Background: an optimization exercise with open tools, aiming at small area, a short achievable clock period and few clock cycles. Do not read the settings as production practice. Where RTL was checked, it was by simulation tests only, not by an equivalence proof against the original. Not every run is shown, and edits may drop behaviour that the tests do not exercise. No functional check of the RTL was part of run 2.

$ cat design/flow/run.sh
#!/bin/bash
# synth_recipe.tcl (not shown) runs the flow's synth.tcl, then flattens the netlist and writes it again
# the make line also repeats each setting of config.mk as NAME=value (left out here)
make -C /OpenROAD-flow-scripts/flow DESIGN_CONFIG=/design/flow/config.mk WORK_HOME=/design/flow/orfs CLKGATE_MAP_FILE= SYNTH_SCRIPT=/design/flow/synth_recipe.tcl finish
$ cat design/flow/config.mk
export PLATFORM = sky130hd
export DESIGN_NAME = kappa3_light_core
export DESIGN_NICKNAME = kappa3_light_core
export VERILOG_FILES = /design/flow/design.v
export SDC_FILE = /design/flow/constraint.sdc
export NUM_CORES = 8
export LEC_CHECK = 0
export CAP_MARGIN = 20
export CORE_MARGIN = 2
export CORE_UTILIZATION = 40
export SLEW_MARGIN = 20
$ cat design/flow/constraint.sdc
create_clock -name core_clock -period 10.0 [get_ports {clock}]
set_input_delay 2.0000 -clock core_clock [delete_from_list [all_inputs] [get_ports {clock}]]
set_output_delay 2.0000 -clock core_clock [all_outputs]
set_load 0.01 [all_outputs]
$ cat design/flow/design.v
module alu(input [31:0]      in1,
	   input [31:0]      in2,
	   input [ 3:0]      ctl,
	   output reg [31:0] out);
   parameter [3:0] ALU_LUI = 4'b0000;
   parameter [3:0] ALU_EQ  = 4'b0010;
   parameter [3:0] ALU_NE  = 4'b0011;
   parameter [3:0] ALU_LT  = 4'b0100;
   parameter [3:0] ALU_GE  = 4'b0101;
   parameter [3:0] ALU_LTU = 4'b0110;
   parameter [3:0] ALU_GEU = 4'b0111;
   parameter [3:0] ALU_ADD = 4'b1000;
   parameter [3:0] ALU_SUB = 4'b1001;
   parameter [3:0] ALU_XOR = 4'b1010;
   parameter [3:0] ALU_OR  = 4'b1011;
   parameter [3:0] ALU_AND = 4'b1100;
   parameter [3:0] ALU_SLL = 4'b1101;
   parameter [3:0] ALU_SRL = 4'b1110;
   parameter [3:0] ALU_SRA = 4'b1111;
   wire signed [31:0] 	 sin1 = in1;
   wire signed [31:0] 	 sin2 = in2;
   always @ ( * ) begin
      case ( ctl )
	ALU_LUI: out = in2;
	ALU_EQ:  out = (in1 == in2) ?  32'b1 : 32'b0;
	ALU_NE:  out = (in1 == in2) ?  32'b0 : 32'b1;
	ALU_LT:  out = (sin1 < sin2) ? 32'b1 : 32'b0;
	ALU_GE:  out = (sin1 < sin2) ? 32'b0 : 32'b1;
	ALU_LTU: out = (in1 < in2) ?   32'b1 : 32'b0;
	ALU_GEU: out = (in1 < in2) ?   32'b0 : 32'b1;
	ALU_ADD: out = sin1 + sin2;
	ALU_SUB: out = sin1 - sin2;
	ALU_XOR: out = in1 ^ in2;
	ALU_OR:  out = in1 | in2;
	ALU_AND: out = in1 & in2;
	ALU_SLL: out = in1 << in2[4:0];
	ALU_SRL: out = in1 >> in2[4:0];
	ALU_SRA: out = sin1 >>> in2[4:0];
	default: out = in2;
      endcase  
   end
endmodule  
module controller(input [3:0]   cstate,
		  input [31:0] 	ir,
		  input [31:0]  addr,
		  input [31:0] 	alu_out,
		  output 	pc_sel,
		  output 	pc_ld,
		  output 	mem_sel,
		  output 	mem_read,
		  output 	mem_write,
		  output [3:0] 	mem_wrbits,
		  output 	ir_ld,
		  output [4:0] 	rs1_addr,
		  output [4:0] 	rs2_addr,
		  output [4:0] 	rd_addr,
		  output [1:0] 	rd_sel,
		  output 	rd_ld,
		  output 	a_ld,
		  output 	b_ld,
		  output 	a_sel,
		  output 	b_sel,
		  output [31:0] imm,
		  output [3:0] 	alu_ctl,
		  output 	c_ld);
	wire [6:0] opcode;
	wire [2:0] funct3;
	wire [6:0] funct7;
	assign opcode = ir[6:0];
	assign funct3 = ir[14:12];
	assign funct7 = ir[31:25];
	wire cs_wb, cs_ex, cs_de, cs_if;
	assign {cs_wb, cs_ex, cs_de, cs_if} = cstate;
	function handle_pc_sel(input [6:0] op, input alu);
		casex(op)
		7'b110X111: handle_pc_sel = 1;
		7'b1100011: handle_pc_sel = alu;
		default:    handle_pc_sel = 0;
		endcase
	endfunction
	assign pc_sel = handle_pc_sel(opcode, alu_out[0]);
	assign pc_ld = cs_wb;
	function handle_mem_sel(input is_cs_if, is_cs_wb, is_ls);
		if (is_cs_if) handle_mem_sel = 0;
		else if (is_cs_wb && is_ls) handle_mem_sel = 1;
	endfunction
	function [3:0] handle_mem_wrbits(input [2:0] f3, input [1:0] mem_l2b);
		case (f3)
		3'b000: handle_mem_wrbits = 4'b0001 << mem_l2b; 
		3'b001: handle_mem_wrbits = 4'b0011 << mem_l2b; 
		3'b010: handle_mem_wrbits = 4'b1111;  
		endcase
	endfunction
	assign mem_sel = handle_mem_sel(cs_if, cs_wb, (opcode == 7'b0000011 || opcode == 7'b0100011));
	assign mem_read = cs_if || (cs_wb && opcode == 7'b0000011);
	assign mem_write = cs_wb && opcode == 7'b0100011;
	assign mem_wrbits = handle_mem_wrbits(funct3, addr[1:0]);
	assign ir_ld = cs_if;
	assign {a_ld, b_ld} = {cs_de, cs_de};
	function [2:0] handle_rd_ld_sel(input is_cs_wb, input [6:0] op);
		if (is_cs_wb) 
			casex (op)
			7'b0X10X11: handle_rd_ld_sel = {1'b1, 2'b10};  
			7'b0000011: handle_rd_ld_sel = {1'b1, 2'b00};  
			7'b110X111: handle_rd_ld_sel = {1'b1, 2'b01};  
			default:    handle_rd_ld_sel = {1'b0, 2'bXX};
			endcase
		else handle_rd_ld_sel = {1'b0, 2'bXX};
	endfunction
	assign rs1_addr = ir[19:15];
	assign rs2_addr = ir[24:20];
	assign rd_addr = ir[11:7];
	assign {rd_ld, rd_sel} = handle_rd_ld_sel(cs_wb, opcode);
	function [31:0] handle_imm(input [31:0] f_ir);
		casex(f_ir[6:0])  
		7'b0010011: if (funct3 == 3'b001 || funct3 == 3'b101) handle_imm = f_ir[31:20] & 5'b11111; 
						else handle_imm = {{20{f_ir[31]}}, f_ir[31:20]};
		7'b0000011: handle_imm = {{20{f_ir[31]}}, f_ir[31:20]};  
		7'b1100111: handle_imm = {{20{f_ir[31]}}, f_ir[31:20]};  
		7'b1110011: handle_imm = {{20{f_ir[31]}}, f_ir[31:20]};  
		7'b0100011: handle_imm = {{20{f_ir[31]}}, f_ir[31:25], f_ir[11:7]};  
		7'b1100011: handle_imm = {{20{f_ir[31]}}, f_ir[31], f_ir[7], f_ir[30:25], f_ir[11:8], 1'b0};  
		7'b0X10111: handle_imm = f_ir[31:12] << 12;  
		7'b1101111: handle_imm = {{11{f_ir[31]}}, f_ir[31], f_ir[19:12], f_ir[20], f_ir[30:21], 1'b0};  
		endcase
	endfunction
	assign imm = handle_imm(ir);
	function [5:0] handle_alu(input is_cs_ex, is_cs_wb, input [6:0] op, input [2:0] f3, input [6:0] f7);
		if (is_cs_ex)
			casex (op)
				7'b0110011: case (f3)
								3'b000: handle_alu = {1'b0, 1'b0, 4'b1000 | f7[5]};  
								3'b100: handle_alu = {1'b0, 1'b0, 4'b1010};  
								3'b110: handle_alu = {1'b0, 1'b0, 4'b1011};  
								3'b111: handle_alu = {1'b0, 1'b0, 4'b1100};  
								3'b001: handle_alu = {1'b0, 1'b0, 4'b1101};  
								3'b101: handle_alu = {1'b0, 1'b0, 4'b1110 | f7[5]};  
								3'b010: handle_alu = {1'b0, 1'b0, 4'b0100};  
								3'b011: handle_alu = {1'b0, 1'b0, 4'b0110};  
								endcase
				7'b0010011: case (f3)
								3'b000: handle_alu = {1'b0, 1'b1, 4'b1000};  
								3'b100: handle_alu = {1'b0, 1'b1, 4'b1010};  
								3'b110: handle_alu = {1'b0, 1'b1, 4'b1011};  
								3'b111: handle_alu = {1'b0, 1'b1, 4'b1100};  
								3'b001: handle_alu = {1'b0, 1'b1, 4'b1101};  
								3'b101: handle_alu = {1'b0, 1'b1, 4'b1110 | f7[5]};  
								3'b010: handle_alu = {1'b0, 1'b1, 4'b0100};  
								3'b011: handle_alu = {1'b0, 1'b1, 4'b0110};  
								endcase
				7'b0X00011: handle_alu = {1'b0, 1'b1, 4'b1000};
				7'b1100011: handle_alu = {1'b1, 1'b1, 4'b1000};
				7'b110X111: handle_alu = {op[3], 1'b1, 4'b1000};
				7'b0110111: handle_alu = {1'bX, 1'b1, 4'b0000};
				7'b0010111: handle_alu = {1'b1, 1'b1, 4'b1000};
			endcase
		else if (is_cs_wb)
			case (f3)
			3'b000: handle_alu = {1'b0, 1'b0, 4'b0010};  
			3'b001: handle_alu = {1'b0, 1'b0, 4'b0011};  
			3'b100: handle_alu = {1'b0, 1'b0, 4'b0100};  
			3'b101: handle_alu = {1'b0, 1'b0, 4'b0101};  
			3'b110: handle_alu = {1'b0, 1'b0, 4'b0110};  
			3'b111: handle_alu = {1'b0, 1'b0, 4'b0111};  
			endcase;
	endfunction
	assign {a_sel, b_sel, alu_ctl} = handle_alu(cs_ex, cs_wb, opcode, funct3, funct7);
	assign c_ld = cs_ex;
endmodule  
module reg32(input             clock,
	     input 	       reset,
	     input [31:0]      in,
	     input 	       ld,
	     output reg [31:0] out,
	     input 	       dbg_mode,
	     input [31:0]      dbg_in,
	     input 	       dbg_ld);
   always @ ( posedge clock or negedge reset )
     if ( !reset )
       out <= 32'h0;
     else if ( dbg_mode && dbg_ld )
       out <= dbg_in;
     else if ( !dbg_mode && ld )
       out <= in;
endmodule  
module regfile(input 	     clock,
	       input 	     reset,
	       input [4:0]   rs1_addr,
	       input [4:0]   rs2_addr,
	       input [4:0]   rd_addr,
	       input [31:0]  in,
	       input 	     ld,
	       output [31:0] rs1_out,
	       output [31:0] rs2_out,
	       input 	     dbg_mode,
	       input [31:0]  dbg_in,
	       input [4:0]   dbg_addr,
	       input 	     dbg_ld,
	       output [31:0] dbg_out);
   reg [31:0] reg01;
   reg [31:0] reg02;
   reg [31:0] reg03;
   reg [31:0] reg04;
   reg [31:0] reg05;
   reg [31:0] reg06;
   reg [31:0] reg07;
   reg [31:0] reg08;
   reg [31:0] reg09;
   reg [31:0] reg10;
   reg [31:0] reg11;
   reg [31:0] reg12;
   reg [31:0] reg13;
   reg [31:0] reg14;
   reg [31:0] reg15;
   reg [31:0] reg16;
   reg [31:0] reg17;
   reg [31:0] reg18;
   reg [31:0] reg19;
   reg [31:0] reg20;
   reg [31:0] reg21;
   reg [31:0] reg22;
   reg [31:0] reg23;
   reg [31:0] reg24;
   reg [31:0] reg25;
   reg [31:0] reg26;
   reg [31:0] reg27;
   reg [31:0] reg28;
   reg [31:0] reg29;
   reg [31:0] reg30;
   reg [31:0] reg31;
   function [31:0] select_reg(input [4:0] addr,
			      input [31:0] reg01,
			      input [31:0] reg02,
			      input [31:0] reg03,
			      input [31:0] reg04,
			      input [31:0] reg05,
			      input [31:0] reg06,
			      input [31:0] reg07,
			      input [31:0] reg08,
			      input [31:0] reg09,
			      input [31:0] reg10,
			      input [31:0] reg11,
			      input [31:0] reg12,
			      input [31:0] reg13,
			      input [31:0] reg14,
			      input [31:0] reg15,
			      input [31:0] reg16,
			      input [31:0] reg17,
			      input [31:0] reg18,
			      input [31:0] reg19,
			      input [31:0] reg20,
			      input [31:0] reg21,
			      input [31:0] reg22,
			      input [31:0] reg23,
			      input [31:0] reg24,
			      input [31:0] reg25,
			      input [31:0] reg26,
			      input [31:0] reg27,
			      input [31:0] reg28,
			      input [31:0] reg29,
			      input [31:0] reg30,
			      input [31:0] reg31);
      begin
	 case ( addr )
	   0:  select_reg = 32'b0000_0000_0000_0000_0000_0000_0000_0000;
	   1:  select_reg = reg01;
	   2:  select_reg = reg02;
	   3:  select_reg = reg03;
	   4:  select_reg = reg04;
	   5:  select_reg = reg05;
	   6:  select_reg = reg06;
	   7:  select_reg = reg07;
	   8:  select_reg = reg08;
	   9:  select_reg = reg09;
	   10: select_reg = reg10;
	   11: select_reg = reg11;
	   12: select_reg = reg12;
	   13: select_reg = reg13;
	   14: select_reg = reg14;
	   15: select_reg = reg15;
	   16: select_reg = reg16;
	   17: select_reg = reg17;
	   18: select_reg = reg18;
	   19: select_reg = reg19;
	   20: select_reg = reg20;
	   21: select_reg = reg21;
	   22: select_reg = reg22;
	   23: select_reg = reg23;
	   24: select_reg = reg24;
	   25: select_reg = reg25;
	   26: select_reg = reg26;
	   27: select_reg = reg27;
	   28: select_reg = reg28;
	   29: select_reg = reg29;
	   30: select_reg = reg30;
	   31: select_reg = reg31;
	 endcase  
      end
   endfunction  
   always @ ( negedge reset or posedge clock ) begin
      if ( !reset ) begin
	 reg01 <= 32'h0;
	 reg02 <= 32'h0;
	 reg03 <= 32'h0;
	 reg04 <= 32'h0;
	 reg05 <= 32'h0;
	 reg06 <= 32'h0;
	 reg07 <= 32'h0;
	 reg08 <= 32'h0;
	 reg09 <= 32'h0;
	 reg10 <= 32'h0;
	 reg11 <= 32'h0;
	 reg12 <= 32'h0;
	 reg13 <= 32'h0;
	 reg14 <= 32'h0;
	 reg15 <= 32'h0;
	 reg16 <= 32'h0;
	 reg17 <= 32'h0;
	 reg18 <= 32'h0;
	 reg19 <= 32'h0;
	 reg20 <= 32'h0;
	 reg21 <= 32'h0;
	 reg22 <= 32'h0;
	 reg23 <= 32'h0;
	 reg24 <= 32'h0;
	 reg25 <= 32'h0;
	 reg26 <= 32'h0;
	 reg27 <= 32'h0;
	 reg28 <= 32'h0;
	 reg29 <= 32'h0;
	 reg30 <= 32'h0;
	 reg31 <= 32'h0;
      end
      else if ( dbg_mode && dbg_ld ) begin
	 case ( dbg_addr )
	   0:  ;  
	   1:  reg01 <= dbg_in;
	   2:  reg02 <= dbg_in;
	   3:  reg03 <= dbg_in;
	   4:  reg04 <= dbg_in;
	   5:  reg05 <= dbg_in;
	   6:  reg06 <= dbg_in;
	   7:  reg07 <= dbg_in;
	   8:  reg08 <= dbg_in;
	   9:  reg09 <= dbg_in;
	   10: reg10 <= dbg_in;
	   11: reg11 <= dbg_in;
	   12: reg12 <= dbg_in;
	   13: reg13 <= dbg_in;
	   14: reg14 <= dbg_in;
	   15: reg15 <= dbg_in;
	   16: reg16 <= dbg_in;
	   17: reg17 <= dbg_in;
	   18: reg18 <= dbg_in;
	   19: reg19 <= dbg_in;
	   20: reg20 <= dbg_in;
	   21: reg21 <= dbg_in;
	   22: reg22 <= dbg_in;
	   23: reg23 <= dbg_in;
	   24: reg24 <= dbg_in;
	   25: reg25 <= dbg_in;
	   26: reg26 <= dbg_in;
	   27: reg27 <= dbg_in;
	   28: reg28 <= dbg_in;
	   29: reg29 <= dbg_in;
	   30: reg30 <= dbg_in;
	   31: reg31 <= dbg_in;
	 endcase  
      end
      else if ( !dbg_mode && ld ) begin
	 case ( rd_addr )
	   0:  ;  
	   1:  reg01 <= in;
	   2:  reg02 <= in;
	   3:  reg03 <= in;
	   4:  reg04 <= in;
	   5:  reg05 <= in;
	   6:  reg06 <= in;
	   7:  reg07 <= in;
	   8:  reg08 <= in;
	   9:  reg09 <= in;
	   10: reg10 <= in;
	   11: reg11 <= in;
	   12: reg12 <= in;
	   13: reg13 <= in;
	   14: reg14 <= in;
	   15: reg15 <= in;
	   16: reg16 <= in;
	   17: reg17 <= in;
	   18: reg18 <= in;
	   19: reg19 <= in;
	   20: reg20 <= in;
	   21: reg21 <= in;
	   22: reg22 <= in;
	   23: reg23 <= in;
	   24: reg24 <= in;
	   25: reg25 <= in;
	   26: reg26 <= in;
	   27: reg27 <= in;
	   28: reg28 <= in;
	   29: reg29 <= in;
	   30: reg30 <= in;
	   31: reg31 <= in;
	 endcase  
      end
   end
   assign rs1_out = select_reg(rs1_addr,
			       reg01, reg02, reg03, reg04, reg05, reg06, reg07,
			       reg08, reg09, reg10, reg11, reg12, reg13, reg14,
			       reg15, reg16, reg17, reg18, reg19, reg20, reg21,
			       reg22, reg23, reg24, reg25, reg26, reg27, reg28,
			       reg29, reg30, reg31);
   assign rs2_out = select_reg(rs2_addr,
			       reg01, reg02, reg03, reg04, reg05, reg06, reg07,
			       reg08, reg09, reg10, reg11, reg12, reg13, reg14,
			       reg15, reg16, reg17, reg18, reg19, reg20, reg21,
			       reg22, reg23, reg24, reg25, reg26, reg27, reg28,
			       reg29, reg30, reg31);
   assign dbg_out = select_reg(dbg_addr,
			       reg01, reg02, reg03, reg04, reg05, reg06, reg07,
			       reg08, reg09, reg10, reg11, reg12, reg13, reg14,
			       reg15, reg16, reg17, reg18, reg19, reg20, reg21,
			       reg22, reg23, reg24, reg25, reg26, reg27, reg28,
			       reg29, reg30, reg31);
endmodule  
module ldconv(input [31:0] in,
				  input [31:0] ir,
				  input [1:0] offset,
				  output [31:0] out);
	wire [4:0] shamt_byte = offset << 3;  
	wire [4:0] shamt_half = offset[1] << 4;  
	wire [7:0] byte_v = in >> shamt_byte;
	wire [15:0] half = in >> shamt_half;
	function [31:0] conv(input [2:0] funct3,
								input [7:0] f_byte,
								input [15:0] f_half,
								input [31:0] f_word);
		case(funct3)
		3'b000: conv = {{24{f_byte[7]}}, f_byte[7:0]};    
		3'b001: conv = {{16{f_half[15]}}, f_half[15:0]};  
		3'b010: conv = f_word;  
		3'b100: conv = {24'b0, f_byte};  
		3'b101: conv = {16'b0, f_half};  
		endcase
	endfunction
	assign out = conv(ir[14:12], byte_v, half, in);
endmodule  
module stconv(input [31:0] in,
				  input [31:0] ir,
				  output [31:0] out);
	function [31:0] conv(input [2:0] funct3,
								input [31:0] f_in);
		case(funct3)
		3'b000: conv = {4{f_in[7:0]}};   
		3'b001: conv = {2{f_in[15:0]}};  
		3'b010: conv = f_in;             
		endcase
	endfunction
	assign out = conv(ir[14:12], in);
endmodule  
module kappa3_light_core(input         clock,
			 input 	       reset,
			 output [31:0] mem_addr,
			 output        mem_read,
			 output        mem_write,
			 output [31:0] mem_wrdata,
			 output [3:0]  mem_wrbits,
			 input [31:0]  mem_rddata);
   wire 			       dbg_mode = 1'b0;
   wire [31:0] 			       dbg_in = 32'h0;
   reg 				       cs_wb, cs_ex, cs_de, cs_if;
   always @ ( posedge clock or negedge reset )
     if ( !reset )
       {cs_wb, cs_ex, cs_de, cs_if} <= 4'b0001;
     else
       {cs_wb, cs_ex, cs_de, cs_if} <= {cs_ex, cs_de, cs_if, cs_wb};
   wire [3:0] 			       cstate = {cs_wb, cs_ex, cs_de, cs_if};
   wire [31:0] 			pc_in;        
   wire 			pc_ld;        
   wire [31:0] 			pc;           
   wire [31:0] 			creg;         
   reg32 pc_inst(.clock(clock),
		 .reset(reset),
		 .in(pc_in),
		 .ld(pc_ld),
		 .out(pc),
		 .dbg_mode(dbg_mode),
		 .dbg_in(dbg_in),
		 .dbg_ld(1'b0));
	wire [31:0] pc4;
	assign pc4 = pc + 4;
	wire pc_sel;
	wire [31:0] pc_sel_out;
	assign pc_sel_out = pc_sel == 0 ? pc4 : creg;
	assign pc_in = pc_sel_out;
   wire [31:0] 		 ir_in;       
   wire 		 ir_ld;       
   wire [31:0] 		 ir;          
   reg32 ir_inst(.clock(clock),
		 .reset(reset),
		 .in(ir_in),
		 .ld(ir_ld),
		 .out(ir),
		 .dbg_mode(dbg_mode),
		 .dbg_in(dbg_in),
		 .dbg_ld(1'b0));
   wire [31:0] mem_rddata_w = mem_rddata;
	wire mem_sel;
	wire [31:0] mem_sel_out;
	assign mem_sel_out = (mem_sel == 0) ? pc : creg;
	assign mem_addr = mem_sel_out;
	assign ir_in = mem_rddata_w;
   wire [4:0] 		 rs1_addr;      
   wire [4:0] 		 rs2_addr;      
   wire [4:0] 		 rd_addr;       
   wire [31:0] 		 rd_in;         
   wire                  rd_ld;         
   wire [31:0] 		 rs1;           
   wire [31:0] 		 rs2;           
   wire [31:0] 		 dbg_reg_out;
   regfile regfile_inst(.clock(clock),
			.reset(reset),
			.rs1_addr(rs1_addr),
			.rs2_addr(rs2_addr),
			.rd_addr(rd_addr),
			.in(rd_in),
			.ld(rd_ld),
			.rs1_out(rs1),
			.rs2_out(rs2),
			.dbg_mode(dbg_mode),
			.dbg_in(dbg_in),
			.dbg_addr(5'd0),
			.dbg_ld(1'b0),
			.dbg_out(dbg_reg_out));
   wire                  a_ld;          
   wire [31:0] 		 areg;          
   reg32 areg_inst(.clock(clock),
		   .reset(reset),
		   .in(rs1),
		   .ld(a_ld),
		   .out(areg),
		   .dbg_mode(dbg_mode),
		   .dbg_in(dbg_in),
		   .dbg_ld(1'b0));
   wire                  b_ld;          
   wire [31:0] 		 breg;          
   reg32 breg_inst(.clock(clock),
		   .reset(reset),
		   .in(rs2),
		   .ld(b_ld),
		   .out(breg),
		   .dbg_mode(dbg_mode),
		   .dbg_in(dbg_in),
		   .dbg_ld(1'b0));
	wire a_sel;
	wire [31:0] a_sel_out;
	assign a_sel_out = (a_sel == 0) ? areg : pc;
	wire b_sel;
	wire [31:0] imm;
	wire [31:0] b_sel_out;
	assign b_sel_out = (b_sel == 0) ? breg : imm;
	wire [3:0] alu_ctl;
   wire [31:0] alu_out;       
   alu alu_inst(.in1(a_sel_out), .in2(b_sel_out), .ctl(alu_ctl), .out(alu_out));
   wire                  c_ld;          
   reg32 creg_inst(.clock(clock),
		   .reset(reset),
		   .in(alu_out),
		   .ld(c_ld),
		   .out(creg),
		   .dbg_mode(dbg_mode),
		   .dbg_in(dbg_in),
		   .dbg_ld(1'b0));
	stconv stconv_inst(.in(breg), .ir(ir), .out(mem_wrdata));
	wire [31:0] ldconv_out;
	wire [1:0] offset;
	ldconv ldconv_inst(.in(mem_rddata_w), .ir(ir), .offset(offset), .out(ldconv_out));
	assign offset = mem_sel_out[1:0];
	wire [1:0] rd_sel;
	wire [31:0] rd_sel_out;
	function [31:0] handle_rd_sel_out(input [1:0] sel, input [31:0] f_ldconv_out, f_pc4, f_creg);
	case(sel)
	2'b00: handle_rd_sel_out = f_ldconv_out;
	2'b01: handle_rd_sel_out = f_pc4;
	2'b10: handle_rd_sel_out = f_creg;
	endcase
	endfunction
	assign rd_sel_out = handle_rd_sel_out(rd_sel, ldconv_out, pc4, creg);
	assign rd_in = rd_sel_out;
	controller controller_inst(
		.cstate(cstate),
		.ir(ir),
		.addr(creg),
		.alu_out(alu_out),
		.pc_sel(pc_sel),
		.pc_ld(pc_ld),
		.mem_sel(mem_sel),
		.mem_read(mem_read),
		.mem_write(mem_write),
		.mem_wrbits(mem_wrbits),
		.ir_ld(ir_ld),
		.rs1_addr(rs1_addr),
		.rs2_addr(rs2_addr),
		.rd_addr(rd_addr),
		.rd_sel(rd_sel),
		.rd_ld(rd_ld),
		.a_ld(a_ld),
		.b_ld(b_ld),
		.a_sel(a_sel),
		.b_sel(b_sel),
		.imm(imm),
		.alu_ctl(alu_ctl),
		.c_ld(c_ld));
endmodule  
==> run_1/blocks.png <==
Scale bar: 100 µm.
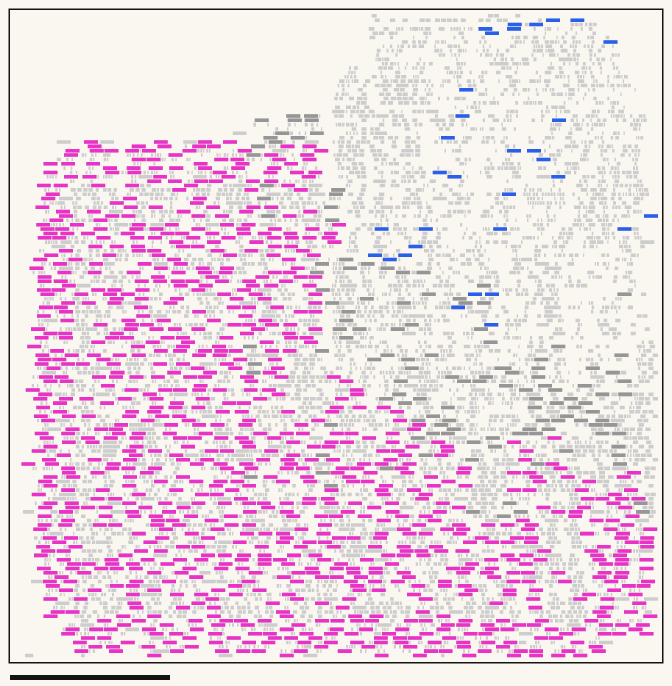
creg_inst: marked blue, flops 32. regfile_inst: marked magenta, flops 992, where all over the die.
DIE AREA: 166000 µm²
fin util: 45.3%
final non-filler cell total: 9489

==> run_1/clock_nets.png <==
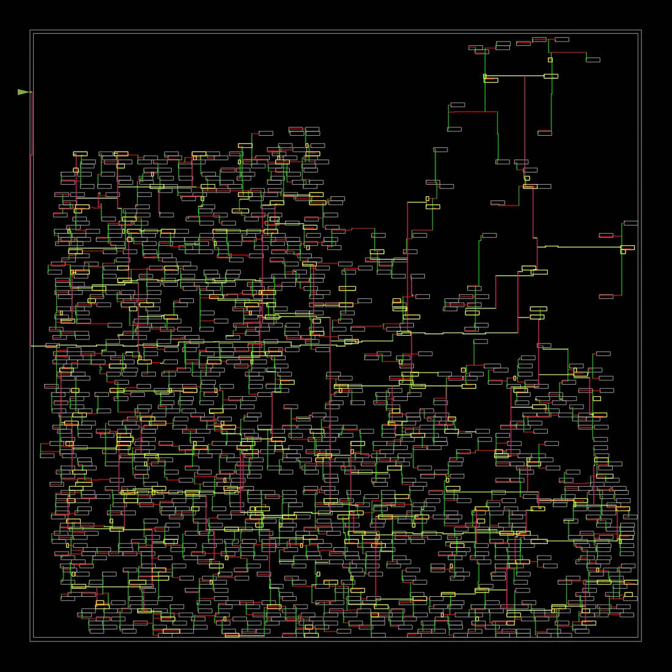
total clock buffers created by CTS: 133
clk_skew: 0.0675 ns

==> impl_metrics.env, run 1 <==
export IMPL_grt_max_degree=159
export IMPL_max_slew_margin_rel_pct=6.82
export IMPL_final_common_cell="nand2_1"
export IMPL_synth_top_area_cell="dfrtp_1"
export IMPL_antenna_found_initial=22
export IMPL_ant_nets=0
export IMPL_die_h_um=408
export IMPL_crit_fanout=21
export IMPL_final_nets=7325
export IMPL_cts_tree="built"
export IMPL_cts_sinks=1156
export IMPL_totalWireLength_mm=369
export IMPL_design_area_um2=73500
export IMPL_wl_per_cell_um=38.8
export IMPL_grt_pass1_wl_mm=506
export IMPL_place_congestion=1.05
export IMPL_drc=0
export IMPL_drv_slew=0
export IMPL_num_vias=68600
export IMPL_first_pass_iters=10
export IMPL_path_delay_family="compound AO/OA/AOI/OAI gates"
export IMPL_setup_tns_ns=0
export IMPL_coreArea_um2=162000
export IMPL_dieWidth_um=408
export IMPL_dpl_worst_slack_ns=2.02
export IMPL_ios=104
export IMPL_endpoint_kind="register"
export IMPL_crit_cells=20
export IMPL_initialDrtViolationCount=13900
export IMPL_ys_ff_latch=1156
export IMPL_root_buffer="clkbuf_16"
export IMPL_yosysWarnings=7
export IMPL_cp_start_kind="register"
export IMPL_drv_cap=0
export IMPL_status="no timing/DRC/antenna violations"
export IMPL_grt_pass1_vias=62500
export IMPL_clk_pin_slew_ns=0.06
export IMPL_crit_type="reg -> reg"
export IMPL_fillerInstances=15800
export IMPL_setup_slack_ns=1.85
export IMPL_layout_drive_gt1_share_pct=9.05
export IMPL_postSynthAreaPerCell_um2=8.74
export IMPL_slowest_delay_ns=0.92
export IMPL_ctsHoldBuffers=0
export IMPL_cts_buffer_depth=3
export IMPL_required_ns=10.69
export IMPL_final_cell_mix="nand2_1 (1265), o21ai_0 (1156), dfrtp_1 (1153), a22oi_1 (444), a221oi_1 (291)"
export IMPL_path_buf_inv=1
export IMPL_setup_viol=0
export IMPL_r2r_cells=20
export IMPL_crit_top_cell="a21oi_1"
export IMPL_row_count=148
export IMPL_syn2layout_area_growth_pct=12.8
export IMPL_dpl_cell_area_um2=68700
export IMPL_grt_total_usage_pct=42.9
export IMPL_critPathSlowestCell="o21ai_2"
export IMPL_post_cts_buffers=0
export IMPL_dp_final_hpwl_mm=226
export IMPL_yosysSeqAreaShare_pct=44.4
export IMPL_hold_depth=2
export IMPL_grt_ovfl_total=0
export IMPL_yosys_most_used_dff="dfrtp_1"
export IMPL_worstHoldPathType="reg -> reg"
export IMPL_arrival_ns=8.84
export IMPL_finalHoldViolCount=0
export IMPL_syn_inst=7456
export IMPL_cts_htree_levels=4
export IMPL_avgViaCountPerCell=7.23
export IMPL_hold_worst_slack_ns=0.508
export IMPL_crit_path_cell_trace="and4b_1 > and3_1 > or2_2 > o21bai_1 > a21bo_2 > a21oi_1 > a21oi_1 > a21oi_1 > inv_1 > ha_1 > nor4_1 > nand3b_1 > nor4_1 > o22ai_1 > o21a_1 > a311o_1 > a211o_1 > o21ai_2 > a21oi_2 > mux2_1"
export IMPL_fmax_ghz=0.123
export IMPL_synthDominantCellAreaShare_pct=44.4
export IMPL_period_minus_slack_ns=8.15
export IMPL_cts_resized=0
export IMPL_yosysUniqueCellTypes=89
export IMPL_worst_pin_slew_ns=1.38
export IMPL_synth_area_leaders="dfrtp_1 (44%), o21ai_0 (8.9%), nand2_1 (7.5%), a22oi_1 (5.1%), a221oi_1 (3.9%)"
export IMPL_clock_latency_ns=0.82
export IMPL_synth_cell_area_um2=65100
export IMPL_io_buffers=103
export IMPL_synth_edf_count=0
export IMPL_rsz0062_at_grt="no"
export IMPL_finalCritPeriodShare_pct=81.5
export IMPL_synthArstFlopShare_pct=100
export IMPL_start_util_pct=40.2
Testbench counts for the RTL of run 1, summed over its fixed seeds: cycles 2,195,520.
==> run_1/m3.png <==
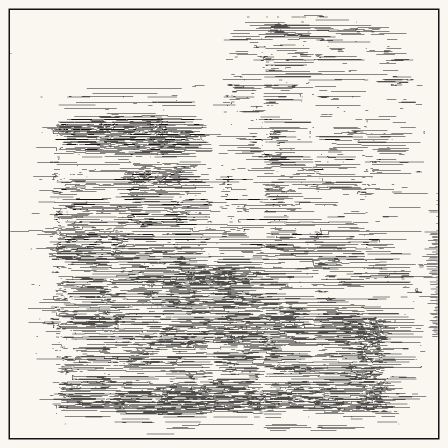
1229 nets have wire on it. The layer holds 16% of the routed length.

==> run 1: cell families after synthesis <==
logic type	Yosys count	share of synthesized area, %
AOI/OAI and AO/OA	2871	29.2
and+or+nand+nor	2104	14.0
DFF	1156	44.4
buffers and inverters	903	5.34
muxes	272	4.48
adders and majority gates	102	1.98
xor gates and xnor gates	48	0.645
==> run 1: stage by stage <==
step | std cells | utilization [%]
after global placement | 9224 | 42.3
after CTS | 9467 | 45.2
final | 9489 | 45.3
after detailed placement | 9227 | 42.3
after floorplan | 7456 | -
after global routing | 9469 | 45.3
==> run 1: final timing paths <==
path,slack (ns),end,from
setup / recovery,1.85,pc_inst.out[0],ir_inst.out[2]
hold / removal,0.51,regfile_inst.reg16[19],regfile_inst.reg16[19]
setup reg to reg,1.85,pc_inst.out[0],ir_inst.out[2]
hold reg to reg,0.51,regfile_inst.reg16[19],regfile_inst.reg16[19]
max in group asynchronous,6.65,regfile_inst.reg29[28],reset
min in group asynchronous,1.16,regfile_inst.reg30[20],reset
==> run 1: tightest hold or removal path, delay by kind of cell, from the launching register on <==
family	cells	cell delay (ns)
simple gates	1	0.05
compound gates	1	0.06
flops	1	0.36
==> run 1: cell type report <==
class,count,area [µm²],area share [%]
Timing Repair Buffer,313,2710,3.68
Sequential cell,1156,28900,39.4
Tap cell,2175,2720,3.70
Clock inverter,53,842,1.15
Antenna cell,20,50.0,0.0681
Inverter,188,706,0.961
Clock buffer,187,3810,5.19
Multi-Input combinational cell,5397,33700,45.8
==> run 1: per-layer routing <==
metal | share of wire [%] | GRT usage (%) | vias up | wire, µm
li1 | - | - | 27100 | -
met1 | 37 | 56.3 | 33300 | 138000
met2 | 39 | 57.5 | 6430 | 143000
met3 | 15 | 17.9 | 1768 | 57100
met4 | 8.1 | 27.2 | 20 | 30000
met5 | 0.040 | 0.172 | - | 149
==> run 1: cells in the mapped netlist (28+ instances only) <==
master,count
a21oi_1,223
dfrtp_1,1155
and3_1,28
inv_1,181
a22oi_1,444
o21ai_0,1164
a22o_1,259
a221oi_1,291
clkbuf_1,647
nor3_1,98
o22ai_1,87
a21o_1,44
ha_1,100
xnor2_1,40
nor4_1,33
mux2_2,61
o211ai_1,47
a211oi_1,33
a31oi_1,38
nand4_1,119
a222oi_1,65
nand3_1,188
mux2i_1,199
nor2_1,215
buf_1,30
nand2_1,1296
==> run 2: a larger rewrite; changed files in full <==
==> design/flow/design.v <==
module alu(input [31:0]      in1,
	   input [31:0]      in2,
	   input [2:0] 	     f3,
	   input 	     alt,
	   input 	     sub_cmp,
	   output reg [31:0] out,
	   output 	     eq,
	   output 	     lt,
	   output 	     ltu);
   wire 		     sub = sub_cmp | alt;
   wire [32:0] 		     sum = {1'b0, in1} + {1'b0, in2 ^ {32{sub}}} + {32'h0, sub};
   assign eq = (in1 == in2);
   assign ltu = ~sum[32];
   assign lt = (in1[31] ^ in2[31]) ? in1[31] : sum[31];
   wire [31:0] 		     shl = in1 << in2[4:0];
   wire [31:0] 		     shr = $signed({alt & in1[31], in1}) >>> in2[4:0];
   always @ ( * )
     case ( f3 )
       3'b000: out = sum[31:0];
       3'b001: out = shl;
       3'b010: out = {31'h0, lt};
       3'b011: out = {31'h0, ltu};
       3'b100: out = in1 ^ in2;
       3'b101: out = shr;
       3'b110: out = in1 | in2;
       default: out = in1 & in2;
     endcase
endmodule  
module controller(input [31:0]  ir,
		  output 	is_r,       
		  output 	is_i,       
		  output 	is_ld,      
		  output 	is_st,      
		  output 	is_br,      
		  output 	is_jal,     
		  output 	is_jalr,    
		  output 	is_lui,     
		  output 	is_auipc,   
		  output 	use_rs1,    
		  output 	use_rs2,    
		  output 	wr_rd,      
		  output [31:0] imm_b_op,   
		  output [11:0] imm_agu,    
		  output [2:0] 	f3,         
		  output 	alt,        
		  output [13:0] br_off,     
		  output 	pred);      
   wire [4:0] op = ir[6:2];
   assign is_r     = (op == 5'b01100);
   assign is_i     = (op == 5'b00100);
   assign is_ld    = (op == 5'b00000);
   assign is_st    = (op == 5'b01000);
   assign is_br    = (op == 5'b11000);
   assign is_jal   = (op == 5'b11011);
   assign is_jalr  = (op == 5'b11001);
   assign is_lui   = (op == 5'b01101);
   assign is_auipc = (op == 5'b00101);
   assign use_rs1 = is_r | is_i | is_ld | is_st | is_br | is_jalr;
   assign use_rs2 = is_r | is_st | is_br;
   assign wr_rd = (is_r | is_i | is_lui | is_auipc | is_jal | is_jalr) & (ir[11:7] != 5'd0);
   wire [31:0] imm_i = {{20{ir[31]}}, ir[31:20]};
   wire [31:0] imm_u = {ir[31:12], 12'h0};
   assign imm_b_op = (is_lui | is_auipc) ? imm_u : imm_i;
   assign imm_agu = is_st ? {ir[31:25], ir[11:7]} : ir[31:20];
   assign f3 = (is_lui | is_auipc) ? 3'b000 : ir[14:12];
   assign alt = ir[30] & (is_r | (is_i & (ir[14:12] == 3'b101)));
   wire [13:0] off_b = {{4{ir[31]}}, ir[7], ir[30:25], ir[11:9]};
   wire [13:0] off_j = {ir[15:12], ir[20], ir[30:22]};
   assign br_off = ir[2] ? off_j : off_b;
   assign pred = is_jal | (is_br & ir[31]);
endmodule  
module reg32(input             clock,
	     input 	       reset,
	     input [31:0]      in,
	     input 	       ld,
	     output reg [31:0] out);
   always @ ( posedge clock or negedge reset )
     if ( !reset )
       out <= 32'h0;
     else if ( ld )
       out <= in;
endmodule  
module regfile(input         clock,
	       input [4:0]   rs1_addr,
	       input [4:0]   rs2_addr,
	       input [4:0]   rd_addr,
	       input [31:0]  in,
	       input 	     ld,
	       output [31:0] rs1_out,
	       output [31:0] rs2_out);
   reg [31:0] regs [1:31];
   genvar i;
   generate
      for (i = 1; i < 32; i = i + 1) begin : g_reg
	 always @ ( posedge clock )
	   if ( ld && rd_addr == i )
	     regs[i] <= in;
      end
   endgenerate
   reg [31:0] r1, r2;
   integer j;
   always @ ( * ) begin
      r1 = 32'h0;
      r2 = 32'h0;
      for (j = 1; j < 32; j = j + 1) begin
	 r1 = r1 | ({32{rs1_addr == j}} & regs[j]);
	 r2 = r2 | ({32{rs2_addr == j}} & regs[j]);
      end
   end
   assign rs1_out = r1;
   assign rs2_out = r2;
endmodule  
module ldconv(input [31:0]  in,
	      input [2:0]   f3,
	      input [1:0]   offset,
	      output [31:0] out);
   wire [7:0]  byte_v = offset[1] ? (offset[0] ? in[31:24] : in[23:16])
			          : (offset[0] ? in[15:8] : in[7:0]);
   wire [15:0] half = offset[1] ? in[31:16] : in[15:0];
   wire        bsign = byte_v[7] & ~f3[2];
   wire        hsign = half[15] & ~f3[2];
   assign out = f3[1] ? in :
		f3[0] ? {{16{hsign}}, half} :
		{{24{bsign}}, byte_v};
endmodule  
module stconv(input [31:0]  in,
	      input [1:0]   f3,
	      output [31:0] out);
   assign out = f3[1] ? in : f3[0] ? {2{in[15:0]}} : {4{in[7:0]}};
endmodule  
module stbits(input [1:0]  f3,
	      input [1:0]  offset,
	      output [3:0] bits);
   assign bits = f3[1] ? 4'b1111 :
		 f3[0] ? (offset[1] ? 4'b1100 : 4'b0011) :
		 (4'b0001 << offset);
endmodule  
module kappa3_light_core(input         clock,
			 input 	       reset,
			 output [31:0] mem_addr,
			 output        mem_read,
			 output        mem_write,
			 output [31:0] mem_wrdata,
			 output [3:0]  mem_wrbits,
			 input [31:0]  mem_rddata);
   reg 		init;           
   reg [4:0] 	clr;            
   reg 		m_ld, m_st;     
   reg [15:2] 	fpc;            
   reg 		e_valid;        
   reg [31:0] 	e_a, e_b;
   reg [11:0] 	e_imm;
   reg [2:0] 	e_f3;
   reg 		e_alt, e_cmp;
   reg [4:0] 	e_rd, e_rs1, e_rs2;
   reg 		e_wr, e_ld, e_st, e_br, e_jalr, e_link, e_pred;
   reg [15:2] 	e_altpc;
   reg [31:0] 	daddr;
   reg [31:0] 	wdata;
   reg [2:0] 	m_f3;
   reg [4:0] 	m_rd;
   wire 	m_cyc = m_ld | m_st;
   wire 	fd_go = ~init & ~m_cyc;
   wire 	e_go = e_valid & fd_go;
   wire [31:0] 	ir = mem_rddata;
   wire 	is_r, is_i, is_ld, is_st, is_br, is_jal, is_jalr, is_lui, is_auipc;
   wire 	use_rs1, use_rs2, wr_rd, alt, pred;
   wire [31:0] 	imm_b_op;
   wire [11:0] 	imm_agu;
   wire [2:0] 	f3;
   wire [13:0] 	br_off;
   controller controller_inst(.ir(ir),
			      .is_r(is_r), .is_i(is_i), .is_ld(is_ld), .is_st(is_st),
			      .is_br(is_br), .is_jal(is_jal), .is_jalr(is_jalr),
			      .is_lui(is_lui), .is_auipc(is_auipc),
			      .use_rs1(use_rs1), .use_rs2(use_rs2), .wr_rd(wr_rd),
			      .imm_b_op(imm_b_op), .imm_agu(imm_agu),
			      .f3(f3), .alt(alt), .br_off(br_off), .pred(pred));
   wire [4:0] 	rs1_addr = ir[19:15];
   wire [4:0] 	rs2_addr = ir[24:20];
   wire [31:0] 	rf_rs1, rf_rs2;
   wire [4:0] 	rf_waddr;
   wire [31:0] 	rf_wdata;
   wire 	rf_we;
   regfile regfile_inst(.clock(clock),
			.rs1_addr(rs1_addr), .rs2_addr(rs2_addr),
			.rd_addr(rf_waddr), .in(rf_wdata), .ld(rf_we),
			.rs1_out(rf_rs1), .rs2_out(rf_rs2));
   wire [31:0] 	alu_out;
   wire 	eq, lt, ltu;
   alu alu_inst(.in1(e_a), .in2(e_b), .f3(e_f3), .alt(e_alt), .sub_cmp(e_cmp),
		.out(alu_out), .eq(eq), .lt(lt), .ltu(ltu));
   wire [31:0] 	e_result = e_link ? {16'h0, e_altpc, 2'b00} : alu_out;
   wire [31:0] 	agu = e_a + {{20{e_imm[11]}}, e_imm};
   wire 	taken = e_f3[2] ? ((e_f3[1] ? ltu : lt) ^ e_f3[0]) : (eq ^ e_f3[0]);
   wire 	mispredict = e_go & e_br & (taken ^ e_pred);
   wire 	jump_reg = e_go & e_jalr;
   wire 	redirect = mispredict | jump_reg;
   wire 	fwd_ok = e_go & e_wr;
   wire [31:0] 	op1 = (fwd_ok && e_rd == rs1_addr) ? e_result : rf_rs1;
   wire [31:0] 	op2 = (fwd_ok && e_rd == rs2_addr) ? e_result : rf_rs2;
   wire [15:2] 	fpc_inc = fpc + 14'd1;
   wire [15:2] 	fpc_tgt = fpc + br_off;
   wire [31:0] 	ld_data;
   ldconv ldconv_inst(.in(mem_rddata), .f3(m_f3), .offset(daddr[1:0]), .out(ld_data));
   wire 	ld_wr = m_ld & (m_rd != 5'd0);
   assign rf_we = init | ld_wr | (e_go & e_wr);
   assign rf_waddr = init ? clr : m_ld ? m_rd : e_rd;
   assign rf_wdata = m_ld ? ld_data : init ? 32'h0 : e_result;
   always @ ( posedge clock or negedge reset )
     if ( !reset ) begin
	init <= 1'b1;
	clr <= 5'd31;
	m_ld <= 1'b0;
	m_st <= 1'b0;
	fpc <= 14'h0;
	e_valid <= 1'b0;
     end
     else begin
	if ( init ) begin
	   clr <= clr - 5'd1;
	   if ( clr == 5'd1 )
	     init <= 1'b0;
	end
	m_ld <= e_go & e_ld;
	m_st <= e_go & e_st;
	if ( redirect )
	  fpc <= e_jalr ? agu[15:2] : e_altpc;
	else if ( fd_go )
	  fpc <= pred ? fpc_tgt : fpc_inc;
	if ( fd_go )
	  e_valid <= ~redirect;
     end
   always @ ( posedge clock ) begin
      if ( fd_go ) begin
	 e_a <= use_rs1 ? op1 : is_auipc ? {16'h0, fpc, 2'b00} : 32'h0;
	 e_b <= use_rs2 ? op2 : imm_b_op;
	 e_imm <= imm_agu;
	 e_f3 <= f3;
	 e_alt <= alt;
	 e_cmp <= is_br | ((is_r | is_i) & (f3[2:1] == 2'b01));
	 e_rd <= ir[11:7];
	 e_rs1 <= use_rs1 ? rs1_addr : 5'd0;
	 e_rs2 <= use_rs2 ? rs2_addr : 5'd0;
	 e_wr <= wr_rd;
	 e_ld <= is_ld;
	 e_st <= is_st;
	 e_br <= is_br;
	 e_jalr <= is_jalr;
	 e_link <= is_jal | is_jalr;
	 e_pred <= pred;
	 e_altpc <= (is_br & ~ir[31]) ? fpc_tgt : fpc_inc;
      end
      else if ( ld_wr ) begin
	 if ( e_rs1 == m_rd )
	   e_a <= ld_data;
	 if ( e_rs2 == m_rd )
	   e_b <= ld_data;
      end
      if ( e_go ) begin
	 daddr <= agu;
	 wdata <= e_b;
	 m_f3 <= e_f3;
	 m_rd <= e_rd;
      end
   end
   wire [31:0] 	st_data;
   stconv stconv_inst(.in(wdata), .f3(m_f3[1:0]), .out(st_data));
   stbits stbits_inst(.f3(m_f3[1:0]), .offset(daddr[1:0]), .bits(mem_wrbits));
   assign mem_addr = m_cyc ? daddr : {16'h0, fpc, 2'b00};
   assign mem_read = ~init & ~m_st;
   assign mem_write = m_st;
   assign mem_wrdata = st_data;
endmodule  
==> run 2 against run 1 <==
Net effect:
- still clean
- design area is 3.0% lower
- wire length fell by 15%
- setup slack better by 2.0 ns
- hold slack lost 0.028 ns
- sequential share of layout area grew 11 points
- non-clock buffer count is 2 lower
- area after synthesis fell by 4.4%
==> impl_metrics.env, run 2 <==
export IMPL_status="no timing/DRC/antenna violations"
export IMPL_grt_pass1_wl_mm=423
export IMPL_critPathSlowestCell="nor4_1"
export IMPL_place_congestion=1.02
export IMPL_yosys_most_used_dff="edfxtp_1"
export IMPL_finalCritPeriodShare_pct=61.3
export IMPL_drv_slew=0
export IMPL_finalHoldViolCount=0
export IMPL_final_util_pct=46.2
export IMPL_first_pass_iters=13
export IMPL_io_buffers=103
export IMPL_synth_cell_area_um2=62300
export IMPL_post_cts_buffers=0
export IMPL_slowest_delay_ns=1.02
export IMPL_yosysWarnings=4
export IMPL_synthSimpleGateAreaFrac_pct=9.52
export IMPL_die_area_um2=159000
export IMPL_rsz0062_at_grt="no"
export IMPL_avgViaCountPerCell=7.43
export IMPL_dp_final_hpwl_mm=188
export IMPL_cts_tree="built"
export IMPL_final_cell_mix="edfxtp_1 (1181), a22oi_1 (754), nand2_1 (379), nor2_1 (301), a21oi_1 (235)"
export IMPL_min_to="m_st"
export IMPL_crit_top_cell="o21ai_0"
export IMPL_yosysUniqueCellTypes=88
export IMPL_layout_drive_gt1_share_pct=12.8
export IMPL_root_buffer="clkbuf_16"
export IMPL_crit_fanout=19
export IMPL_synth_compound_area_share_pct=20.4
export IMPL_skew_ns=0.0558
export IMPL_cts_sinks=1204
export IMPL_synth_fa_ha_area_share_pct=2.97
export IMPL_grt_total_usage_pct=38.5
export IMPL_worstHoldPathType="reg -> reg"
export IMPL_crit_path_cell_trace="clkdlybuf4s50_1 > nand2b_1 > nor2_4 > buf_4 > a22o_1 > a221oi_1 > nand4_1 > nor4_1 > nand2_1 > o21ai_0 > o21ai_0"
export IMPL_timing_rr_end="regfile_inst.regs[14][28]"
export IMPL_fillerInstances=13800
export IMPL_start_util_pct=40.3
export IMPL_synthDominantCellAreaShare_pct=56.9
export IMPL_worst_pin_slew_ns=1.34
export IMPL_final_common_cell="edfxtp_1"
export IMPL_cts_resized=0
export IMPL_endpoint_kind="register"
export IMPL_synth_top_area_cell="edfxtp_1"
export IMPL_fmax_ghz=0.163
export IMPL_clock_latency_ns=0.82
export IMPL_ctsHoldBuffers=0
export IMPL_row_count=144
export IMPL_min_from="e_st"
export IMPL_yosys_top_cells_count="edfxtp_1 (1181), a22oi_1 (754), nor2_1 (398)"
export IMPL_cts_htree_levels=4
export IMPL_dieWidth_um=399
export IMPL_design_area_um2=71300
export IMPL_ys_ff_latch=1204
export IMPL_crit_type="in -> reg"
export IMPL_final_nets=5433
export IMPL_grt_ovfl_total=0
export IMPL_syn_inst=5181
export IMPL_synth_xor_area_share_pct=1.84
export IMPL_synth_area_leaders="edfxtp_1 (57%), a22oi_1 (9.1%), ha_1 (2.9%), nor2_1 (2.4%), mux4_2 (2.4%)"
export IMPL_coreArea_um2=154000
export IMPL_setup_viol=0
export IMPL_grt_max_degree=74
export IMPL_ant_nets=0
export IMPL_synthArstFlopShare_pct=1.91
export IMPL_period_minus_slack_ns=6.13
export IMPL_yosysSeqAreaShare_pct=57.9
export IMPL_cts_buffers=131
export IMPL_setup_tns_ns=0
export IMPL_r2r_slack_ns=4.22
export IMPL_synth_top_family_by_area="compound AO/OA/AOI/OAI gates"
export IMPL_regArea_um2=36000
export IMPL_totalWireLength_mm=314
export IMPL_r2r_cells=14
run 2: cell types whose count changed after synthesis, moves of 157 or more:
cell and delta:
edfxtp_1 +1181, a22o_1 -157, a221oi_1 -181, o21ai_0 -970, a22oi_1 +310, nand2_1 -917
nor2_1 +183, clkbuf_1 -386, dfrtp_1 -1138
run 2: layer usage:
layer | track usage (%) | routed length, µm
met3 | 16.8 | 51700
met4 | 26.9 | 29200
met2 | 55.4 | 128000
met1 | 46.0 | 104000
met5 | 0.151 | 123
run 2: kinds of logic after synthesis:
logic type	Yosys count
compound gates	1759
xor+xnor	131
fa+ha+maj	146
buf+inv	481
flops	1204
mux	181
simple gates	1279
run 2: how the worst max path moves through the flow:
| stage | startpoint | endpoint | slack [ns] | cells after the start |
|---|---|---|---|---|
| detailed placement | mem_rddata[15] | e_a[23] | 3.53 | 11 |
| finish | mem_rddata[15] | e_a[23] | 3.87 | 11 |
| global placement | mem_rddata[15] | e_a[23] | 3.52 | 11 |
| global route | mem_rddata[15] | e_a[23] | 4.01 | 11 |
| floorplan | e_b[1] | regfile_inst.regs[10][14] | 4.65 | 16 |
| CTS | e_alt | regfile_inst.regs[17][28] | 4.23 | 13 |
run 2: area by class of cell:
type | instances | area share (%)
clock buffers | 154 | 4.76
well taps | 2044 | 3.59
inverters | 109 | 0.578
multi-input cells | 3496 | 35.4
flip-flops and latches | 1204 | 50.6
repair buffers | 311 | 3.64
clock inverters | 82 | 1.40
diodes | 6 | 0.0211
run 2: metrics by stage:
step | cells | setup WS (ns) | hold slack [ns]
floorplan | 5181 | 4.65 | 0.421
global placement | 7162 | 3.52 | 0.462
detailed placement | 7162 | 3.53 | 0.473
CTS | 7398 | 4.23 | 0.485
global route | 7400 | 4.01 | 0.503
finish | 7406 | 3.87 | 0.481
==> run_2/layers.png <==
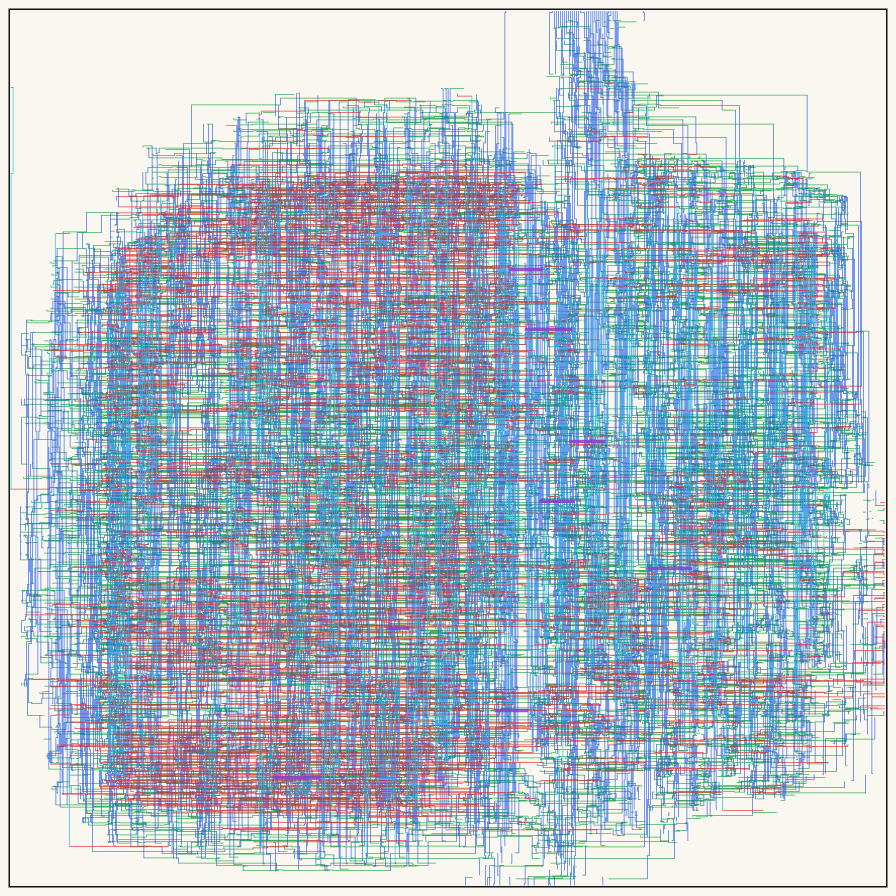
M4: marked cyan, wire length 29.2 mm. M3: marked red, wire length 51.7 mm. M1: marked green, wire length 104 mm. M5: marked purple, wire length 123 µm. M2: marked blue, wire length 128 mm.

==> run_2/ff_map.png <==
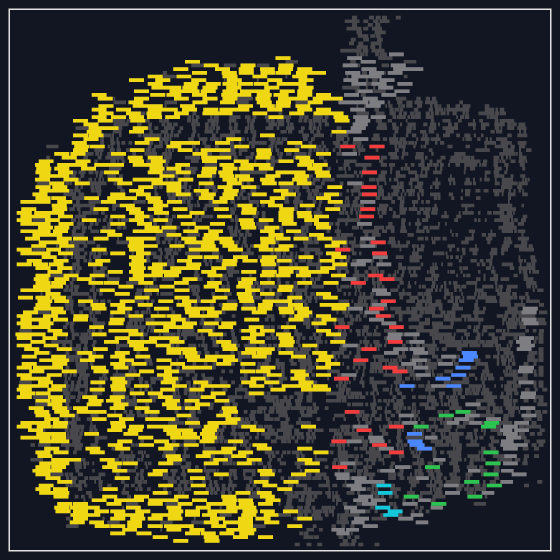
regfile_inst.regs: marked yellow, flops 992. e_altpc: marked green, flops 14, where lower right. e_imm: marked blue, flops 12. e_rs2: marked cyan, flops 5. e_a: marked red, flops 32.
Another 149 sequential cells are not colored.

==> run_2/m3.png <==
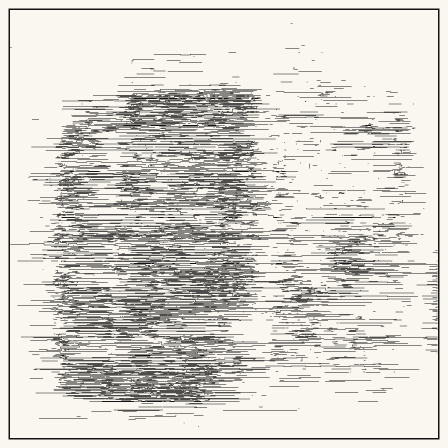
1116 nets have wire on it. The longest straight run is 192 µm. The layer carries 51.7 mm of wire. The wires run mostly horizontal. The layer holds 17% of the routed length.
met3 Resource Use GR: 16.8%
Vias: 55.0k

==> run_2/port_trees.png <==
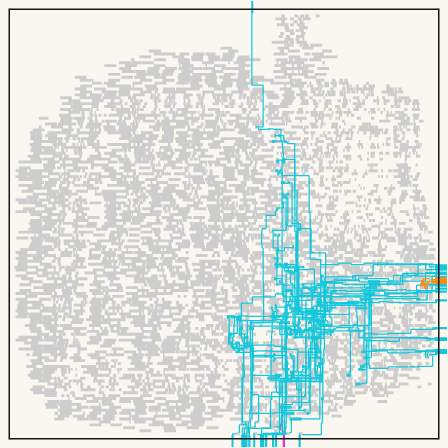
mem_rddata: marked cyan, bits 32, direction input, edge 18 right, 13 bottom, 1 top, end cells 219, buffers 43, wire 9400 µm. mem_read: marked magenta, bits 1, direction output, edge bottom, end cells 1, buffers 1, wire 10.9 µm. mem_wrbits: marked orange, bits 4, direction output, edge right, end cells 4, buffers 4, wire 67.6 µm.

--- run 3 (changed files replaced; the others as in run 2) ---
removed: design/flow/run.sh
==> design/flow/design.v <==
module alu(input [31:0]  in1,
	   input [31:0]  in2,
	   input 	 cin,
	   input [4:0] 	 shamt,
	   input [8:0] 	 op,      
	   input 	 sra,     
	   input [31:0]  link,    
	   output [31:0] out,
	   output 	 eq,
	   output 	 lt,
	   output 	 ltu);
   wire [32:0] 	 sum = {1'b0, in1} + {1'b0, in2} + {32'h0, cin};
   assign eq = &(in1 ^ in2);
   assign ltu = ~sum[32];
   assign lt = (in1[31] ^ ~in2[31]) ? in1[31] : sum[31];
   wire [31:0] 	 shl = in1 << shamt;
   wire signed [32:0] sx = {sra & in1[31], in1};
   wire [32:0] 	 shr33 = sx >>> shamt;
   wire [31:0] 	 shr = shr33[31:0];
   assign out = ({32{op[0]}} & sum[31:0])
     | ({32{op[1]}} & shl)
     | {31'h0, op[2] & lt}
     | {31'h0, op[3] & ltu}
     | ({32{op[4]}} & (in1 ^ in2))
     | ({32{op[5]}} & shr)
     | ({32{op[6]}} & (in1 | in2))
     | ({32{op[7]}} & (in1 & in2))
     | ({32{op[8]}} & link);
endmodule  
module controller(input [31:0]  ir,
		  output 	is_ld,      
		  output 	is_st,      
		  output 	is_br,      
		  output 	is_jal,     
		  output 	is_jalr,    
		  output 	is_auipc,   
		  output 	use_rs1,    
		  output 	use_rs2,    
		  output 	wr_rd,      
		  output [31:0] imm_b_op,   
		  output [11:0] imm_agu,    
		  output [8:0] 	alu_op,     
		  output 	inv_b,      
		  output 	sra,        
		  output [5:0] 	mis,        
		  output [13:0] br_off,     
		  output 	pred);      
   wire [4:0] op = ir[6:2];
   wire [2:0] f3 = ir[14:12];
   wire       is_r     = (op == 5'b01100);
   wire       is_i     = (op == 5'b00100);
   wire       is_lui   = (op == 5'b01101);
   assign is_ld    = (op == 5'b00000);
   assign is_st    = (op == 5'b01000);
   assign is_br    = (op == 5'b11000);
   assign is_jal   = (op == 5'b11011);
   assign is_jalr  = (op == 5'b11001);
   assign is_auipc = (op == 5'b00101);
   assign use_rs1 = is_r | is_i | is_ld | is_st | is_br | is_jalr;
   assign use_rs2 = is_r | is_st | is_br;
   assign wr_rd = (is_r | is_i | is_lui | is_auipc | is_jal | is_jalr) & (ir[11:7] != 5'd0);
   wire [31:0] imm_i = {{20{ir[31]}}, ir[31:20]};
   wire [31:0] imm_u = {ir[31:12], 12'h0};
   assign imm_b_op = (is_lui | is_auipc) ? imm_u : imm_i;
   assign imm_agu = is_st ? {ir[31:25], ir[11:7]} : ir[31:20];
   wire       alu = is_r | is_i;
   wire       sub = is_r & ir[30] & (f3 == 3'b000);
   assign inv_b = sub | is_br | (alu & f3[2:1] == 2'b01);
   assign alu_op[0] = (alu & f3 == 3'b000) | is_lui | is_auipc;
   assign alu_op[1] = alu & f3 == 3'b001;
   assign alu_op[2] = alu & f3 == 3'b010;
   assign alu_op[3] = alu & f3 == 3'b011;
   assign alu_op[4] = alu & f3 == 3'b100;
   assign alu_op[5] = alu & f3 == 3'b101;
   assign alu_op[6] = alu & f3 == 3'b110;
   assign alu_op[7] = alu & f3 == 3'b111;
   assign alu_op[8] = is_jal | is_jalr;
   assign sra = ir[30];
   assign pred = is_jal | (is_br & ir[31]);
   wire       bt = is_br & ir[31];     
   wire       bn = is_br & ~ir[31];    
   assign mis[0] = (f3 == 3'b000 & bn) | (f3 == 3'b001 & bt);   
   assign mis[1] = (f3 == 3'b000 & bt) | (f3 == 3'b001 & bn);   
   assign mis[2] = (f3 == 3'b100 & bn) | (f3 == 3'b101 & bt);   
   assign mis[3] = (f3 == 3'b100 & bt) | (f3 == 3'b101 & bn);   
   assign mis[4] = (f3 == 3'b110 & bn) | (f3 == 3'b111 & bt);   
   assign mis[5] = (f3 == 3'b110 & bt) | (f3 == 3'b111 & bn);   
   wire [13:0] off_b = {{4{ir[31]}}, ir[7], ir[30:25], ir[11:9]};
   wire [13:0] off_j = {ir[15:12], ir[20], ir[30:22]};
   assign br_off = ir[2] ? off_j : off_b;
endmodule  
module reg32(input             clock,
	     input 	       reset,
	     input [31:0]      in,
	     input 	       ld,
	     output reg [31:0] out);
   always @ ( posedge clock or negedge reset )
     if ( !reset )
       out <= 32'h0;
     else if ( ld )
       out <= in;
endmodule  
module regfile(input         clock,
	       input [4:0]   rs1_addr,
	       input [4:0]   rs2_addr,
	       input [4:0]   rd_addr,
	       input [31:0]  in,
	       input 	     ld,
	       output [31:0] rs1_out,
	       output [31:0] rs2_out);
   reg [31:0] regs [1:31];
   genvar i;
   generate
      for (i = 1; i < 32; i = i + 1) begin : g_reg
	 always @ ( posedge clock )
	   if ( ld && rd_addr == i )
	     regs[i] <= in;
      end
   endgenerate
   reg [31:0] r1, r2;
   integer j;
   always @ ( * ) begin
      r1 = 32'h0;
      r2 = 32'h0;
      for (j = 1; j < 32; j = j + 1) begin
	 r1 = r1 | ({32{rs1_addr == j}} & regs[j]);
	 r2 = r2 | ({32{rs2_addr == j}} & regs[j]);
      end
   end
   assign rs1_out = r1;
   assign rs2_out = r2;
endmodule  
module ldconv(input [31:0]  in,
	      input [2:0]   f3,
	      input [1:0]   offset,
	      output [31:0] out);
   wire [7:0]  byte_v = offset[1] ? (offset[0] ? in[31:24] : in[23:16])
			          : (offset[0] ? in[15:8] : in[7:0]);
   wire [15:0] half = offset[1] ? in[31:16] : in[15:0];
   wire        bsign = byte_v[7] & ~f3[2];
   wire        hsign = half[15] & ~f3[2];
   assign out = f3[1] ? in :
		f3[0] ? {{16{hsign}}, half} :
		{{24{bsign}}, byte_v};
endmodule  
module stconv(input [31:0]  in,
	      input [1:0]   f3,
	      output [31:0] out);
   assign out = f3[1] ? in : f3[0] ? {2{in[15:0]}} : {4{in[7:0]}};
endmodule  
module stbits(input [1:0]  f3,
	      input [1:0]  offset,
	      output [3:0] bits);
   assign bits = f3[1] ? 4'b1111 :
		 f3[0] ? (offset[1] ? 4'b1100 : 4'b0011) :
		 (4'b0001 << offset);
endmodule  
module kappa3_light_core(input         clock,
			 input 	       reset,
			 output [31:0] mem_addr,
			 output        mem_read,
			 output        mem_write,
			 output [31:0] mem_wrdata,
			 output [3:0]  mem_wrbits,
			 input [31:0]  mem_rddata);
   reg 		init;           
   reg [4:0] 	clr;            
   reg 		m_ld, m_st;     
   reg [15:2] 	fpc;            
   reg 		e_valid;        
   reg [31:0] 	e_a, e_b;
   reg [11:0] 	e_imm;
   reg [8:0] 	e_op;
   reg 		e_cin;
   reg [4:0] 	e_shamt;
   reg 		e_sra;
   reg [5:0] 	e_mis;
   reg [2:0] 	e_f3;
   reg [4:0] 	e_rd, e_rs1, e_rs2;
   reg 		e_wr, e_ld, e_st, e_jalr;
   reg [15:2] 	e_altpc;
   reg [16:0] 	maddr;
   reg 		mread;
   reg [31:0] 	wdata;
   reg [3:0] 	wbits;
   reg [2:0] 	m_f3;
   reg [4:0] 	m_rd;
   wire 	m_cyc = m_ld | m_st;
   wire 	fd_go = ~init & ~m_cyc;
   wire 	e_go = e_valid & fd_go;
   wire [31:0] 	ir = mem_rddata;
   wire 	is_ld, is_st, is_br, is_jal, is_jalr, is_auipc;
   wire 	use_rs1, use_rs2, wr_rd, sra, pred;
   wire [31:0] 	imm_b_op;
   wire [11:0] 	imm_agu;
   wire [8:0] 	alu_op;
   wire 	inv_b;
   wire [5:0] 	mis;
   wire [13:0] 	br_off;
   controller controller_inst(.ir(ir),
			      .is_ld(is_ld), .is_st(is_st), .is_br(is_br),
			      .is_jal(is_jal), .is_jalr(is_jalr), .is_auipc(is_auipc),
			      .use_rs1(use_rs1), .use_rs2(use_rs2), .wr_rd(wr_rd),
			      .imm_b_op(imm_b_op), .imm_agu(imm_agu),
			      .alu_op(alu_op), .inv_b(inv_b), .sra(sra), .mis(mis),
			      .br_off(br_off), .pred(pred));
   wire [4:0] 	rs1_addr = ir[19:15];
   wire [4:0] 	rs2_addr = ir[24:20];
   wire [31:0] 	rf_rs1, rf_rs2;
   wire [4:0] 	rf_waddr;
   wire [31:0] 	rf_wdata;
   wire 	rf_we;
   regfile regfile_inst(.clock(clock),
			.rs1_addr(rs1_addr), .rs2_addr(rs2_addr),
			.rd_addr(rf_waddr), .in(rf_wdata), .ld(rf_we),
			.rs1_out(rf_rs1), .rs2_out(rf_rs2));
   wire [31:0] 	e_result;
   wire 	eq, lt, ltu;
   alu alu_inst(.in1(e_a), .in2(e_b), .cin(e_cin), .shamt(e_shamt), .op(e_op), .sra(e_sra),
		.link({16'h0, e_altpc, 2'b00}),
		.out(e_result), .eq(eq), .lt(lt), .ltu(ltu));
   wire [16:0] 	agu = e_a[16:0] + {{5{e_imm[11]}}, e_imm};
   wire 	mispredict = e_go & ((e_mis[0] & eq) | (e_mis[1] & ~eq) |
				     (e_mis[2] & lt) | (e_mis[3] & ~lt) |
				     (e_mis[4] & ltu) | (e_mis[5] & ~ltu));
   wire 	jump_reg = e_go & e_jalr;
   wire 	fwd_ok = e_go & e_wr;
   wire [31:0] 	op1 = (fwd_ok && e_rd == rs1_addr) ? e_result : rf_rs1;
   wire [31:0] 	op2 = (fwd_ok && e_rd == rs2_addr) ? e_result : rf_rs2;
   wire [15:2] 	fpc_inc = fpc + 14'd1;
   wire [15:2] 	fpc_tgt = fpc + br_off;
   wire [31:0] 	ld_data;
   ldconv ldconv_inst(.in(mem_rddata), .f3(m_f3), .offset(maddr[1:0]), .out(ld_data));
   wire 	ld_wr = m_ld & (m_rd != 5'd0);
   assign rf_we = init | ld_wr | (e_go & e_wr);
   assign rf_waddr = init ? clr : m_ld ? m_rd : e_rd;
   assign rf_wdata = m_ld ? ld_data : init ? 32'h0 : e_result;
   wire 	m_next_ld = e_go & e_ld;
   wire 	m_next_st = e_go & e_st;
   wire [15:2] 	fpc_seq = jump_reg ? agu[15:2] :
		fd_go ? (pred ? fpc_tgt : fpc_inc) : fpc;
   wire [16:0] 	maddr_seq = (m_next_ld | m_next_st) ? agu : {1'b0, fpc_seq, 2'b00};
   wire [15:2] 	fpc_next = mispredict ? e_altpc : fpc_seq;
   wire [16:0] 	maddr_next = mispredict ? {1'b0, e_altpc, 2'b00} : maddr_seq;
   wire [31:0] 	st_data;
   wire [3:0] 	st_bits;
   stconv stconv_inst(.in(e_b), .f3(e_f3[1:0]), .out(st_data));
   stbits stbits_inst(.f3(e_f3[1:0]), .offset(agu[1:0]), .bits(st_bits));
   always @ ( posedge clock or negedge reset )
     if ( !reset ) begin
	init <= 1'b1;
	clr <= 5'd31;
	m_ld <= 1'b0;
	m_st <= 1'b0;
	mread <= 1'b0;
	maddr <= 17'h0;
	fpc <= 14'h0;
	e_valid <= 1'b0;
     end
     else begin
	if ( init ) begin
	   clr <= clr - 5'd1;
	   if ( clr == 5'd1 )
	     init <= 1'b0;
	end
	m_ld <= m_next_ld;
	m_st <= m_next_st;
	mread <= ~m_next_st & (~init | clr == 5'd1);
	fpc <= fpc_next;
	maddr <= maddr_next;
	if ( fd_go )
	  e_valid <= ~(mispredict | jump_reg);
     end
   always @ ( posedge clock ) begin
      if ( fd_go ) begin
	 e_a <= use_rs1 ? op1 : is_auipc ? {16'h0, fpc, 2'b00} : 32'h0;
	 e_b <= use_rs2 ? (inv_b ? ~op2 : op2) : (inv_b ? ~imm_b_op : imm_b_op);
	 e_shamt <= use_rs2 ? op2[4:0] : imm_b_op[4:0];
	 e_cin <= inv_b;
	 e_imm <= imm_agu;
	 e_op <= alu_op;
	 e_sra <= sra;
	 e_mis <= mis;
	 e_f3 <= ir[14:12];
	 e_rd <= ir[11:7];
	 e_rs1 <= use_rs1 ? rs1_addr : 5'd0;
	 e_rs2 <= use_rs2 ? rs2_addr : 5'd0;
	 e_wr <= wr_rd;
	 e_ld <= is_ld;
	 e_st <= is_st;
	 e_jalr <= is_jalr;
	 e_altpc <= (is_br & ~ir[31]) ? fpc_tgt : fpc_inc;
      end
      else if ( ld_wr ) begin
	 if ( e_rs1 == m_rd )
	   e_a <= ld_data;
	 if ( e_rs2 == m_rd ) begin
	    e_b <= e_cin ? ~ld_data : ld_data;
	    e_shamt <= ld_data[4:0];
	 end
      end
      if ( e_go ) begin
	 wdata <= st_data;
	 wbits <= st_bits;
	 m_f3 <= e_f3;
	 m_rd <= e_rd;
      end
   end
   assign mem_addr = {15'h0, maddr};
   assign mem_read = mread;
   assign mem_write = m_st;
   assign mem_wrdata = wdata;
   assign mem_wrbits = wbits;
endmodule  
==> design/flow/flow/run.sh <==
#!/bin/bash
# Layout flow: the standard synthesis (standard.sh synth, unchanged), then
# the standard ORFS steps (standard.sh) with two changes:
#  - the port buffers are buf_4 cells instead of the cell buffer_ports picks
#    by default (a slow delay cell on this platform);
#  - timing repair aims for a larger setup margin, on the worst endpoints only.
# make's output goes to flow_synth.log and flow_layout.log, each ORFS step's
# to orfs/logs/.
set -euo pipefail
cd "$(dirname "$0")/.."
bash standard.sh synth > flow_synth.log 2>&1
bash standard.sh "BUFFER_PORTS_ARGS=-buffer_cell sky130_fd_sc_hd__buf_4" \
     SETUP_SLACK_MARGIN=6.5 TNS_END_PERCENT=5 finish > flow_layout.log 2>&1
==> design/flow/standard.sh <==
#!/bin/bash
# synth_recipe.tcl (not shown) runs the flow's synth.tcl, then flattens the netlist and writes it again
# the make line also repeats each setting of config.mk as NAME=value (left out here)
make -C /OpenROAD-flow-scripts/flow DESIGN_CONFIG=/design/flow/config.mk WORK_HOME=/design/flow/orfs CLKGATE_MAP_FILE= SYNTH_SCRIPT=/design/flow/synth_recipe.tcl "${@:-finish}"
==> run_3/clock_nets.png <==
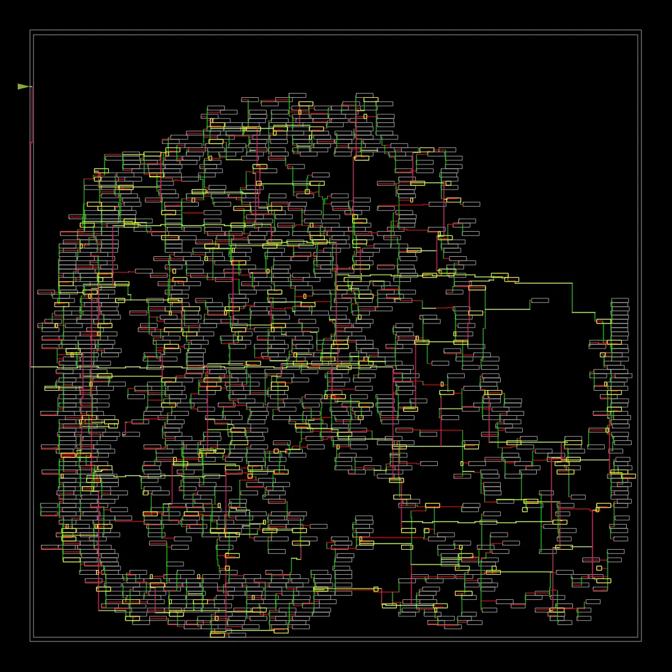
clk_skew: 0.0593 ns
CTS Sinks: 1210
FF+latch count: 1210
total clock buffers created by CTS: 130

==> run_3/port_trees.png <==
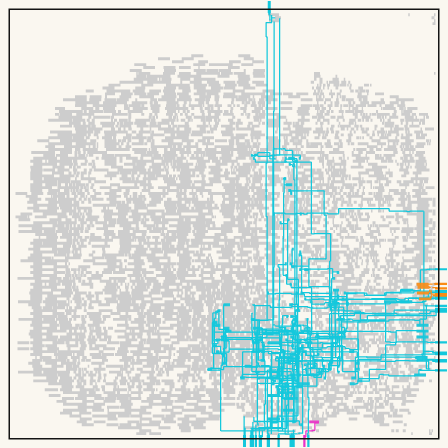
mem_wrbits: marked orange, bits 4, direction output, edge right, end cells 4, buffers 4, wire 34.3 µm. mem_read: marked magenta, bits 1, direction output, edge bottom, end cells 1, buffers 1, wire 27.7 µm. mem_rddata: marked cyan, bits 32, direction input, edge 15 right, 15 bottom, 2 top, end cells 202, buffers 51, wire 10100 µm.

==> run 3 against run 2 <==
Net effect:
- wire length grew 1.8%
- die area decreased by 0.55%
- count of clock-buffer cells in the layout fell by 8
- register-to-register slack improved by 1.3 ns
- synthesized cell count up 0.19%
- clock skew grew 0.0034 ns
- largest cell class unchanged
==> impl_metrics.env, run 3 <==
export IMPL_avgViaCountPerCell=7.42
export IMPL_cts_htree_levels=4
export IMPL_grt_pass1_wl_mm=414
export IMPL_final_nets=5700
export IMPL_dp_final_hpwl_mm=178
export IMPL_layout_drive_gt1_share_pct=23.6
export IMPL_yosysUniqueCellTypes=87
export IMPL_setup_slack_ns=5.50
export IMPL_cts_tree="built"
export IMPL_ant_nets=0
export IMPL_synth_top_area_cell="edfxtp_1"
export IMPL_finalCritPeriodShare_pct=45.0
export IMPL_synthDominantCellAreaShare_pct=56.7
export IMPL_r2r_cells=20
export IMPL_clock_latency_ns=0.82
export IMPL_die_area_um2=158000
export IMPL_period_minus_slack_ns=4.50
export IMPL_final_cell_mix="edfxtp_1 (1169), a22oi_1 (862), nand2_1 (495), buf_4 (415), nor2_1 (213)"
export IMPL_synth_cell_area_um2=61900
export IMPL_grt_pass1_vias=51200
export IMPL_fillerInstances=13300
export IMPL_ys_ff_latch=1210
export IMPL_cts_buffer_depth=3
export IMPL_fmax_ghz=0.222
export IMPL_required_ns=10.66
export IMPL_hold_worst_slack_ns=0.431
export IMPL_max_slew_margin_rel_pct=19.1
export IMPL_hold_depth=0
export IMPL_drv_cap=0
export IMPL_timing_rr_end="maddr[13]"
export IMPL_row_count=144
export IMPL_drv_slew=0
export IMPL_yosys_top_cells_count="edfxtp_1 (1169), a22oi_1 (879), nand2_1 (507)"
export IMPL_dp_cells=7124
export IMPL_dpl_cell_area_um2=66000
export IMPL_clk_pin_slew_ns=0.07
export IMPL_root_buffer="clkbuf_16"
export IMPL_cp_start_kind="register"
export IMPL_yosysSeqAreaShare_pct=58.3
export IMPL_initialDrtViolationCount=13700
export IMPL_synth_edf_count=1169
export IMPL_status="no timing/DRC/antenna violations"
export IMPL_rsz0062_at_grt="yes"
export IMPL_worst_pin_slew_ns=1.21
export IMPL_yosysWarnings=3
export IMPL_yosysMostFrequentCell="edfxtp_1"
export IMPL_synth_area_leaders="edfxtp_1 (57%), a22oi_1 (11%), nand2_1 (3.1%), mux4_2 (2.7%), ha_1 (1.9%)"
export IMPL_endpoint_kind="register"
export IMPL_finalHoldViolCount=0
export IMPL_final_util_pct=50.0
export IMPL_setup_viol=0
export IMPL_largest_reg_flops=992
export IMPL_die_h_um=398
export IMPL_ios=104
export IMPL_crit_fanout=8
export IMPL_dieWidth_um=398
export IMPL_cp_startpoint="e_b[4]"
export IMPL_setup_tns_ns=0
export IMPL_grt_ovfl_total=0
export IMPL_totalWireLength_mm=319
export IMPL_min_from="e_f3[2]"
export IMPL_r2r_start="e_b[4]"
export IMPL_postSynthAreaPerCell_um2=11.9
export IMPL_synthArstFlopShare_pct=3.39
export IMPL_antenna_found_initial=13
export IMPL_dpl_worst_slack_ns=4.02
export IMPL_yosys_most_used_dff="edfxtp_1"
export IMPL_regMostFlops="regfile_inst.regs"
export IMPL_num_vias=57300
export IMPL_grt_max_degree=68
export IMPL_worstHoldPathType="reg -> reg"
export IMPL_r2r_slack_ns=5.50
export IMPL_min_to="m_f3[2]"
export IMPL_final_common_cell="edfxtp_1"
export IMPL_syn2layout_area_growth_pct=24.1
export IMPL_grt_total_usage_pct=37.6
export IMPL_instances_no_fill=7725
export IMPL_arrival_ns=5.16
export IMPL_io_buffers=88
export IMPL_place_congestion=1.00
export IMPL_wl_per_cell_um=41.3
export IMPL_worstSetupEndpoint="maddr[13]"
export IMPL_syn_inst=5191
export IMPL_coreArea_um2=154000
export IMPL_first_pass_iters=31
export IMPL_start_util_pct=40.3
export IMPL_crit_type="reg -> reg"
export IMPL_design_area_um2=76900
export IMPL_drc=0
Testbench counts for the RTL of run 3, summed over its fixed seeds: cycles 656,146.
==> run_3/m3.png <==
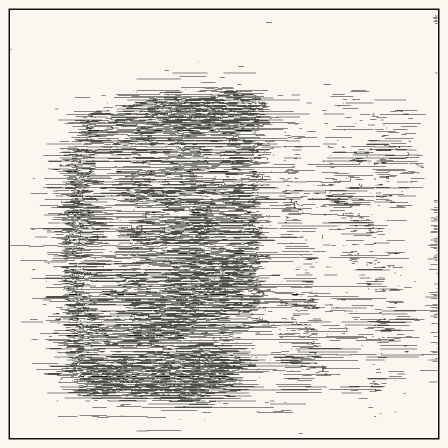
1361 nets have wire on it. The longest straight run is 186 µm.

==> run_3/layers.png <==
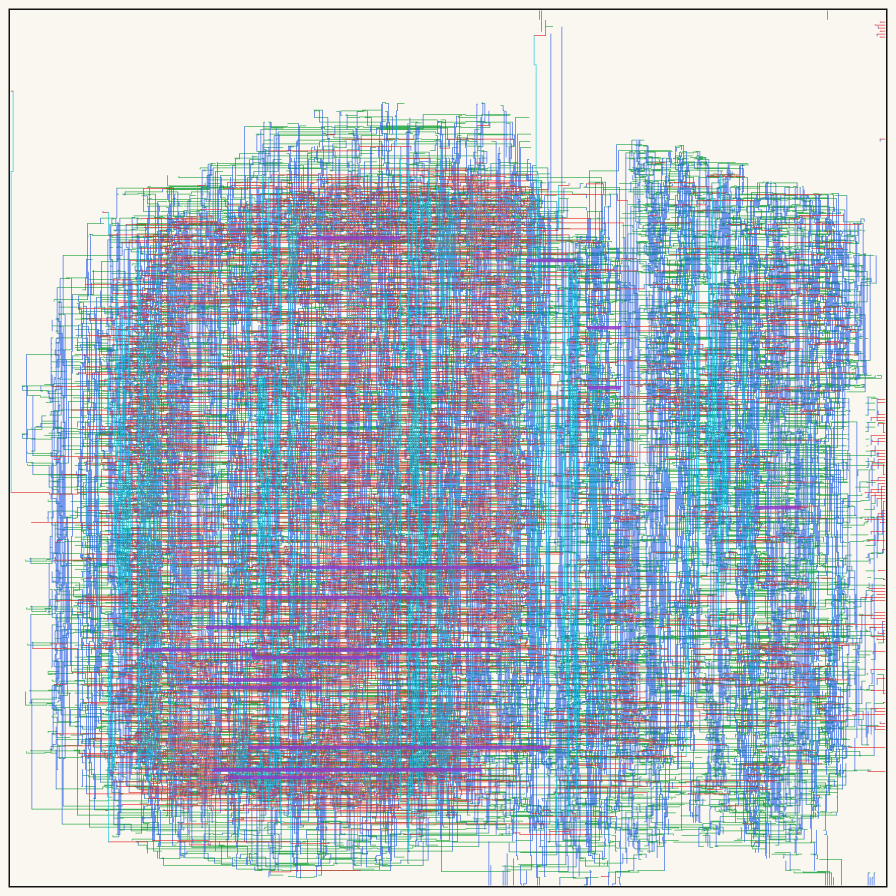
M4: marked cyan, wire length 31.5 mm. M1: marked green, wire length 104 mm. M5: marked purple, wire length 958 µm. M2: marked blue, wire length 127 mm. M3: marked red, wire length 55.2 mm.

[run 3: cell types whose count changed after synthesis, sizes merged, moves of 29 or more]
cell	previous run	this run
nand2	379	507
a221oi	112	46
a22oi	755	879
nor2	399	318
ha	143	96
clkbuf	261	290
a22o	102	30
a21oi	237	207
[run 3: cell type report]
type | count | area [µm²] | share of cell area, %
flip-flops and latches | 1210 | 36100 | 47.0
multi-input cells | 3491 | 26300 | 34.2
repair buffers | 626 | 6910 | 8.99
clock buffers | 146 | 3330 | 4.34
well taps | 2044 | 2560 | 3.33
clock inverters | 89 | 1160 | 1.51
inverters | 105 | 424 | 0.552
diodes | 13 | 32.5 | 0.0423
repair inverters | 1 | 11.3 | 0.0146
[run 3: worst max-delay path, cell delays in order (launching register included)]
cell and delay, ns:
edfxtp_1 0.40, buf_6 0.17, buf_8 0.13, ha_4 0.17
o211ai_1 0.18, o211ai_1 0.17, a32oi_2 0.36, a211oi_4 0.14
o311a_1 0.35, or2_4 0.25, a21oi_2 0.11, o21ai_1 0.06
nand3_1 0.10, nand2_2 0.06, fa_2 0.43, buf_4 0.18
mux2i_2 0.15, nand2_1 0.08, o21a_4 0.26, buf_12 0.19
mux2_2 0.38
[run 3: cells by family (layout without fill, tap and decap cells)]
group | count (synthesis) | count (layout) | synth area share (%)
AOI/OAI and AO/OA | 1706 | 1709 | 19.5
xor gates and xnor gates | 126 | 126 | 1.78
adders and majority gates | 101 | 101 | 2.10
buffers and inverters | 507 | 967 | 3.29
DFF | 1210 | 1210 | 58.3
muxes | 215 | 215 | 5.23
other | 1 | 28 | 0.00605
and+or+nand+nor | 1325 | 1325 | 9.77
[run 3: metal layers]
| metal | vias up | routed length [µm] | share of wire (%) | global-route usage, % |
|---|---|---|---|---|
| met5 | - | 957 | 0.30 | 0.726 |
| met4 | 31 | 31500 | 9.8 | 25.0 |
| met3 | 2081 | 55200 | 17 | 16.9 |
| met2 | 6454 | 127000 | 40 | 53.5 |
| met1 | 27400 | 104000 | 33 | 45.9 |
| li1 | 21400 | - | - | - |
[run 3: what timing repair did]
action | CTS | global route
gates cloned | 5 | 26
hold endpoints to repair | 0 | 0
pin swaps | 55 | 127
hold buffers | 0 | 0
endpoints found under the setup margin | 2137 | 2139
gates resized for setup | 177 | 468
buffers inserted | 118 | 204
--- run 4 (diff from run 3) ---
--- a/design/flow/design.v
+++ b/design/flow/design.v
@@ -11,11 +11,12 @@
 	   output 	 ltu);
-   wire [32:0] 	 sum = {1'b0, in1} + {1'b0, in2} + {32'h0, cin};
+   wire [33:0] 	 sum2;
+   adder34 add_inst(.a({1'b0, in1, 1'b1}), .b({1'b0, in2, cin}), .s(sum2));
+   wire [31:0] 	 sum = sum2[32:1];
+   wire 	 cout = sum2[33];
    assign eq = &(in1 ^ in2);
-   assign ltu = ~sum[32];
+   assign ltu = ~cout;
    assign lt = (in1[31] ^ ~in2[31]) ? in1[31] : sum[31];
-   wire [31:0] 	 shl = in1 << shamt;
-   wire signed [32:0] sx = {sra & in1[31], in1};
-   wire [32:0] 	 shr33 = sx >>> shamt;
-   wire [31:0] 	 shr = shr33[31:0];
-   assign out = ({32{op[0]}} & sum[31:0])
+   wire [31:0] 	 shl, shr;
+   shifter shift_inst(.in(in1), .shamt(shamt), .sra(sra), .shl(shl), .shr(shr));
+   assign out = ({32{op[0]}} & sum)
      | ({32{op[1]}} & shl)
@@ -29,2 +30,17 @@
 endmodule  
+module adder34(input [33:0]  a,
+	       input [33:0]  b,
+	       output [33:0] s);
+   assign s = a + b;
+endmodule  
+module shifter(input [31:0]  in,
+	       input [4:0]   shamt,
+	       input 	     sra,
+	       output [31:0] shl,
+	       output [31:0] shr);
+   wire signed [32:0] sx = {sra & in[31], in};
+   wire [32:0] 	      r = sx >>> shamt;
+   assign shl = in << shamt;
+   assign shr = r[31:0];
+endmodule  
 module controller(input [31:0]  ir,
@@ -108,26 +124,77 @@
 	       input 	     ld,
-	       output [31:0] rs1_out,
-	       output [31:0] rs2_out);
-   reg [31:0] regs [1:31];
-   genvar i;
+	       output [31:0] rs1_out_n,
+	       output [31:0] rs2_out_n);
+   wire [32*32-1:0]  q;
+   wire [31:1] 	     we, sel1, sel2;
+   decode5 wdec(.a(rd_addr), .en(ld), .y(we));
+   decode5 r1dec(.a(rs1_addr), .en(1'b1), .y(sel1));
+   decode5 r2dec(.a(rs2_addr), .en(1'b1), .y(sel2));
+   genvar i, b;
    generate
       for (i = 1; i < 32; i = i + 1) begin : g_reg
-	 always @ ( posedge clock )
-	   if ( ld && rd_addr == i )
-	     regs[i] <= in;
+	 reg32e r(.clock(clock), .ld(we[i]), .in(in), .out(q[32*i +: 32]));
+      end
+      for (b = 0; b < 32; b = b + 1) begin : g_rd
+	 wire [31:1] d;
+	 for (i = 1; i < 32; i = i + 1) begin : g_d
+	    assign d[i] = q[32*i + b];
+	 end
+	 rdmux31 m1(.d(d), .s(sel1), .y_n(rs1_out_n[b]));
+	 rdmux31 m2(.d(d), .s(sel2), .y_n(rs2_out_n[b]));
+      end
+   endgenerate
+endmodule  
+module reg32e(input             clock,
+	      input 		ld,
+	      input [31:0] 	in,
+	      output reg [31:0] out);
+   always @ ( posedge clock )
+     if ( ld )
+       out <= in;
+endmodule  
+module decode5(input [4:0]   a,
+	       input 	     en,
+	       output [31:1] y);
+   wire [3:0] lo = {a[1] & a[0], a[1] & ~a[0], ~a[1] & a[0], ~a[1] & ~a[0]};
+   wire [7:0] hi = {8{en}} & (8'h01 << a[4:2]);
+   genvar i;
+   generate
+      for (i = 1; i < 32; i = i + 1) begin : g_y
+	 assign y[i] = hi[i / 4] & lo[i % 4];
       end
    endgenerate
-   reg [31:0] r1, r2;
-   integer j;
-   always @ ( * ) begin
-      r1 = 32'h0;
-      r2 = 32'h0;
-      for (j = 1; j < 32; j = j + 1) begin
-	 r1 = r1 | ({32{rs1_addr == j}} & regs[j]);
-	 r2 = r2 | ({32{rs2_addr == j}} & regs[j]);
+endmodule  
+module rdmux31(input [31:1] d,
+	       input [31:1] s,
+	       output 	    y_n);
+   wire [10:0] t;
+   genvar k;
+   generate
+      for (k = 0; k < 10; k = k + 1) begin : g_t
+	 aoi222 g(.a0(s[3*k+1]), .b0(d[3*k+1]), .a1(s[3*k+2]), .b1(d[3*k+2]),
+		  .a2(s[3*k+3]), .b2(d[3*k+3]), .y(t[k]));
       end
-   end
-   assign rs1_out = r1;
-   assign rs2_out = r2;
+   endgenerate
+   nand2g g10(.a(s[31]), .b(d[31]), .y(t[10]));
+   wire [2:0] u;
+   nand4g g11(.a(t[0]), .b(t[1]), .c(t[2]), .d(t[3]), .y(u[0]));
+   nand4g g12(.a(t[4]), .b(t[5]), .c(t[6]), .d(t[7]), .y(u[1]));
+   nand3g g13(.a(t[8]), .b(t[9]), .c(t[10]), .y(u[2]));
+   nor3g g14(.a(u[0]), .b(u[1]), .c(u[2]), .y(y_n));
 endmodule  
+module aoi222(input a0, b0, a1, b1, a2, b2, output y);
+   assign y = ~((a0 & b0) | (a1 & b1) | (a2 & b2));
+endmodule
+module nand2g(input a, b, output y);
+   assign y = ~(a & b);
+endmodule
+module nand3g(input a, b, c, output y);
+   assign y = ~(a & b & c);
+endmodule
+module nand4g(input a, b, c, d, output y);
+   assign y = ~(a & b & c & d);
+endmodule
+module nor3g(input a, b, c, output y);
+   assign y = ~(a | b | c);
+endmodule
 module ldconv(input [31:0]  in,
@@ -208,3 +275,3 @@
    wire [4:0] 	rs2_addr = ir[24:20];
-   wire [31:0] 	rf_rs1, rf_rs2;
+   wire [31:0] 	rf_rs1_n, rf_rs2_n;
    wire [4:0] 	rf_waddr;
@@ -215,3 +282,5 @@
 			.rd_addr(rf_waddr), .in(rf_wdata), .ld(rf_we),
-			.rs1_out(rf_rs1), .rs2_out(rf_rs2));
+			.rs1_out_n(rf_rs1_n), .rs2_out_n(rf_rs2_n));
+   wire [31:0] 	rf_rs1 = ~rf_rs1_n;
+   wire [31:0] 	rf_rs2 = ~rf_rs2_n;
    wire [31:0] 	e_result;
@@ -221,3 +290,4 @@
 		.out(e_result), .eq(eq), .lt(lt), .ltu(ltu));
-   wire [16:0] 	agu = e_a[16:0] + {{5{e_imm[11]}}, e_imm};
+   wire [16:0] 	agu;
+   add17 agu_inst(.a(e_a[16:0]), .b({{5{e_imm[11]}}, e_imm}), .s(agu));
    wire 	mispredict = e_go & ((e_mis[0] & eq) | (e_mis[1] & ~eq) |
@@ -230,3 +300,4 @@
    wire [15:2] 	fpc_inc = fpc + 14'd1;
-   wire [15:2] 	fpc_tgt = fpc + br_off;
+   wire [15:2] 	fpc_tgt;
+   add14 tgt_inst(.a(fpc), .b(br_off), .s(fpc_tgt));
    wire [31:0] 	ld_data;
@@ -254,4 +325,2 @@
 	m_st <= 1'b0;
-	mread <= 1'b0;
-	maddr <= 17'h0;
 	fpc <= 14'h0;
@@ -267,5 +336,3 @@
 	m_st <= m_next_st;
-	mread <= ~m_next_st & (~init | clr == 5'd1);
 	fpc <= fpc_next;
-	maddr <= maddr_next;
 	if ( fd_go )
@@ -274,2 +341,6 @@
    always @ ( posedge clock ) begin
+      mread <= ~m_next_st & (~init | clr == 5'd1);
+      maddr <= maddr_next;
+   end
+   always @ ( posedge clock ) begin
       if ( fd_go ) begin
@@ -314 +385,11 @@
 endmodule  
+module add14(input [13:0]  a,
+	     input [13:0]  b,
+	     output [13:0] s);
+   assign s = a + b;
+endmodule  
+module add17(input [16:0]  a,
+	     input [16:0]  b,
+	     output [16:0] s);
+   assign s = a + b;
+endmodule  
--- a/design/flow/config.mk
+++ b/design/flow/config.mk
@@ -10,2 +10,6 @@
 export CORE_UTILIZATION = 40
+export CTS_BUF_LIST = sky130_fd_sc_hd__clkbuf_16
+export CTS_CLUSTER_DIAMETER = 80
+export CTS_CLUSTER_SIZE = 24
 export SLEW_MARGIN = 20
+export SYNTH_HIERARCHICAL = 1
==> run 4 against run 3 <==
Net effect:
- non-clock buffer count decreased by 56
- global-route usage decreased by 4.6 points
- sequential share of layout area rose by 1.6 points
- utilization shrank 2.4 points
- count of clock-buffer cells in the layout is 75 lower
- clock skew decreased by 0.0081 ns
==> impl_metrics.env, run 4 <==
export IMPL_status="no timing/DRC/antenna violations"
export IMPL_min_from="e_f3[2]"
export IMPL_grt_pass1_wl_mm=375
export IMPL_finalCritPeriodShare_pct=42.3
export IMPL_grt_max_degree=84
export IMPL_r2r_start="e_a[20]"
export IMPL_drc=0
export IMPL_syn2layout_area_growth_pct=18.3
export IMPL_die_area_um2=160000
export IMPL_fillerInstances=13600
export IMPL_start_util_pct=40.2
export IMPL_rsz0062_at_grt="yes"
export IMPL_first_pass_iters=14
export IMPL_slowest_delay_ns=0.56
export IMPL_cts_buffer_depth=3
export IMPL_yosysWarnings=8
export IMPL_drv_slew=0
export IMPL_r2r_cells=13
export IMPL_final_common_cell="edfxtp_1"
export IMPL_hold_depth=0
export IMPL_final_util_pct=47.6
export IMPL_initialDrtViolationCount=12300
export IMPL_cts_htree_levels=3
export IMPL_antenna_found_initial=12
export IMPL_cts_sinks=1211
export IMPL_r2r_slack_ns=5.84
export IMPL_place_congestion=0.999
export IMPL_largest_reg_flops=992
export IMPL_hold_worst_slack_ns=0.436
export IMPL_coreArea_um2=156000
export IMPL_dieWidth_um=400
export IMPL_endpoint_kind="register"
export IMPL_worst_pin_slew_ns=1.04
export IMPL_period_minus_slack_ns=4.23
export IMPL_layout_drive_gt1_share_pct=22.0
export IMPL_dp_cells=6829
export IMPL_grt_ovfl_total=0
export IMPL_crit_type="in -> reg"
export IMPL_final_nets=5342
export IMPL_synth_cell_area_um2=62700
export IMPL_cp_startpoint="mem_rddata[22]"
export IMPL_min_to="m_f3[2]"
export IMPL_crit_fanout=32
export IMPL_regMostFlops="regfile_inst.g.r.out"
export IMPL_final_cell_mix="edfxtp_1 (1170), a222oi_1 (649), buf_4 (420), nand2_1 (297), nand4_1 (166)"
export IMPL_skew_ns=0.0511
export IMPL_ctsHoldBuffers=0
export IMPL_setup_tns_ns=0
export IMPL_setup_viol=0
export IMPL_timing_rr_end="e_b[4]"
export IMPL_syn_inst=4722
export IMPL_finalHoldViolCount=0
export IMPL_crit_path_cell_trace="buf_16 > or2_4 > buf_4 > nor2_4 > buf_12 > a222oi_1 > nand4_1 > nor3_2 > xor2_1 > a221o_1 > o21ai_1"
export IMPL_dp_final_hpwl_mm=161
export IMPL_max_slew_margin_rel_pct=30.9
export IMPL_row_count=145
export IMPL_required_ns=10.45
export IMPL_io_buffers=88
export IMPL_cts_tree="built"
export IMPL_die_h_um=400
export IMPL_worstSetupEndpoint="e_b[24]"
export IMPL_drv_cap=0
export IMPL_ios=104
export IMPL_avgViaCountPerCell=7.36
export IMPL_arrival_ns=4.69
export IMPL_grt_pass1_vias=48600
export IMPL_root_buffer="clkbuf_16"
export IMPL_instances_no_fill=7274
export IMPL_cp_start_kind="input port"
export IMPL_fmax_ghz=0.236
export IMPL_postSynthAreaPerCell_um2=13.3
export IMPL_worstHoldPathType="reg -> reg"
export IMPL_ant_nets=0
export IMPL_clk_pin_slew_ns=0.10
export IMPL_clock_latency_ns=0.75
export IMPL_critPathSlowestCell="a222oi_1"
Testbench counts for the RTL of run 4, summed over its fixed seeds: cycles 656,146.
## run 4: cell count changes in the layout (fill, tap and decap cells not counted), moves of 39 or more
| cell | before | now |
|---|---|---|
| clkbuf_16 | 153 | 91 |
| o21ai_0 | 173 | 94 |
| a22oi_1 | 862 | 44 |
| nor3_2 | 17 | 57 |
| mux2i_1 | 59 | 104 |
| a222oi_1 | 67 | 649 |
| xor2_1 | 38 | 87 |
| o21ai_1 | 27 | 95 |
| a221o_1 | 7 | 46 |
| nor2_1 | 213 | 139 |
| nand2_1 | 495 | 297 |
| nand4_1 | 88 | 166 |
| nor3_1 | 77 | 34 |
| a21oi_1 | 185 | 116 |
## run 4: metrics by stage
step	setup WS (ns)	cell area, µm²
finish	5.77	74200
global route	5.76	74200
CTS	6.05	72300
detailed placement	4.45	66900
global placement	4.51	66800
floorplan	5.53	63500
## run 4: per-layer routing
| metal | track usage (%) | routed length [µm] | vias to the layer above |
|---|---|---|---|
| met3 | 9.95 | 42700 | 1070 |
| met1 | 41.0 | 93400 | 26400 |
| met4 | 23.7 | 26200 | 10 |
| li1 | - | - | 21100 |
| met5 | 0.121 | 52 | - |
| met2 | 49.1 | 118000 | 4882 |
## run 4: worst max-delay path, delay by kind of cell
kind / cells / cell delay [ns]
xor gates and xnor gates: 1 / 0.19
AOI/OAI and AO/OA: 3 / 0.77
buffers and inverters: 3 / 0.45
and+or+nand+nor: 4 / 1.22
## run 4: timing repair
action / 4_1_cts / 5_1_grt
pin swaps: 114 / 93
resized for setup: 241 / 126
setup endpoints to repair: 2092 / 2090
setup buffers: 184 / 104
gates cloned: 26 / 20
hold endpoints to repair: 0 / 0
## run 4: cell type report
type                       count  area (µm²)  share of cell area (%)
antenna                        3        7.51                  0.0101
inverter                     136         528                   0.711
clock buffer                  71        1780                    2.39
timing repair buffer         570        6030                    8.12
clock inverter                37         410                   0.553
tap                         2058        2570                    3.47
sequential                  1211       36100                    48.6
multi-input combinational   3188       26800                    36.1
==> run_4/ff_map.png <==
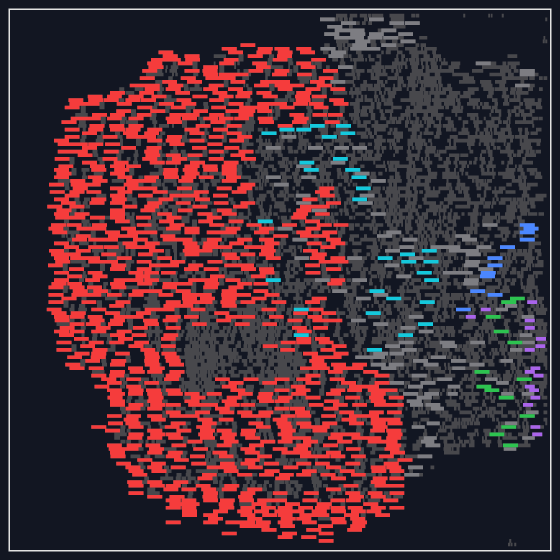
e_a: marked cyan, flops 32. regfile_inst.g_reg.r.out: marked red, flops 992. e_altpc: marked green, flops 14. e_imm: marked blue, flops 12, where middle right. maddr: marked purple, flops 17.
Another 144 sequential cells are not colored.

==> run_4/clock_nets.png <==
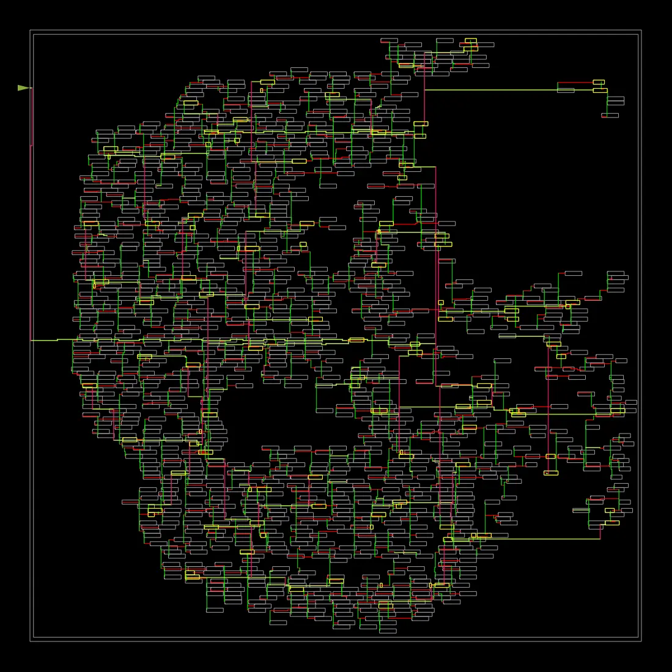
total clock buffers created by CTS: 69

==> run_4/layers.png <==
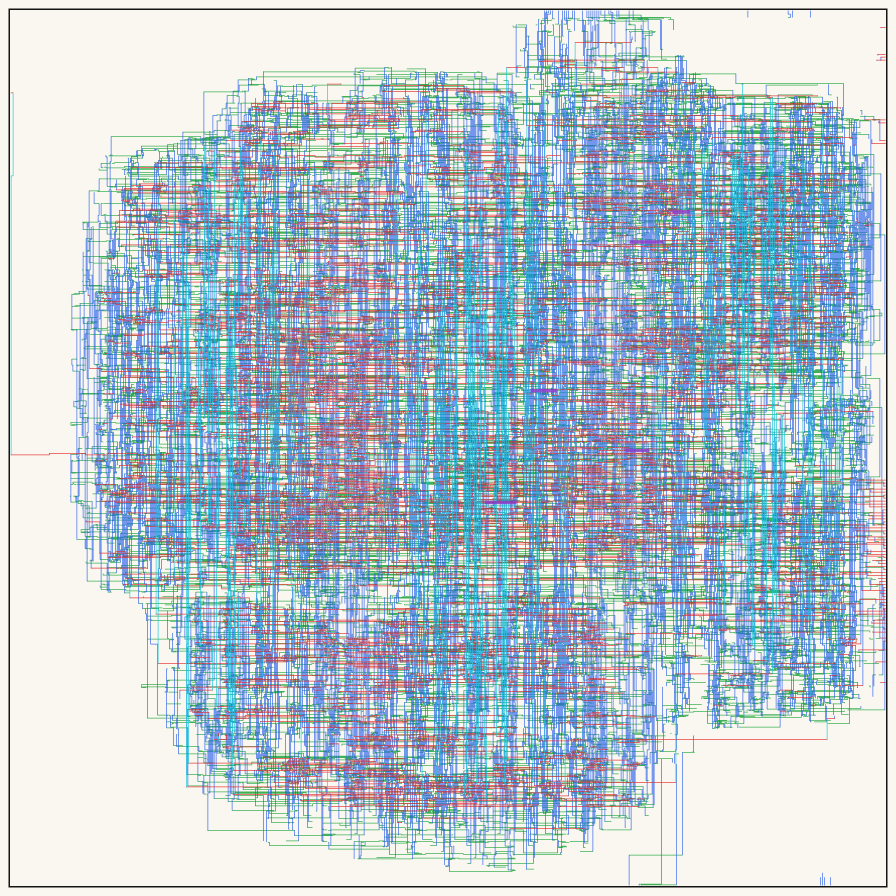
M4: marked cyan, wire length 26.2 mm. M5: marked purple, wire length 52.7 µm. M2: marked blue, wire length 118 mm. M3: marked red, wire length 42.7 mm. M1: marked green, wire length 93.4 mm.
Vias: 53.5k
DR WL/cell: 38.6 µm
Total GRT Usage: 33.1%

==> run_4/m3.png <==
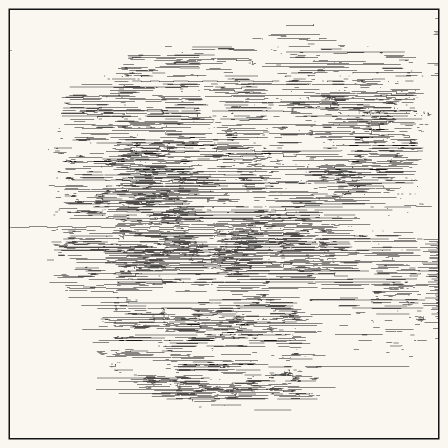
The layer holds 15% of the routed length. The wires run mostly horizontal. The layer carries 42.7 mm of wire. The longest straight run is 134 µm.
met3 Resource Use GR: 9.95%
final wirelength: 281 mm

--- run 5 (diff from run 4) ---
--- a/design/flow/design.v
+++ b/design/flow/design.v
@@ -6,2 +6,3 @@
 	   input 	 sra,     
+	   input 	 left,    
 	   input [31:0]  link,    
@@ -19,3 +20,3 @@
    wire [31:0] 	 shl, shr;
-   shifter shift_inst(.in(in1), .shamt(shamt), .sra(sra), .shl(shl), .shr(shr));
+   shifter shift_inst(.in(in1), .shamt(shamt), .sra(sra), .left(left), .shl(shl), .shr(shr));
    assign out = ({32{op[0]}} & sum)
@@ -38,8 +39,31 @@
 	       input 	     sra,
+	       input 	     left,
 	       output [31:0] shl,
 	       output [31:0] shr);
-   wire signed [32:0] sx = {sra & in[31], in};
-   wire [32:0] 	      r = sx >>> shamt;
-   assign shl = in << shamt;
-   assign shr = r[31:0];
+   wire [31:0] x [0:5];
+   wire        sfill = sra & in[31];    
+   genvar i, k;
+   generate
+      for (i = 0; i < 32; i = i + 1) begin : g_in
+	 mux2ig m(.a0(in[i]), .a1(in[31 - i]), .s(left), .y(x[0][i]));
+      end
+      for (k = 0; k < 5; k = k + 1) begin : g_lvl
+	 wire fill = ((k % 2) == 0) ? ~sfill : sfill;
+	 for (i = 0; i < 32; i = i + 1) begin : g_bit
+	    if (i + (1 << k) < 32) begin : g_m
+	       mux2ig m(.a0(x[k][i]), .a1(x[k][i + (1 << k)]), .s(shamt[k]), .y(x[k+1][i]));
+	    end
+	    else begin : g_f
+	       mux2ig m(.a0(x[k][i]), .a1(fill), .s(shamt[k]), .y(x[k+1][i]));
+	    end
+	 end
+      end
+      for (i = 0; i < 32; i = i + 1) begin : g_out
+	 assign shr[i] = x[5][i];
+	 assign shl[i] = x[5][31 - i];
+      end
+   endgenerate
+endmodule  
+module mux2ig(input a0, a1, s, output y);
+   assign y = ~(s ? a1 : a0);
 endmodule  
@@ -93,3 +117,3 @@
    assign alu_op[8] = is_jal | is_jalr;
-   assign sra = ir[30];
+   assign sra = ir[30] & f3[2];
    assign pred = is_jal | (is_br & ir[31]);
@@ -124,4 +148,4 @@
 	       input 	     ld,
-	       output [31:0] rs1_out_n,
-	       output [31:0] rs2_out_n);
+	       output [31:0] rs1_out,
+	       output [31:0] rs2_out);
    wire [32*32-1:0]  q;
@@ -141,4 +165,4 @@
 	 end
-	 rdmux31 m1(.d(d), .s(sel1), .y_n(rs1_out_n[b]));
-	 rdmux31 m2(.d(d), .s(sel2), .y_n(rs2_out_n[b]));
+	 rdmux31 m1(.d(d), .s(sel1), .y(rs1_out[b]));
+	 rdmux31 m2(.d(d), .s(sel2), .y(rs2_out[b]));
       end
@@ -168,3 +192,3 @@
 	       input [31:1] s,
-	       output 	    y_n);
+	       output 	    y);
    wire [10:0] t;
@@ -178,7 +202,15 @@
    nand2g g10(.a(s[31]), .b(d[31]), .y(t[10]));
-   wire [2:0] u;
-   nand4g g11(.a(t[0]), .b(t[1]), .c(t[2]), .d(t[3]), .y(u[0]));
-   nand4g g12(.a(t[4]), .b(t[5]), .c(t[6]), .d(t[7]), .y(u[1]));
-   nand3g g13(.a(t[8]), .b(t[9]), .c(t[10]), .y(u[2]));
-   nor3g g14(.a(u[0]), .b(u[1]), .c(u[2]), .y(y_n));
+   wire [5:0] u;    
+   wire [2:0] v;    
+   genvar j;
+   generate
+      for (j = 0; j < 5; j = j + 1) begin : g_u
+	 nand2g g(.a(t[2*j]), .b(t[2*j+1]), .y(u[j]));
+      end
+   endgenerate
+   inv1g g15(.a(t[10]), .y(u[5]));
+   nor2g g16(.a(u[0]), .b(u[1]), .y(v[0]));
+   nor2g g17(.a(u[2]), .b(u[3]), .y(v[1]));
+   nor2g g18(.a(u[4]), .b(u[5]), .y(v[2]));
+   nand3g g19(.a(v[0]), .b(v[1]), .c(v[2]), .y(y));
 endmodule  
@@ -196,2 +228,8 @@
 endmodule
+module nor2g(input a, b, output y);
+   assign y = ~(a | b);
+endmodule
+module inv1g(input a, output y);
+   assign y = ~a;
+endmodule
 module nor3g(input a, b, c, output y);
@@ -242,3 +280,3 @@
    reg [4:0] 	e_shamt;
-   reg 		e_sra;
+   reg 		e_sra, e_left;
    reg [5:0] 	e_mis;
@@ -248,2 +286,7 @@
    reg [15:2] 	e_altpc;
+   reg 		e_fa;           
+   reg 		e_fbt, e_fbn;   
+   reg [31:0] 	r_q;            
+   reg [4:0] 	w_rd;
+   reg 		w_valid;        
    reg [16:0] 	maddr;
@@ -275,3 +318,3 @@
    wire [4:0] 	rs2_addr = ir[24:20];
-   wire [31:0] 	rf_rs1_n, rf_rs2_n;
+   wire [31:0] 	rf_rs1, rf_rs2;
    wire [4:0] 	rf_waddr;
@@ -282,8 +325,10 @@
 			.rd_addr(rf_waddr), .in(rf_wdata), .ld(rf_we),
-			.rs1_out_n(rf_rs1_n), .rs2_out_n(rf_rs2_n));
-   wire [31:0] 	rf_rs1 = ~rf_rs1_n;
-   wire [31:0] 	rf_rs2 = ~rf_rs2_n;
+			.rs1_out(rf_rs1), .rs2_out(rf_rs2));
    wire [31:0] 	e_result;
    wire 	eq, lt, ltu;
-   alu alu_inst(.in1(e_a), .in2(e_b), .cin(e_cin), .shamt(e_shamt), .op(e_op), .sra(e_sra),
+   wire [31:0] 	a_in = e_fa ? r_q : e_a;
+   wire [31:0] 	b_in = ({32{e_fbt}} & r_q) | ({32{e_fbn}} & ~r_q) |
+		({32{~(e_fbt | e_fbn)}} & e_b);
+   wire [4:0] 	sh_in = (e_fbt | e_fbn) ? r_q[4:0] : e_shamt;
+   alu alu_inst(.in1(a_in), .in2(b_in), .cin(e_cin), .shamt(sh_in), .op(e_op), .sra(e_sra), .left(e_left),
 		.link({16'h0, e_altpc, 2'b00}),
@@ -291,3 +336,3 @@
    wire [16:0] 	agu;
-   add17 agu_inst(.a(e_a[16:0]), .b({{5{e_imm[11]}}, e_imm}), .s(agu));
+   add17 agu_inst(.a(a_in[16:0]), .b({{5{e_imm[11]}}, e_imm}), .s(agu));
    wire 	mispredict = e_go & ((e_mis[0] & eq) | (e_mis[1] & ~eq) |
@@ -296,5 +341,7 @@
    wire 	jump_reg = e_go & e_jalr;
+   wire 	wbf1 = w_valid & (w_rd == rs1_addr);
+   wire 	wbf2 = w_valid & (w_rd == rs2_addr);
    wire 	fwd_ok = e_go & e_wr;
-   wire [31:0] 	op1 = (fwd_ok && e_rd == rs1_addr) ? e_result : rf_rs1;
-   wire [31:0] 	op2 = (fwd_ok && e_rd == rs2_addr) ? e_result : rf_rs2;
+   wire 	fa = fwd_ok & use_rs1 & (e_rd == rs1_addr);
+   wire 	fb = fwd_ok & use_rs2 & (e_rd == rs2_addr);
    wire [15:2] 	fpc_inc = fpc + 14'd1;
@@ -305,10 +352,19 @@
    wire 	ld_wr = m_ld & (m_rd != 5'd0);
-   assign rf_we = init | ld_wr | (e_go & e_wr);
-   assign rf_waddr = init ? clr : m_ld ? m_rd : e_rd;
-   assign rf_wdata = m_ld ? ld_data : init ? 32'h0 : e_result;
+   assign rf_we = init | ld_wr | w_valid;
+   assign rf_waddr = init ? clr : m_ld ? m_rd : w_rd;
+   assign rf_wdata = m_ld ? ld_data : init ? 32'h0 : r_q;
    wire 	m_next_ld = e_go & e_ld;
    wire 	m_next_st = e_go & e_st;
-   wire [15:2] 	fpc_seq = jump_reg ? agu[15:2] :
-		fd_go ? (pred ? fpc_tgt : fpc_inc) : fpc;
-   wire [16:0] 	maddr_seq = (m_next_ld | m_next_st) ? agu : {1'b0, fpc_seq, 2'b00};
+   wire 	s_jr = jump_reg;
+   wire 	s_hold = ~jump_reg & ~fd_go;
+   wire 	s_tgt = ~jump_reg & fd_go & pred;
+   wire 	s_inc = ~jump_reg & fd_go & ~pred;
+   wire [15:2] 	fpc_seq = ({14{s_jr}} & agu[15:2]) | ({14{s_hold}} & fpc) |
+		({14{s_tgt}} & fpc_tgt) | ({14{s_inc}} & fpc_inc);
+   wire 	m_next = m_next_ld | m_next_st;
+   wire 	a_agu = m_next | jump_reg;
+   wire [16:0] 	maddr_seq = ({17{a_agu}} & agu) |
+		({17{~m_next & s_hold}} & {1'b0, fpc, 2'b00}) |
+		({17{~m_next & s_tgt}} & {1'b0, fpc_tgt, 2'b00}) |
+		({17{~m_next & s_inc}} & {1'b0, fpc_inc, 2'b00});
    wire [15:2] 	fpc_next = mispredict ? e_altpc : fpc_seq;
@@ -317,3 +373,3 @@
    wire [3:0] 	st_bits;
-   stconv stconv_inst(.in(e_b), .f3(e_f3[1:0]), .out(st_data));
+   stconv stconv_inst(.in(b_in), .f3(e_f3[1:0]), .out(st_data));
    stbits stbits_inst(.f3(e_f3[1:0]), .offset(agu[1:0]), .bits(st_bits));
@@ -345,6 +401,30 @@
    always @ ( posedge clock ) begin
+      r_q <= e_result;
+      w_rd <= e_rd;
+      w_valid <= e_go & e_wr;
+   end
+   wire 	fix_a = ~fd_go & ld_wr & (e_rs1 == m_rd);
+   wire 	fix_b = ~fd_go & ld_wr & (e_rs2 == m_rd);
+   wire 	sa_rf = fd_go & use_rs1 & ~wbf1;
+   wire [31:0] 	a_other = fd_go ? (use_rs1 ? r_q : (is_auipc ? {16'h0, fpc, 2'b00} : 32'h0)) : ld_data;
+   wire [31:0] 	a_next = sa_rf ? rf_rs1 : a_other;
+   wire 	sb_rf = fd_go & use_rs2 & ~wbf2;
+   wire 	sb_rft = sb_rf & ~inv_b;
+   wire 	sb_rfn = sb_rf & inv_b;
+   wire [31:0] 	b_oth0 = fd_go ? (use_rs2 ? r_q : imm_b_op) : ld_data;
+   wire 	b_oth_inv = fd_go ? inv_b : e_cin;
+   wire [31:0] 	b_other = b_oth0 ^ {32{b_oth_inv}};
+   wire [31:0] 	b_next = ({32{sb_rft}} & rf_rs2) | ({32{sb_rfn}} & ~rf_rs2) |
+		({32{~sb_rf}} & b_other);
+   wire [4:0] 	sh_next = sb_rf ? rf_rs2[4:0] : b_oth0[4:0];
+   always @ ( posedge clock ) begin
+      if ( fd_go | fix_a )
+	e_a <= a_next;
+      if ( fd_go | fix_b ) begin
+	 e_b <= b_next;
+	 e_shamt <= sh_next;
+      end
+   end
+   always @ ( posedge clock ) begin
       if ( fd_go ) begin
-	 e_a <= use_rs1 ? op1 : is_auipc ? {16'h0, fpc, 2'b00} : 32'h0;
-	 e_b <= use_rs2 ? (inv_b ? ~op2 : op2) : (inv_b ? ~imm_b_op : imm_b_op);
-	 e_shamt <= use_rs2 ? op2[4:0] : imm_b_op[4:0];
 	 e_cin <= inv_b;
@@ -353,2 +433,3 @@
 	 e_sra <= sra;
+	 e_left <= alu_op[1];
 	 e_mis <= mis;
@@ -363,10 +444,5 @@
 	 e_altpc <= (is_br & ~ir[31]) ? fpc_tgt : fpc_inc;
-      end
-      else if ( ld_wr ) begin
-	 if ( e_rs1 == m_rd )
-	   e_a <= ld_data;
-	 if ( e_rs2 == m_rd ) begin
-	    e_b <= e_cin ? ~ld_data : ld_data;
-	    e_shamt <= ld_data[4:0];
-	 end
+	 e_fa <= fa;
+	 e_fbt <= fb & ~inv_b;
+	 e_fbn <= fb & inv_b;
       end
--- a/design/flow/flow/run.sh
+++ b/design/flow/flow/run.sh
@@ -12,2 +12,2 @@
 bash standard.sh "BUFFER_PORTS_ARGS=-buffer_cell sky130_fd_sc_hd__buf_4" \
-     SETUP_SLACK_MARGIN=6.5 TNS_END_PERCENT=5 finish > flow_layout.log 2>&1
+     SETUP_SLACK_MARGIN=6.0 TNS_END_PERCENT=5 finish > flow_layout.log 2>&1
--- a/design/flow/config.mk
+++ b/design/flow/config.mk
@@ -7,5 +7,5 @@
 export LEC_CHECK = 0
-export CAP_MARGIN = 20
+export CAP_MARGIN = 25
 export CORE_MARGIN = 2
-export CORE_UTILIZATION = 40
+export CORE_UTILIZATION = 50
 export CTS_BUF_LIST = sky130_fd_sc_hd__clkbuf_16
@@ -13,3 +13,3 @@
 export CTS_CLUSTER_SIZE = 24
-export SLEW_MARGIN = 20
+export SLEW_MARGIN = 25
 export SYNTH_HIERARCHICAL = 1
==> run 5 against run 4 <==
Net effect:
- global-route usage grew 5.7 points
- sequential share of layout area grew 3.1 points
- utilization up 9.4 points
- design area is 3.8% lower
- hold slack got worse by 0.0024 ns
- setup slack got worse by 0.29 ns
- die area fell by 20%
- critical path depth shrank 1
==> impl_metrics.env, run 5 <==
export IMPL_grt_ovfl_total=0
export IMPL_avgViaCountPerCell=7.27
export IMPL_place_congestion=0.968
export IMPL_setup_tns_ns=0
export IMPL_grt_pass1_vias=47400
export IMPL_regMostFlops="regfile_inst.g.r.out"
export IMPL_ant_nets=0
export IMPL_use_met3_pct=8.71
export IMPL_grt_max_degree=79
export IMPL_busiest_layer="met2"
export IMPL_cts_tree="built"
export IMPL_r2r_cells=20
export IMPL_finalCritPeriodShare_pct=45.2
export IMPL_clk_pin_slew_ns=0.10
export IMPL_syn2layout_area_growth_pct=13.5
export IMPL_worstSetupEndpoint="e_b[11]"
export IMPL_coreArea_um2=125000
export IMPL_final_nets=5438
export IMPL_timing_rr_end="maddr[6]"
export IMPL_required_ns=10.44
export IMPL_totalWireLength_mm=256
export IMPL_grt_total_usage_pct=38.8
export IMPL_grt_pass1_wl_mm=353
export IMPL_cts_buffer_depth=3
export IMPL_initialDrtViolationCount=10400
export IMPL_row_count=130
export IMPL_antenna_found_initial=9
export IMPL_drc=0
export IMPL_syn_inst=4976
export IMPL_drv_cap=0
export IMPL_worst_pin_slew_ns=1.07
export IMPL_r2r_start="e_fbn"
export IMPL_max_slew_margin_rel_pct=28.2
export IMPL_die_area_um2=129000
export IMPL_synth_cell_area_um2=62900
export IMPL_final_cell_mix="edfxtp_1 (1172), a222oi_1 (650), nand2_1 (584), buf_4 (351), nor2_1 (291)"
export IMPL_setup_viol=0
export IMPL_finalHoldViolCount=0
export IMPL_r2r_slack_ns=5.68
export IMPL_first_pass_iters=13
export IMPL_dp_final_hpwl_mm=159
export IMPL_die_h_um=359
export IMPL_final_common_cell="edfxtp_1"
export IMPL_skew_ns=0.0444
export IMPL_num_vias=50700
export IMPL_yosysWarnings=9
export IMPL_layout_drive_gt1_share_pct=18.8
export IMPL_status="no timing/DRC/antenna violations"
export IMPL_cp_startpoint="mem_rddata[20]"
export IMPL_largest_reg_flops=992
export IMPL_hold_worst_slack_ns=0.434
export IMPL_cp_start_kind="input port"
export IMPL_start_util_pct=50.2
export IMPL_dieWidth_um=359
export IMPL_met1_usage_pct=48.2
export IMPL_drv_slew=0
export IMPL_root_buffer="clkbuf_16"
export IMPL_gr_usage_met2_pct=59.7
export IMPL_wl_per_cell_um=36.8
export IMPL_worstHoldPathType="reg -> reg"
export IMPL_arrival_ns=4.96
export IMPL_rsz0062_at_grt="yes"
export IMPL_cts_htree_levels=3
export IMPL_fmax_ghz=0.221
export IMPL_postSynthAreaPerCell_um2=12.6
export IMPL_cts_buffers=74
export IMPL_endpoint_kind="register"
export IMPL_period_minus_slack_ns=4.52
export IMPL_crit_fanout=31
export IMPL_crit_type="in -> reg"
Testbench counts for the RTL of run 5, summed over its fixed seeds: cycles 656,146.
## run 5: worst max-delay path, cell delays in order
cell	delay [ns]
buf_4	0.39
nand4bb_2	0.31
nor2_2	0.11
buf_4	0.30
a222oi_1	0.39
nand2_1	0.12
nor2_1	0.69
nand3_1	0.31
xnor2_1	0.20
o21ai_0	0.08
## run 5: area by class of cell
type	count	area, µm²
inverter	164	629
antenna	9	22.5
clock buffer	75	1880
timing repair inverter	2	15.0
sequential	1252	36900
fill	10300	53800
tap	1650	2060
multi-input combinational	3387	26200
clock inverter	40	455
timing repair buffer	391	3270
## run 5: stage by stage
step                      std cells  setup WS, ns  cell area [µm²]  utilization (%)
after detailed placement       6709          2.75            66400             53.0
after global routing           6962          5.61            71400             57.0
after floorplan                5024          5.76            63300                -
after CTS                      6918          5.77            70500             56.3
final                          6970          5.48            71400             57.0
after global placement         6709          2.91            66400             53.0
## run 5: timing repair
item / in CTS / in global routing
hold buffers: 0 / 0
gates resized for setup: 225 / 106
endpoints found under the setup margin: 129 / 165
buffers inserted: 87 / 41
cloned: 7 / 0
pin swaps: 44 / 63
## run 5: worst min path at each step
stage                         end  cells after the start  slack [ns]     from
after global placement    m_f3[2]                      0        0.41  e_f3[2]
after CTS                 m_f3[2]                      0        0.43  e_f3[2]
after detailed placement  m_f3[2]                      0        0.41  e_f3[2]
after floorplan           m_f3[2]                      0        0.40  e_f3[2]
after global routing      m_f3[2]                      0        0.45  e_f3[2]
final                     m_f3[2]                      0        0.43  e_f3[2]
## run 5: per-layer routing
metal	up-vias	wire length [µm]
met5	-	38
met4	2	22200
met3	836	30600
met2	3836	114000
li1	20900	-
met1	25100	89400
==> run_5/clock_nets.png <==
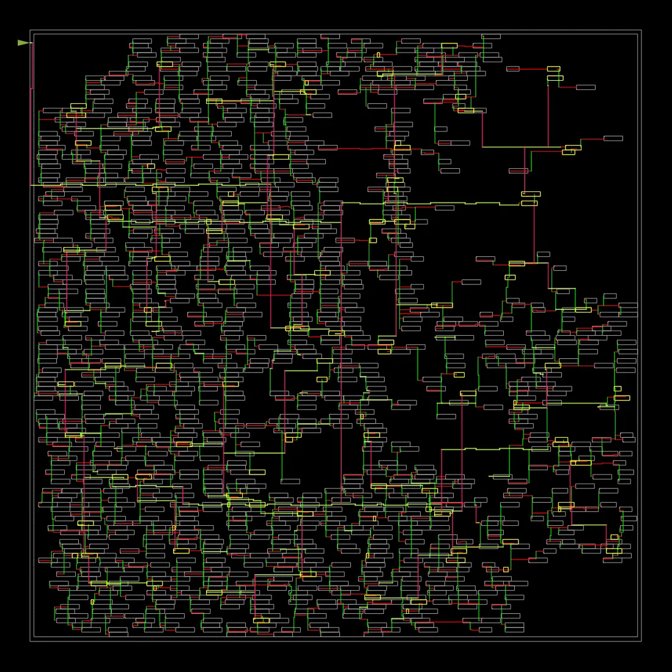
FF+latch count: 1252
Worst-Skew Late Latency: 0.74 ns
CTS Sinks: 1252

==> run_5/layers.png <==
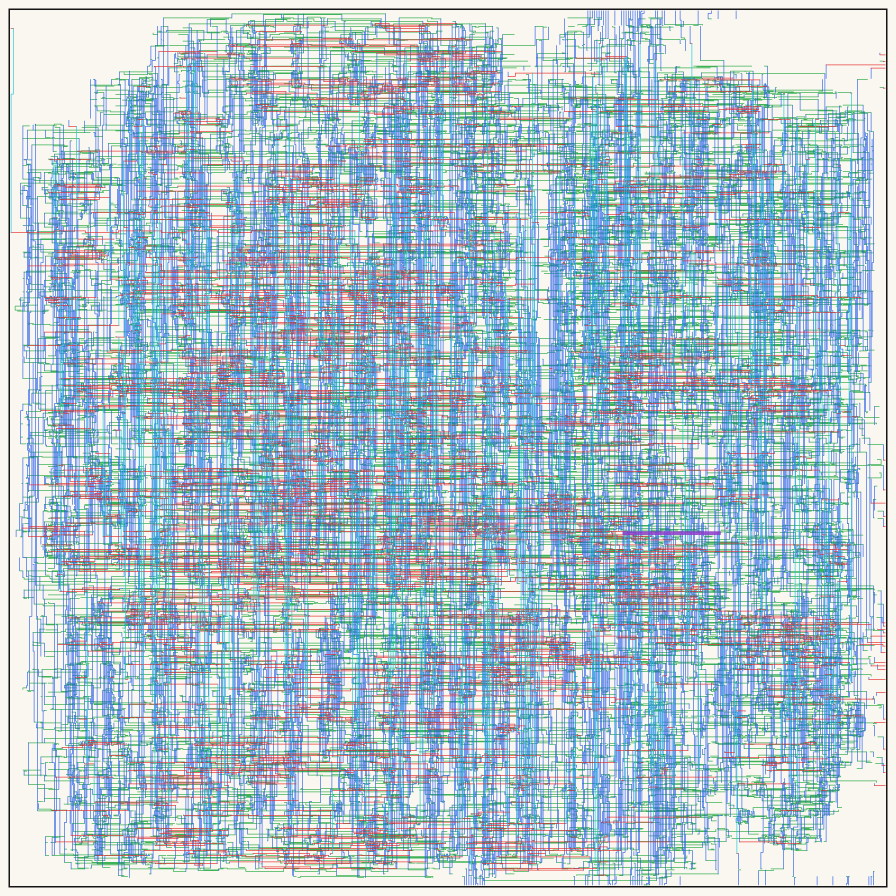
M2: marked blue, wire length 114 mm. M1: marked green, wire length 89.4 mm. M5: marked purple, wire length 38.6 µm. M3: marked red, wire length 30.6 mm. M4: marked cyan, wire length 22.2 mm.

==> run_5/port_trees.png <==
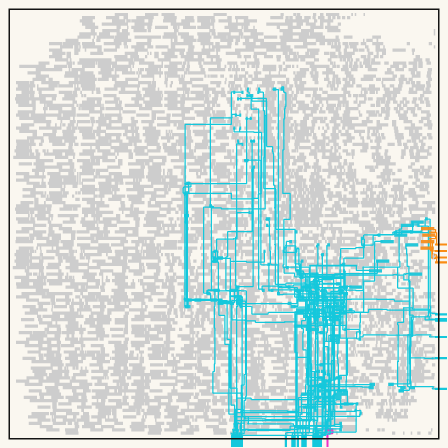
mem_wrbits: marked orange, bits 4, direction output, edge right, end cells 4, buffers 4, wire 80.5 µm. mem_read: marked magenta, bits 1, direction output, edge bottom, end cells 1, buffers 1, wire 11.2 µm. mem_rddata: marked cyan, bits 32, direction input, edge 26 bottom, 6 right, end cells 214, buffers 32, wire 12300 µm.
I/O Buffers: 88
io pins: 104

==> run_5/ff_map.png <==
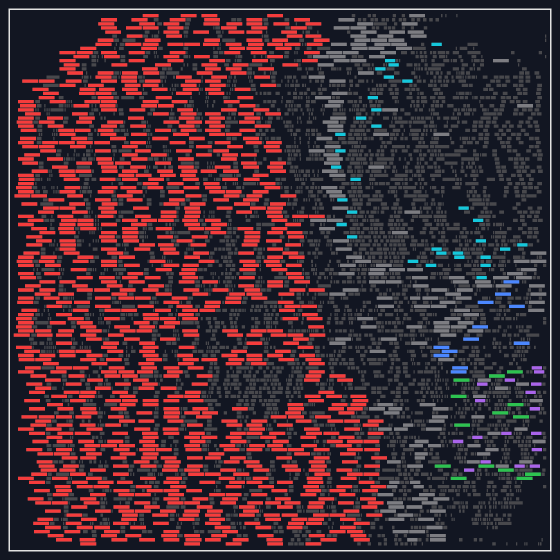
r_q: marked cyan, flops 32. e_imm: marked blue, flops 12, where middle right. e_altpc: marked green, flops 14, where lower right. maddr: marked purple, flops 17, where lower right. regfile_inst.g_reg.r.out: marked red, flops 992.
Another 185 sequential cells are not colored.

--- run 6 (diff from run 5) ---
--- a/design/flow/flow/run.sh
+++ b/design/flow/flow/run.sh
@@ -12,2 +12,2 @@
 bash standard.sh "BUFFER_PORTS_ARGS=-buffer_cell sky130_fd_sc_hd__buf_4" \
-     SETUP_SLACK_MARGIN=6.0 TNS_END_PERCENT=5 finish > flow_layout.log 2>&1
+     SETUP_SLACK_MARGIN=6.5 TNS_END_PERCENT=5 finish > flow_layout.log 2>&1
--- a/design/flow/config.mk
+++ b/design/flow/config.mk
@@ -9,3 +9,3 @@
 export CORE_MARGIN = 2
-export CORE_UTILIZATION = 50
+export CORE_UTILIZATION = 40
 export CTS_BUF_LIST = sky130_fd_sc_hd__clkbuf_16
==> run_6/m3.png <==
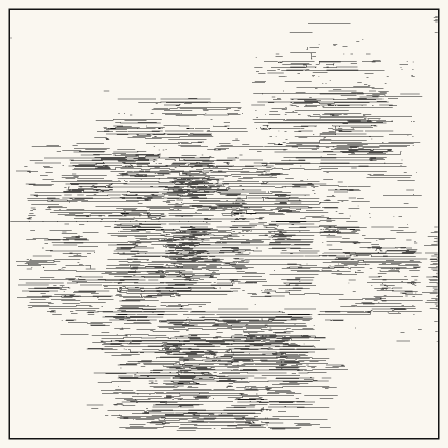
The wires run mostly horizontal. The layer holds 15% of the routed length. 1050 nets have wire on it.
final wirelength: 268 mm
Vias: 51.7k
met3 Resource Use GR: 9.53%

==> run_6/clock_nets.png <==
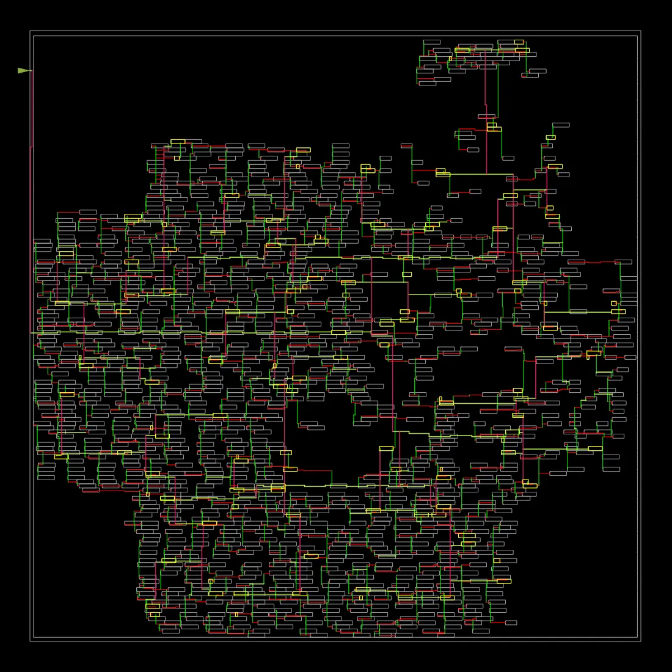
CLK BUF: 82
total clock buffers created by CTS: 79

==> run 6 against run 5 <==
Net effect:
- design area up 3.4%
- count of clock-buffer cells in the layout up 7
- clock skew up 0.0077 ns
- final cell count up 6.2%
- die area up 25%
==> impl_metrics.env, run 6 <==
export IMPL_status="no timing/DRC/antenna violations"
export IMPL_cp_start_kind="register"
export IMPL_first_pass_iters=14
export IMPL_die_h_um=401
export IMPL_worstHoldPathType="reg -> reg"
export IMPL_ant_nets=0
export IMPL_antenna_found_initial=16
export IMPL_avgViaCountPerCell=6.99
export IMPL_clock_latency_ns=0.74
export IMPL_finalCritPeriodShare_pct=43.6
export IMPL_setup_slack_ns=5.64
export IMPL_path_buf_inv=6
export IMPL_required_ns=10.61
export IMPL_rsz0062_at_grt="yes"
export IMPL_slowest_delay_ns=0.57
export IMPL_grt_ovfl_total=0
export IMPL_arrival_ns=4.97
export IMPL_worst_pin_slew_ns=1.10
export IMPL_root_buffer="clkbuf_16"
export IMPL_endpoint_kind="register"
export IMPL_dp_cells=7104
export IMPL_regMostFlops="regfile_inst.g.r.out"
export IMPL_postSynthAreaPerCell_um2=12.6
export IMPL_dieWidth_um=401
export IMPL_crit_fanout=11
export IMPL_coreArea_um2=156000
export IMPL_drc=0
export IMPL_cts_buffer_depth=3
export IMPL_busiest_layer="met2"
export IMPL_path_delay_family="simple AND/OR/NAND/NOR gates"
export IMPL_r2r_start="e_fbn"
export IMPL_die_area_um2=160000
export IMPL_drv_cap=0
export IMPL_drv_slew=0
export IMPL_cts_tree="built"
export IMPL_synth_cell_area_um2=62900
export IMPL_max_slew_margin_rel_pct=25.7
export IMPL_min_from="e_f3[2]"
export IMPL_wl_per_cell_um=36.2
export IMPL_clk_pin_slew_ns=0.09
export IMPL_grt_max_degree=83
export IMPL_grt_pass1_vias=47600
export IMPL_syn_inst=4976
export IMPL_yosysWarnings=9
export IMPL_setup_tns_ns=0
export IMPL_finalHoldViolCount=0
export IMPL_place_congestion=0.962
export IMPL_hold_worst_slack_ns=0.436
export IMPL_largest_reg_flops=992
export IMPL_critPathSlowestCell="or4b_4"
export IMPL_crit_type="reg -> reg"
export IMPL_setup_viol=0
export IMPL_cts_sinks=1252
==> run_6/port_trees.png <==
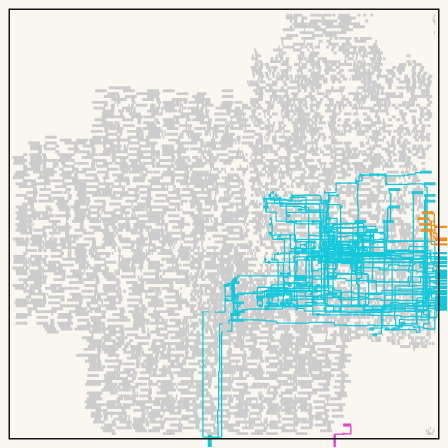
mem_rddata: marked cyan, bits 32, direction input, edge 29 right, 3 bottom, end cells 214, buffers 41, wire 10600 µm. mem_read: marked magenta, bits 1, direction output, edge bottom, end cells 1, buffers 1, wire 27.3 µm. mem_wrbits: marked orange, bits 4, direction output, edge right, end cells 4, buffers 4, wire 83.6 µm.

==> run_6/ff_map.png <==
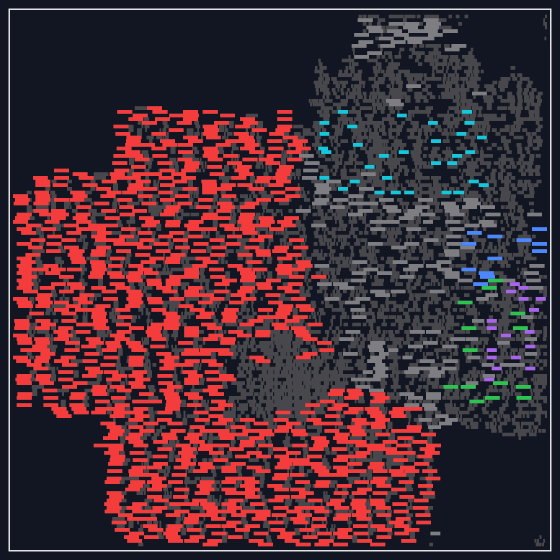
regfile_inst.g_reg.r.out: marked red, flops 992. e_imm: marked blue, flops 12, where middle right. e_altpc: marked green, flops 14. maddr: marked purple, flops 17, where middle right. r_q: marked cyan, flops 32.
Another 185 sequential cells are not colored.

[run 6: layout make-up]
class	count	area, µm²	area share (%)
Clock inverter	45	513	0.695
Timing Repair Buffer	395	4210	5.71
Tap cell	2058	2570	3.49
Multi-Input combinational cell	3405	26900	36.4
Inverter	164	637	0.863
Clock buffer	82	2050	2.78
Antenna cell	3	7.51	0.0102
Sequential cell	1252	36900	50.0
[run 6: path summary, 6_finish.rpt]
check | cells past startpoint | to | slack, ns
worst max-delay path | 21 | fpc[9] | 5.64
worst max register to register | 21 | fpc[9] | 5.64
worst min register to register | 0 | m_f3[2] | 0.44
min in group asynchronous | 1 | fpc[13] | 1.19
worst min-delay path | 0 | m_f3[2] | 0.44
max in group asynchronous | 1 | clr[4] | 8.46
[run 6: per-stage QoR]
| stage | utilization [%] | area, µm² |
|---|---|---|
| floorplan | - | 63700 |
| global placement | 43.0 | 67100 |
| detailed placement | 43.0 | 67100 |
| CTS | 46.9 | 73300 |
| global route | 47.2 | 73800 |
| finish | 47.3 | 73800 |
[run 6: repair_timing]
action | in CTS | in global routing
gates cloned | 35 | 1
endpoints found under the hold margin | 0 | 0
buffers inserted | 115 | 19
pin swaps | 141 | 24
setup endpoints to repair | 861 | 909
hold buffers | 0 | 0
resized for setup | 442 | 62
[run 6: metal layers]
metal | vias to the layer above | wire length, µm
met1 | 25700 | 95600
li1 | 21000 | -
met5 | - | 59
met3 | 769 | 39700
met2 | 4275 | 112000
met4 | 10 | 20800

port drivers added, routing unchanged:
How much do the figures lean on ideal ports? The routed layouts below were timed once more, with nothing changed but the port constraints.
Step 1 assumes that a clkbuf_16 drives the clock port and a buf_2 every other input.
Step 2 also shifts input and output timing later by t, the mid clock arrival at the registers, as if the neighbouring blocks saw the same clock.
Slacks: ideal ports / drivers / drivers and shift; pairs: ideal ports / drivers.
run	t (ns)	setup WS [ns]	worst setup path at the end
run 1	0.869	1.850 / 1.850 / 1.850	register to register
run 2	0.869	3.866 / 3.924 / 3.055	input to register
run 3	0.873	5.502 / 5.502 / 4.752	input to register
run 4	0.806	5.766 / 5.724 / 4.917	input to register
run 5	0.790	5.480 / 5.529 / 4.739	input to register
run 6	0.794	5.640 / 5.640 / 4.855	input to register
After both steps setup and hold are still met in every run listed. The setup slack of run 4, which loses most, moves by -0.042 ns with the drivers and by -0.849 ns with both steps.
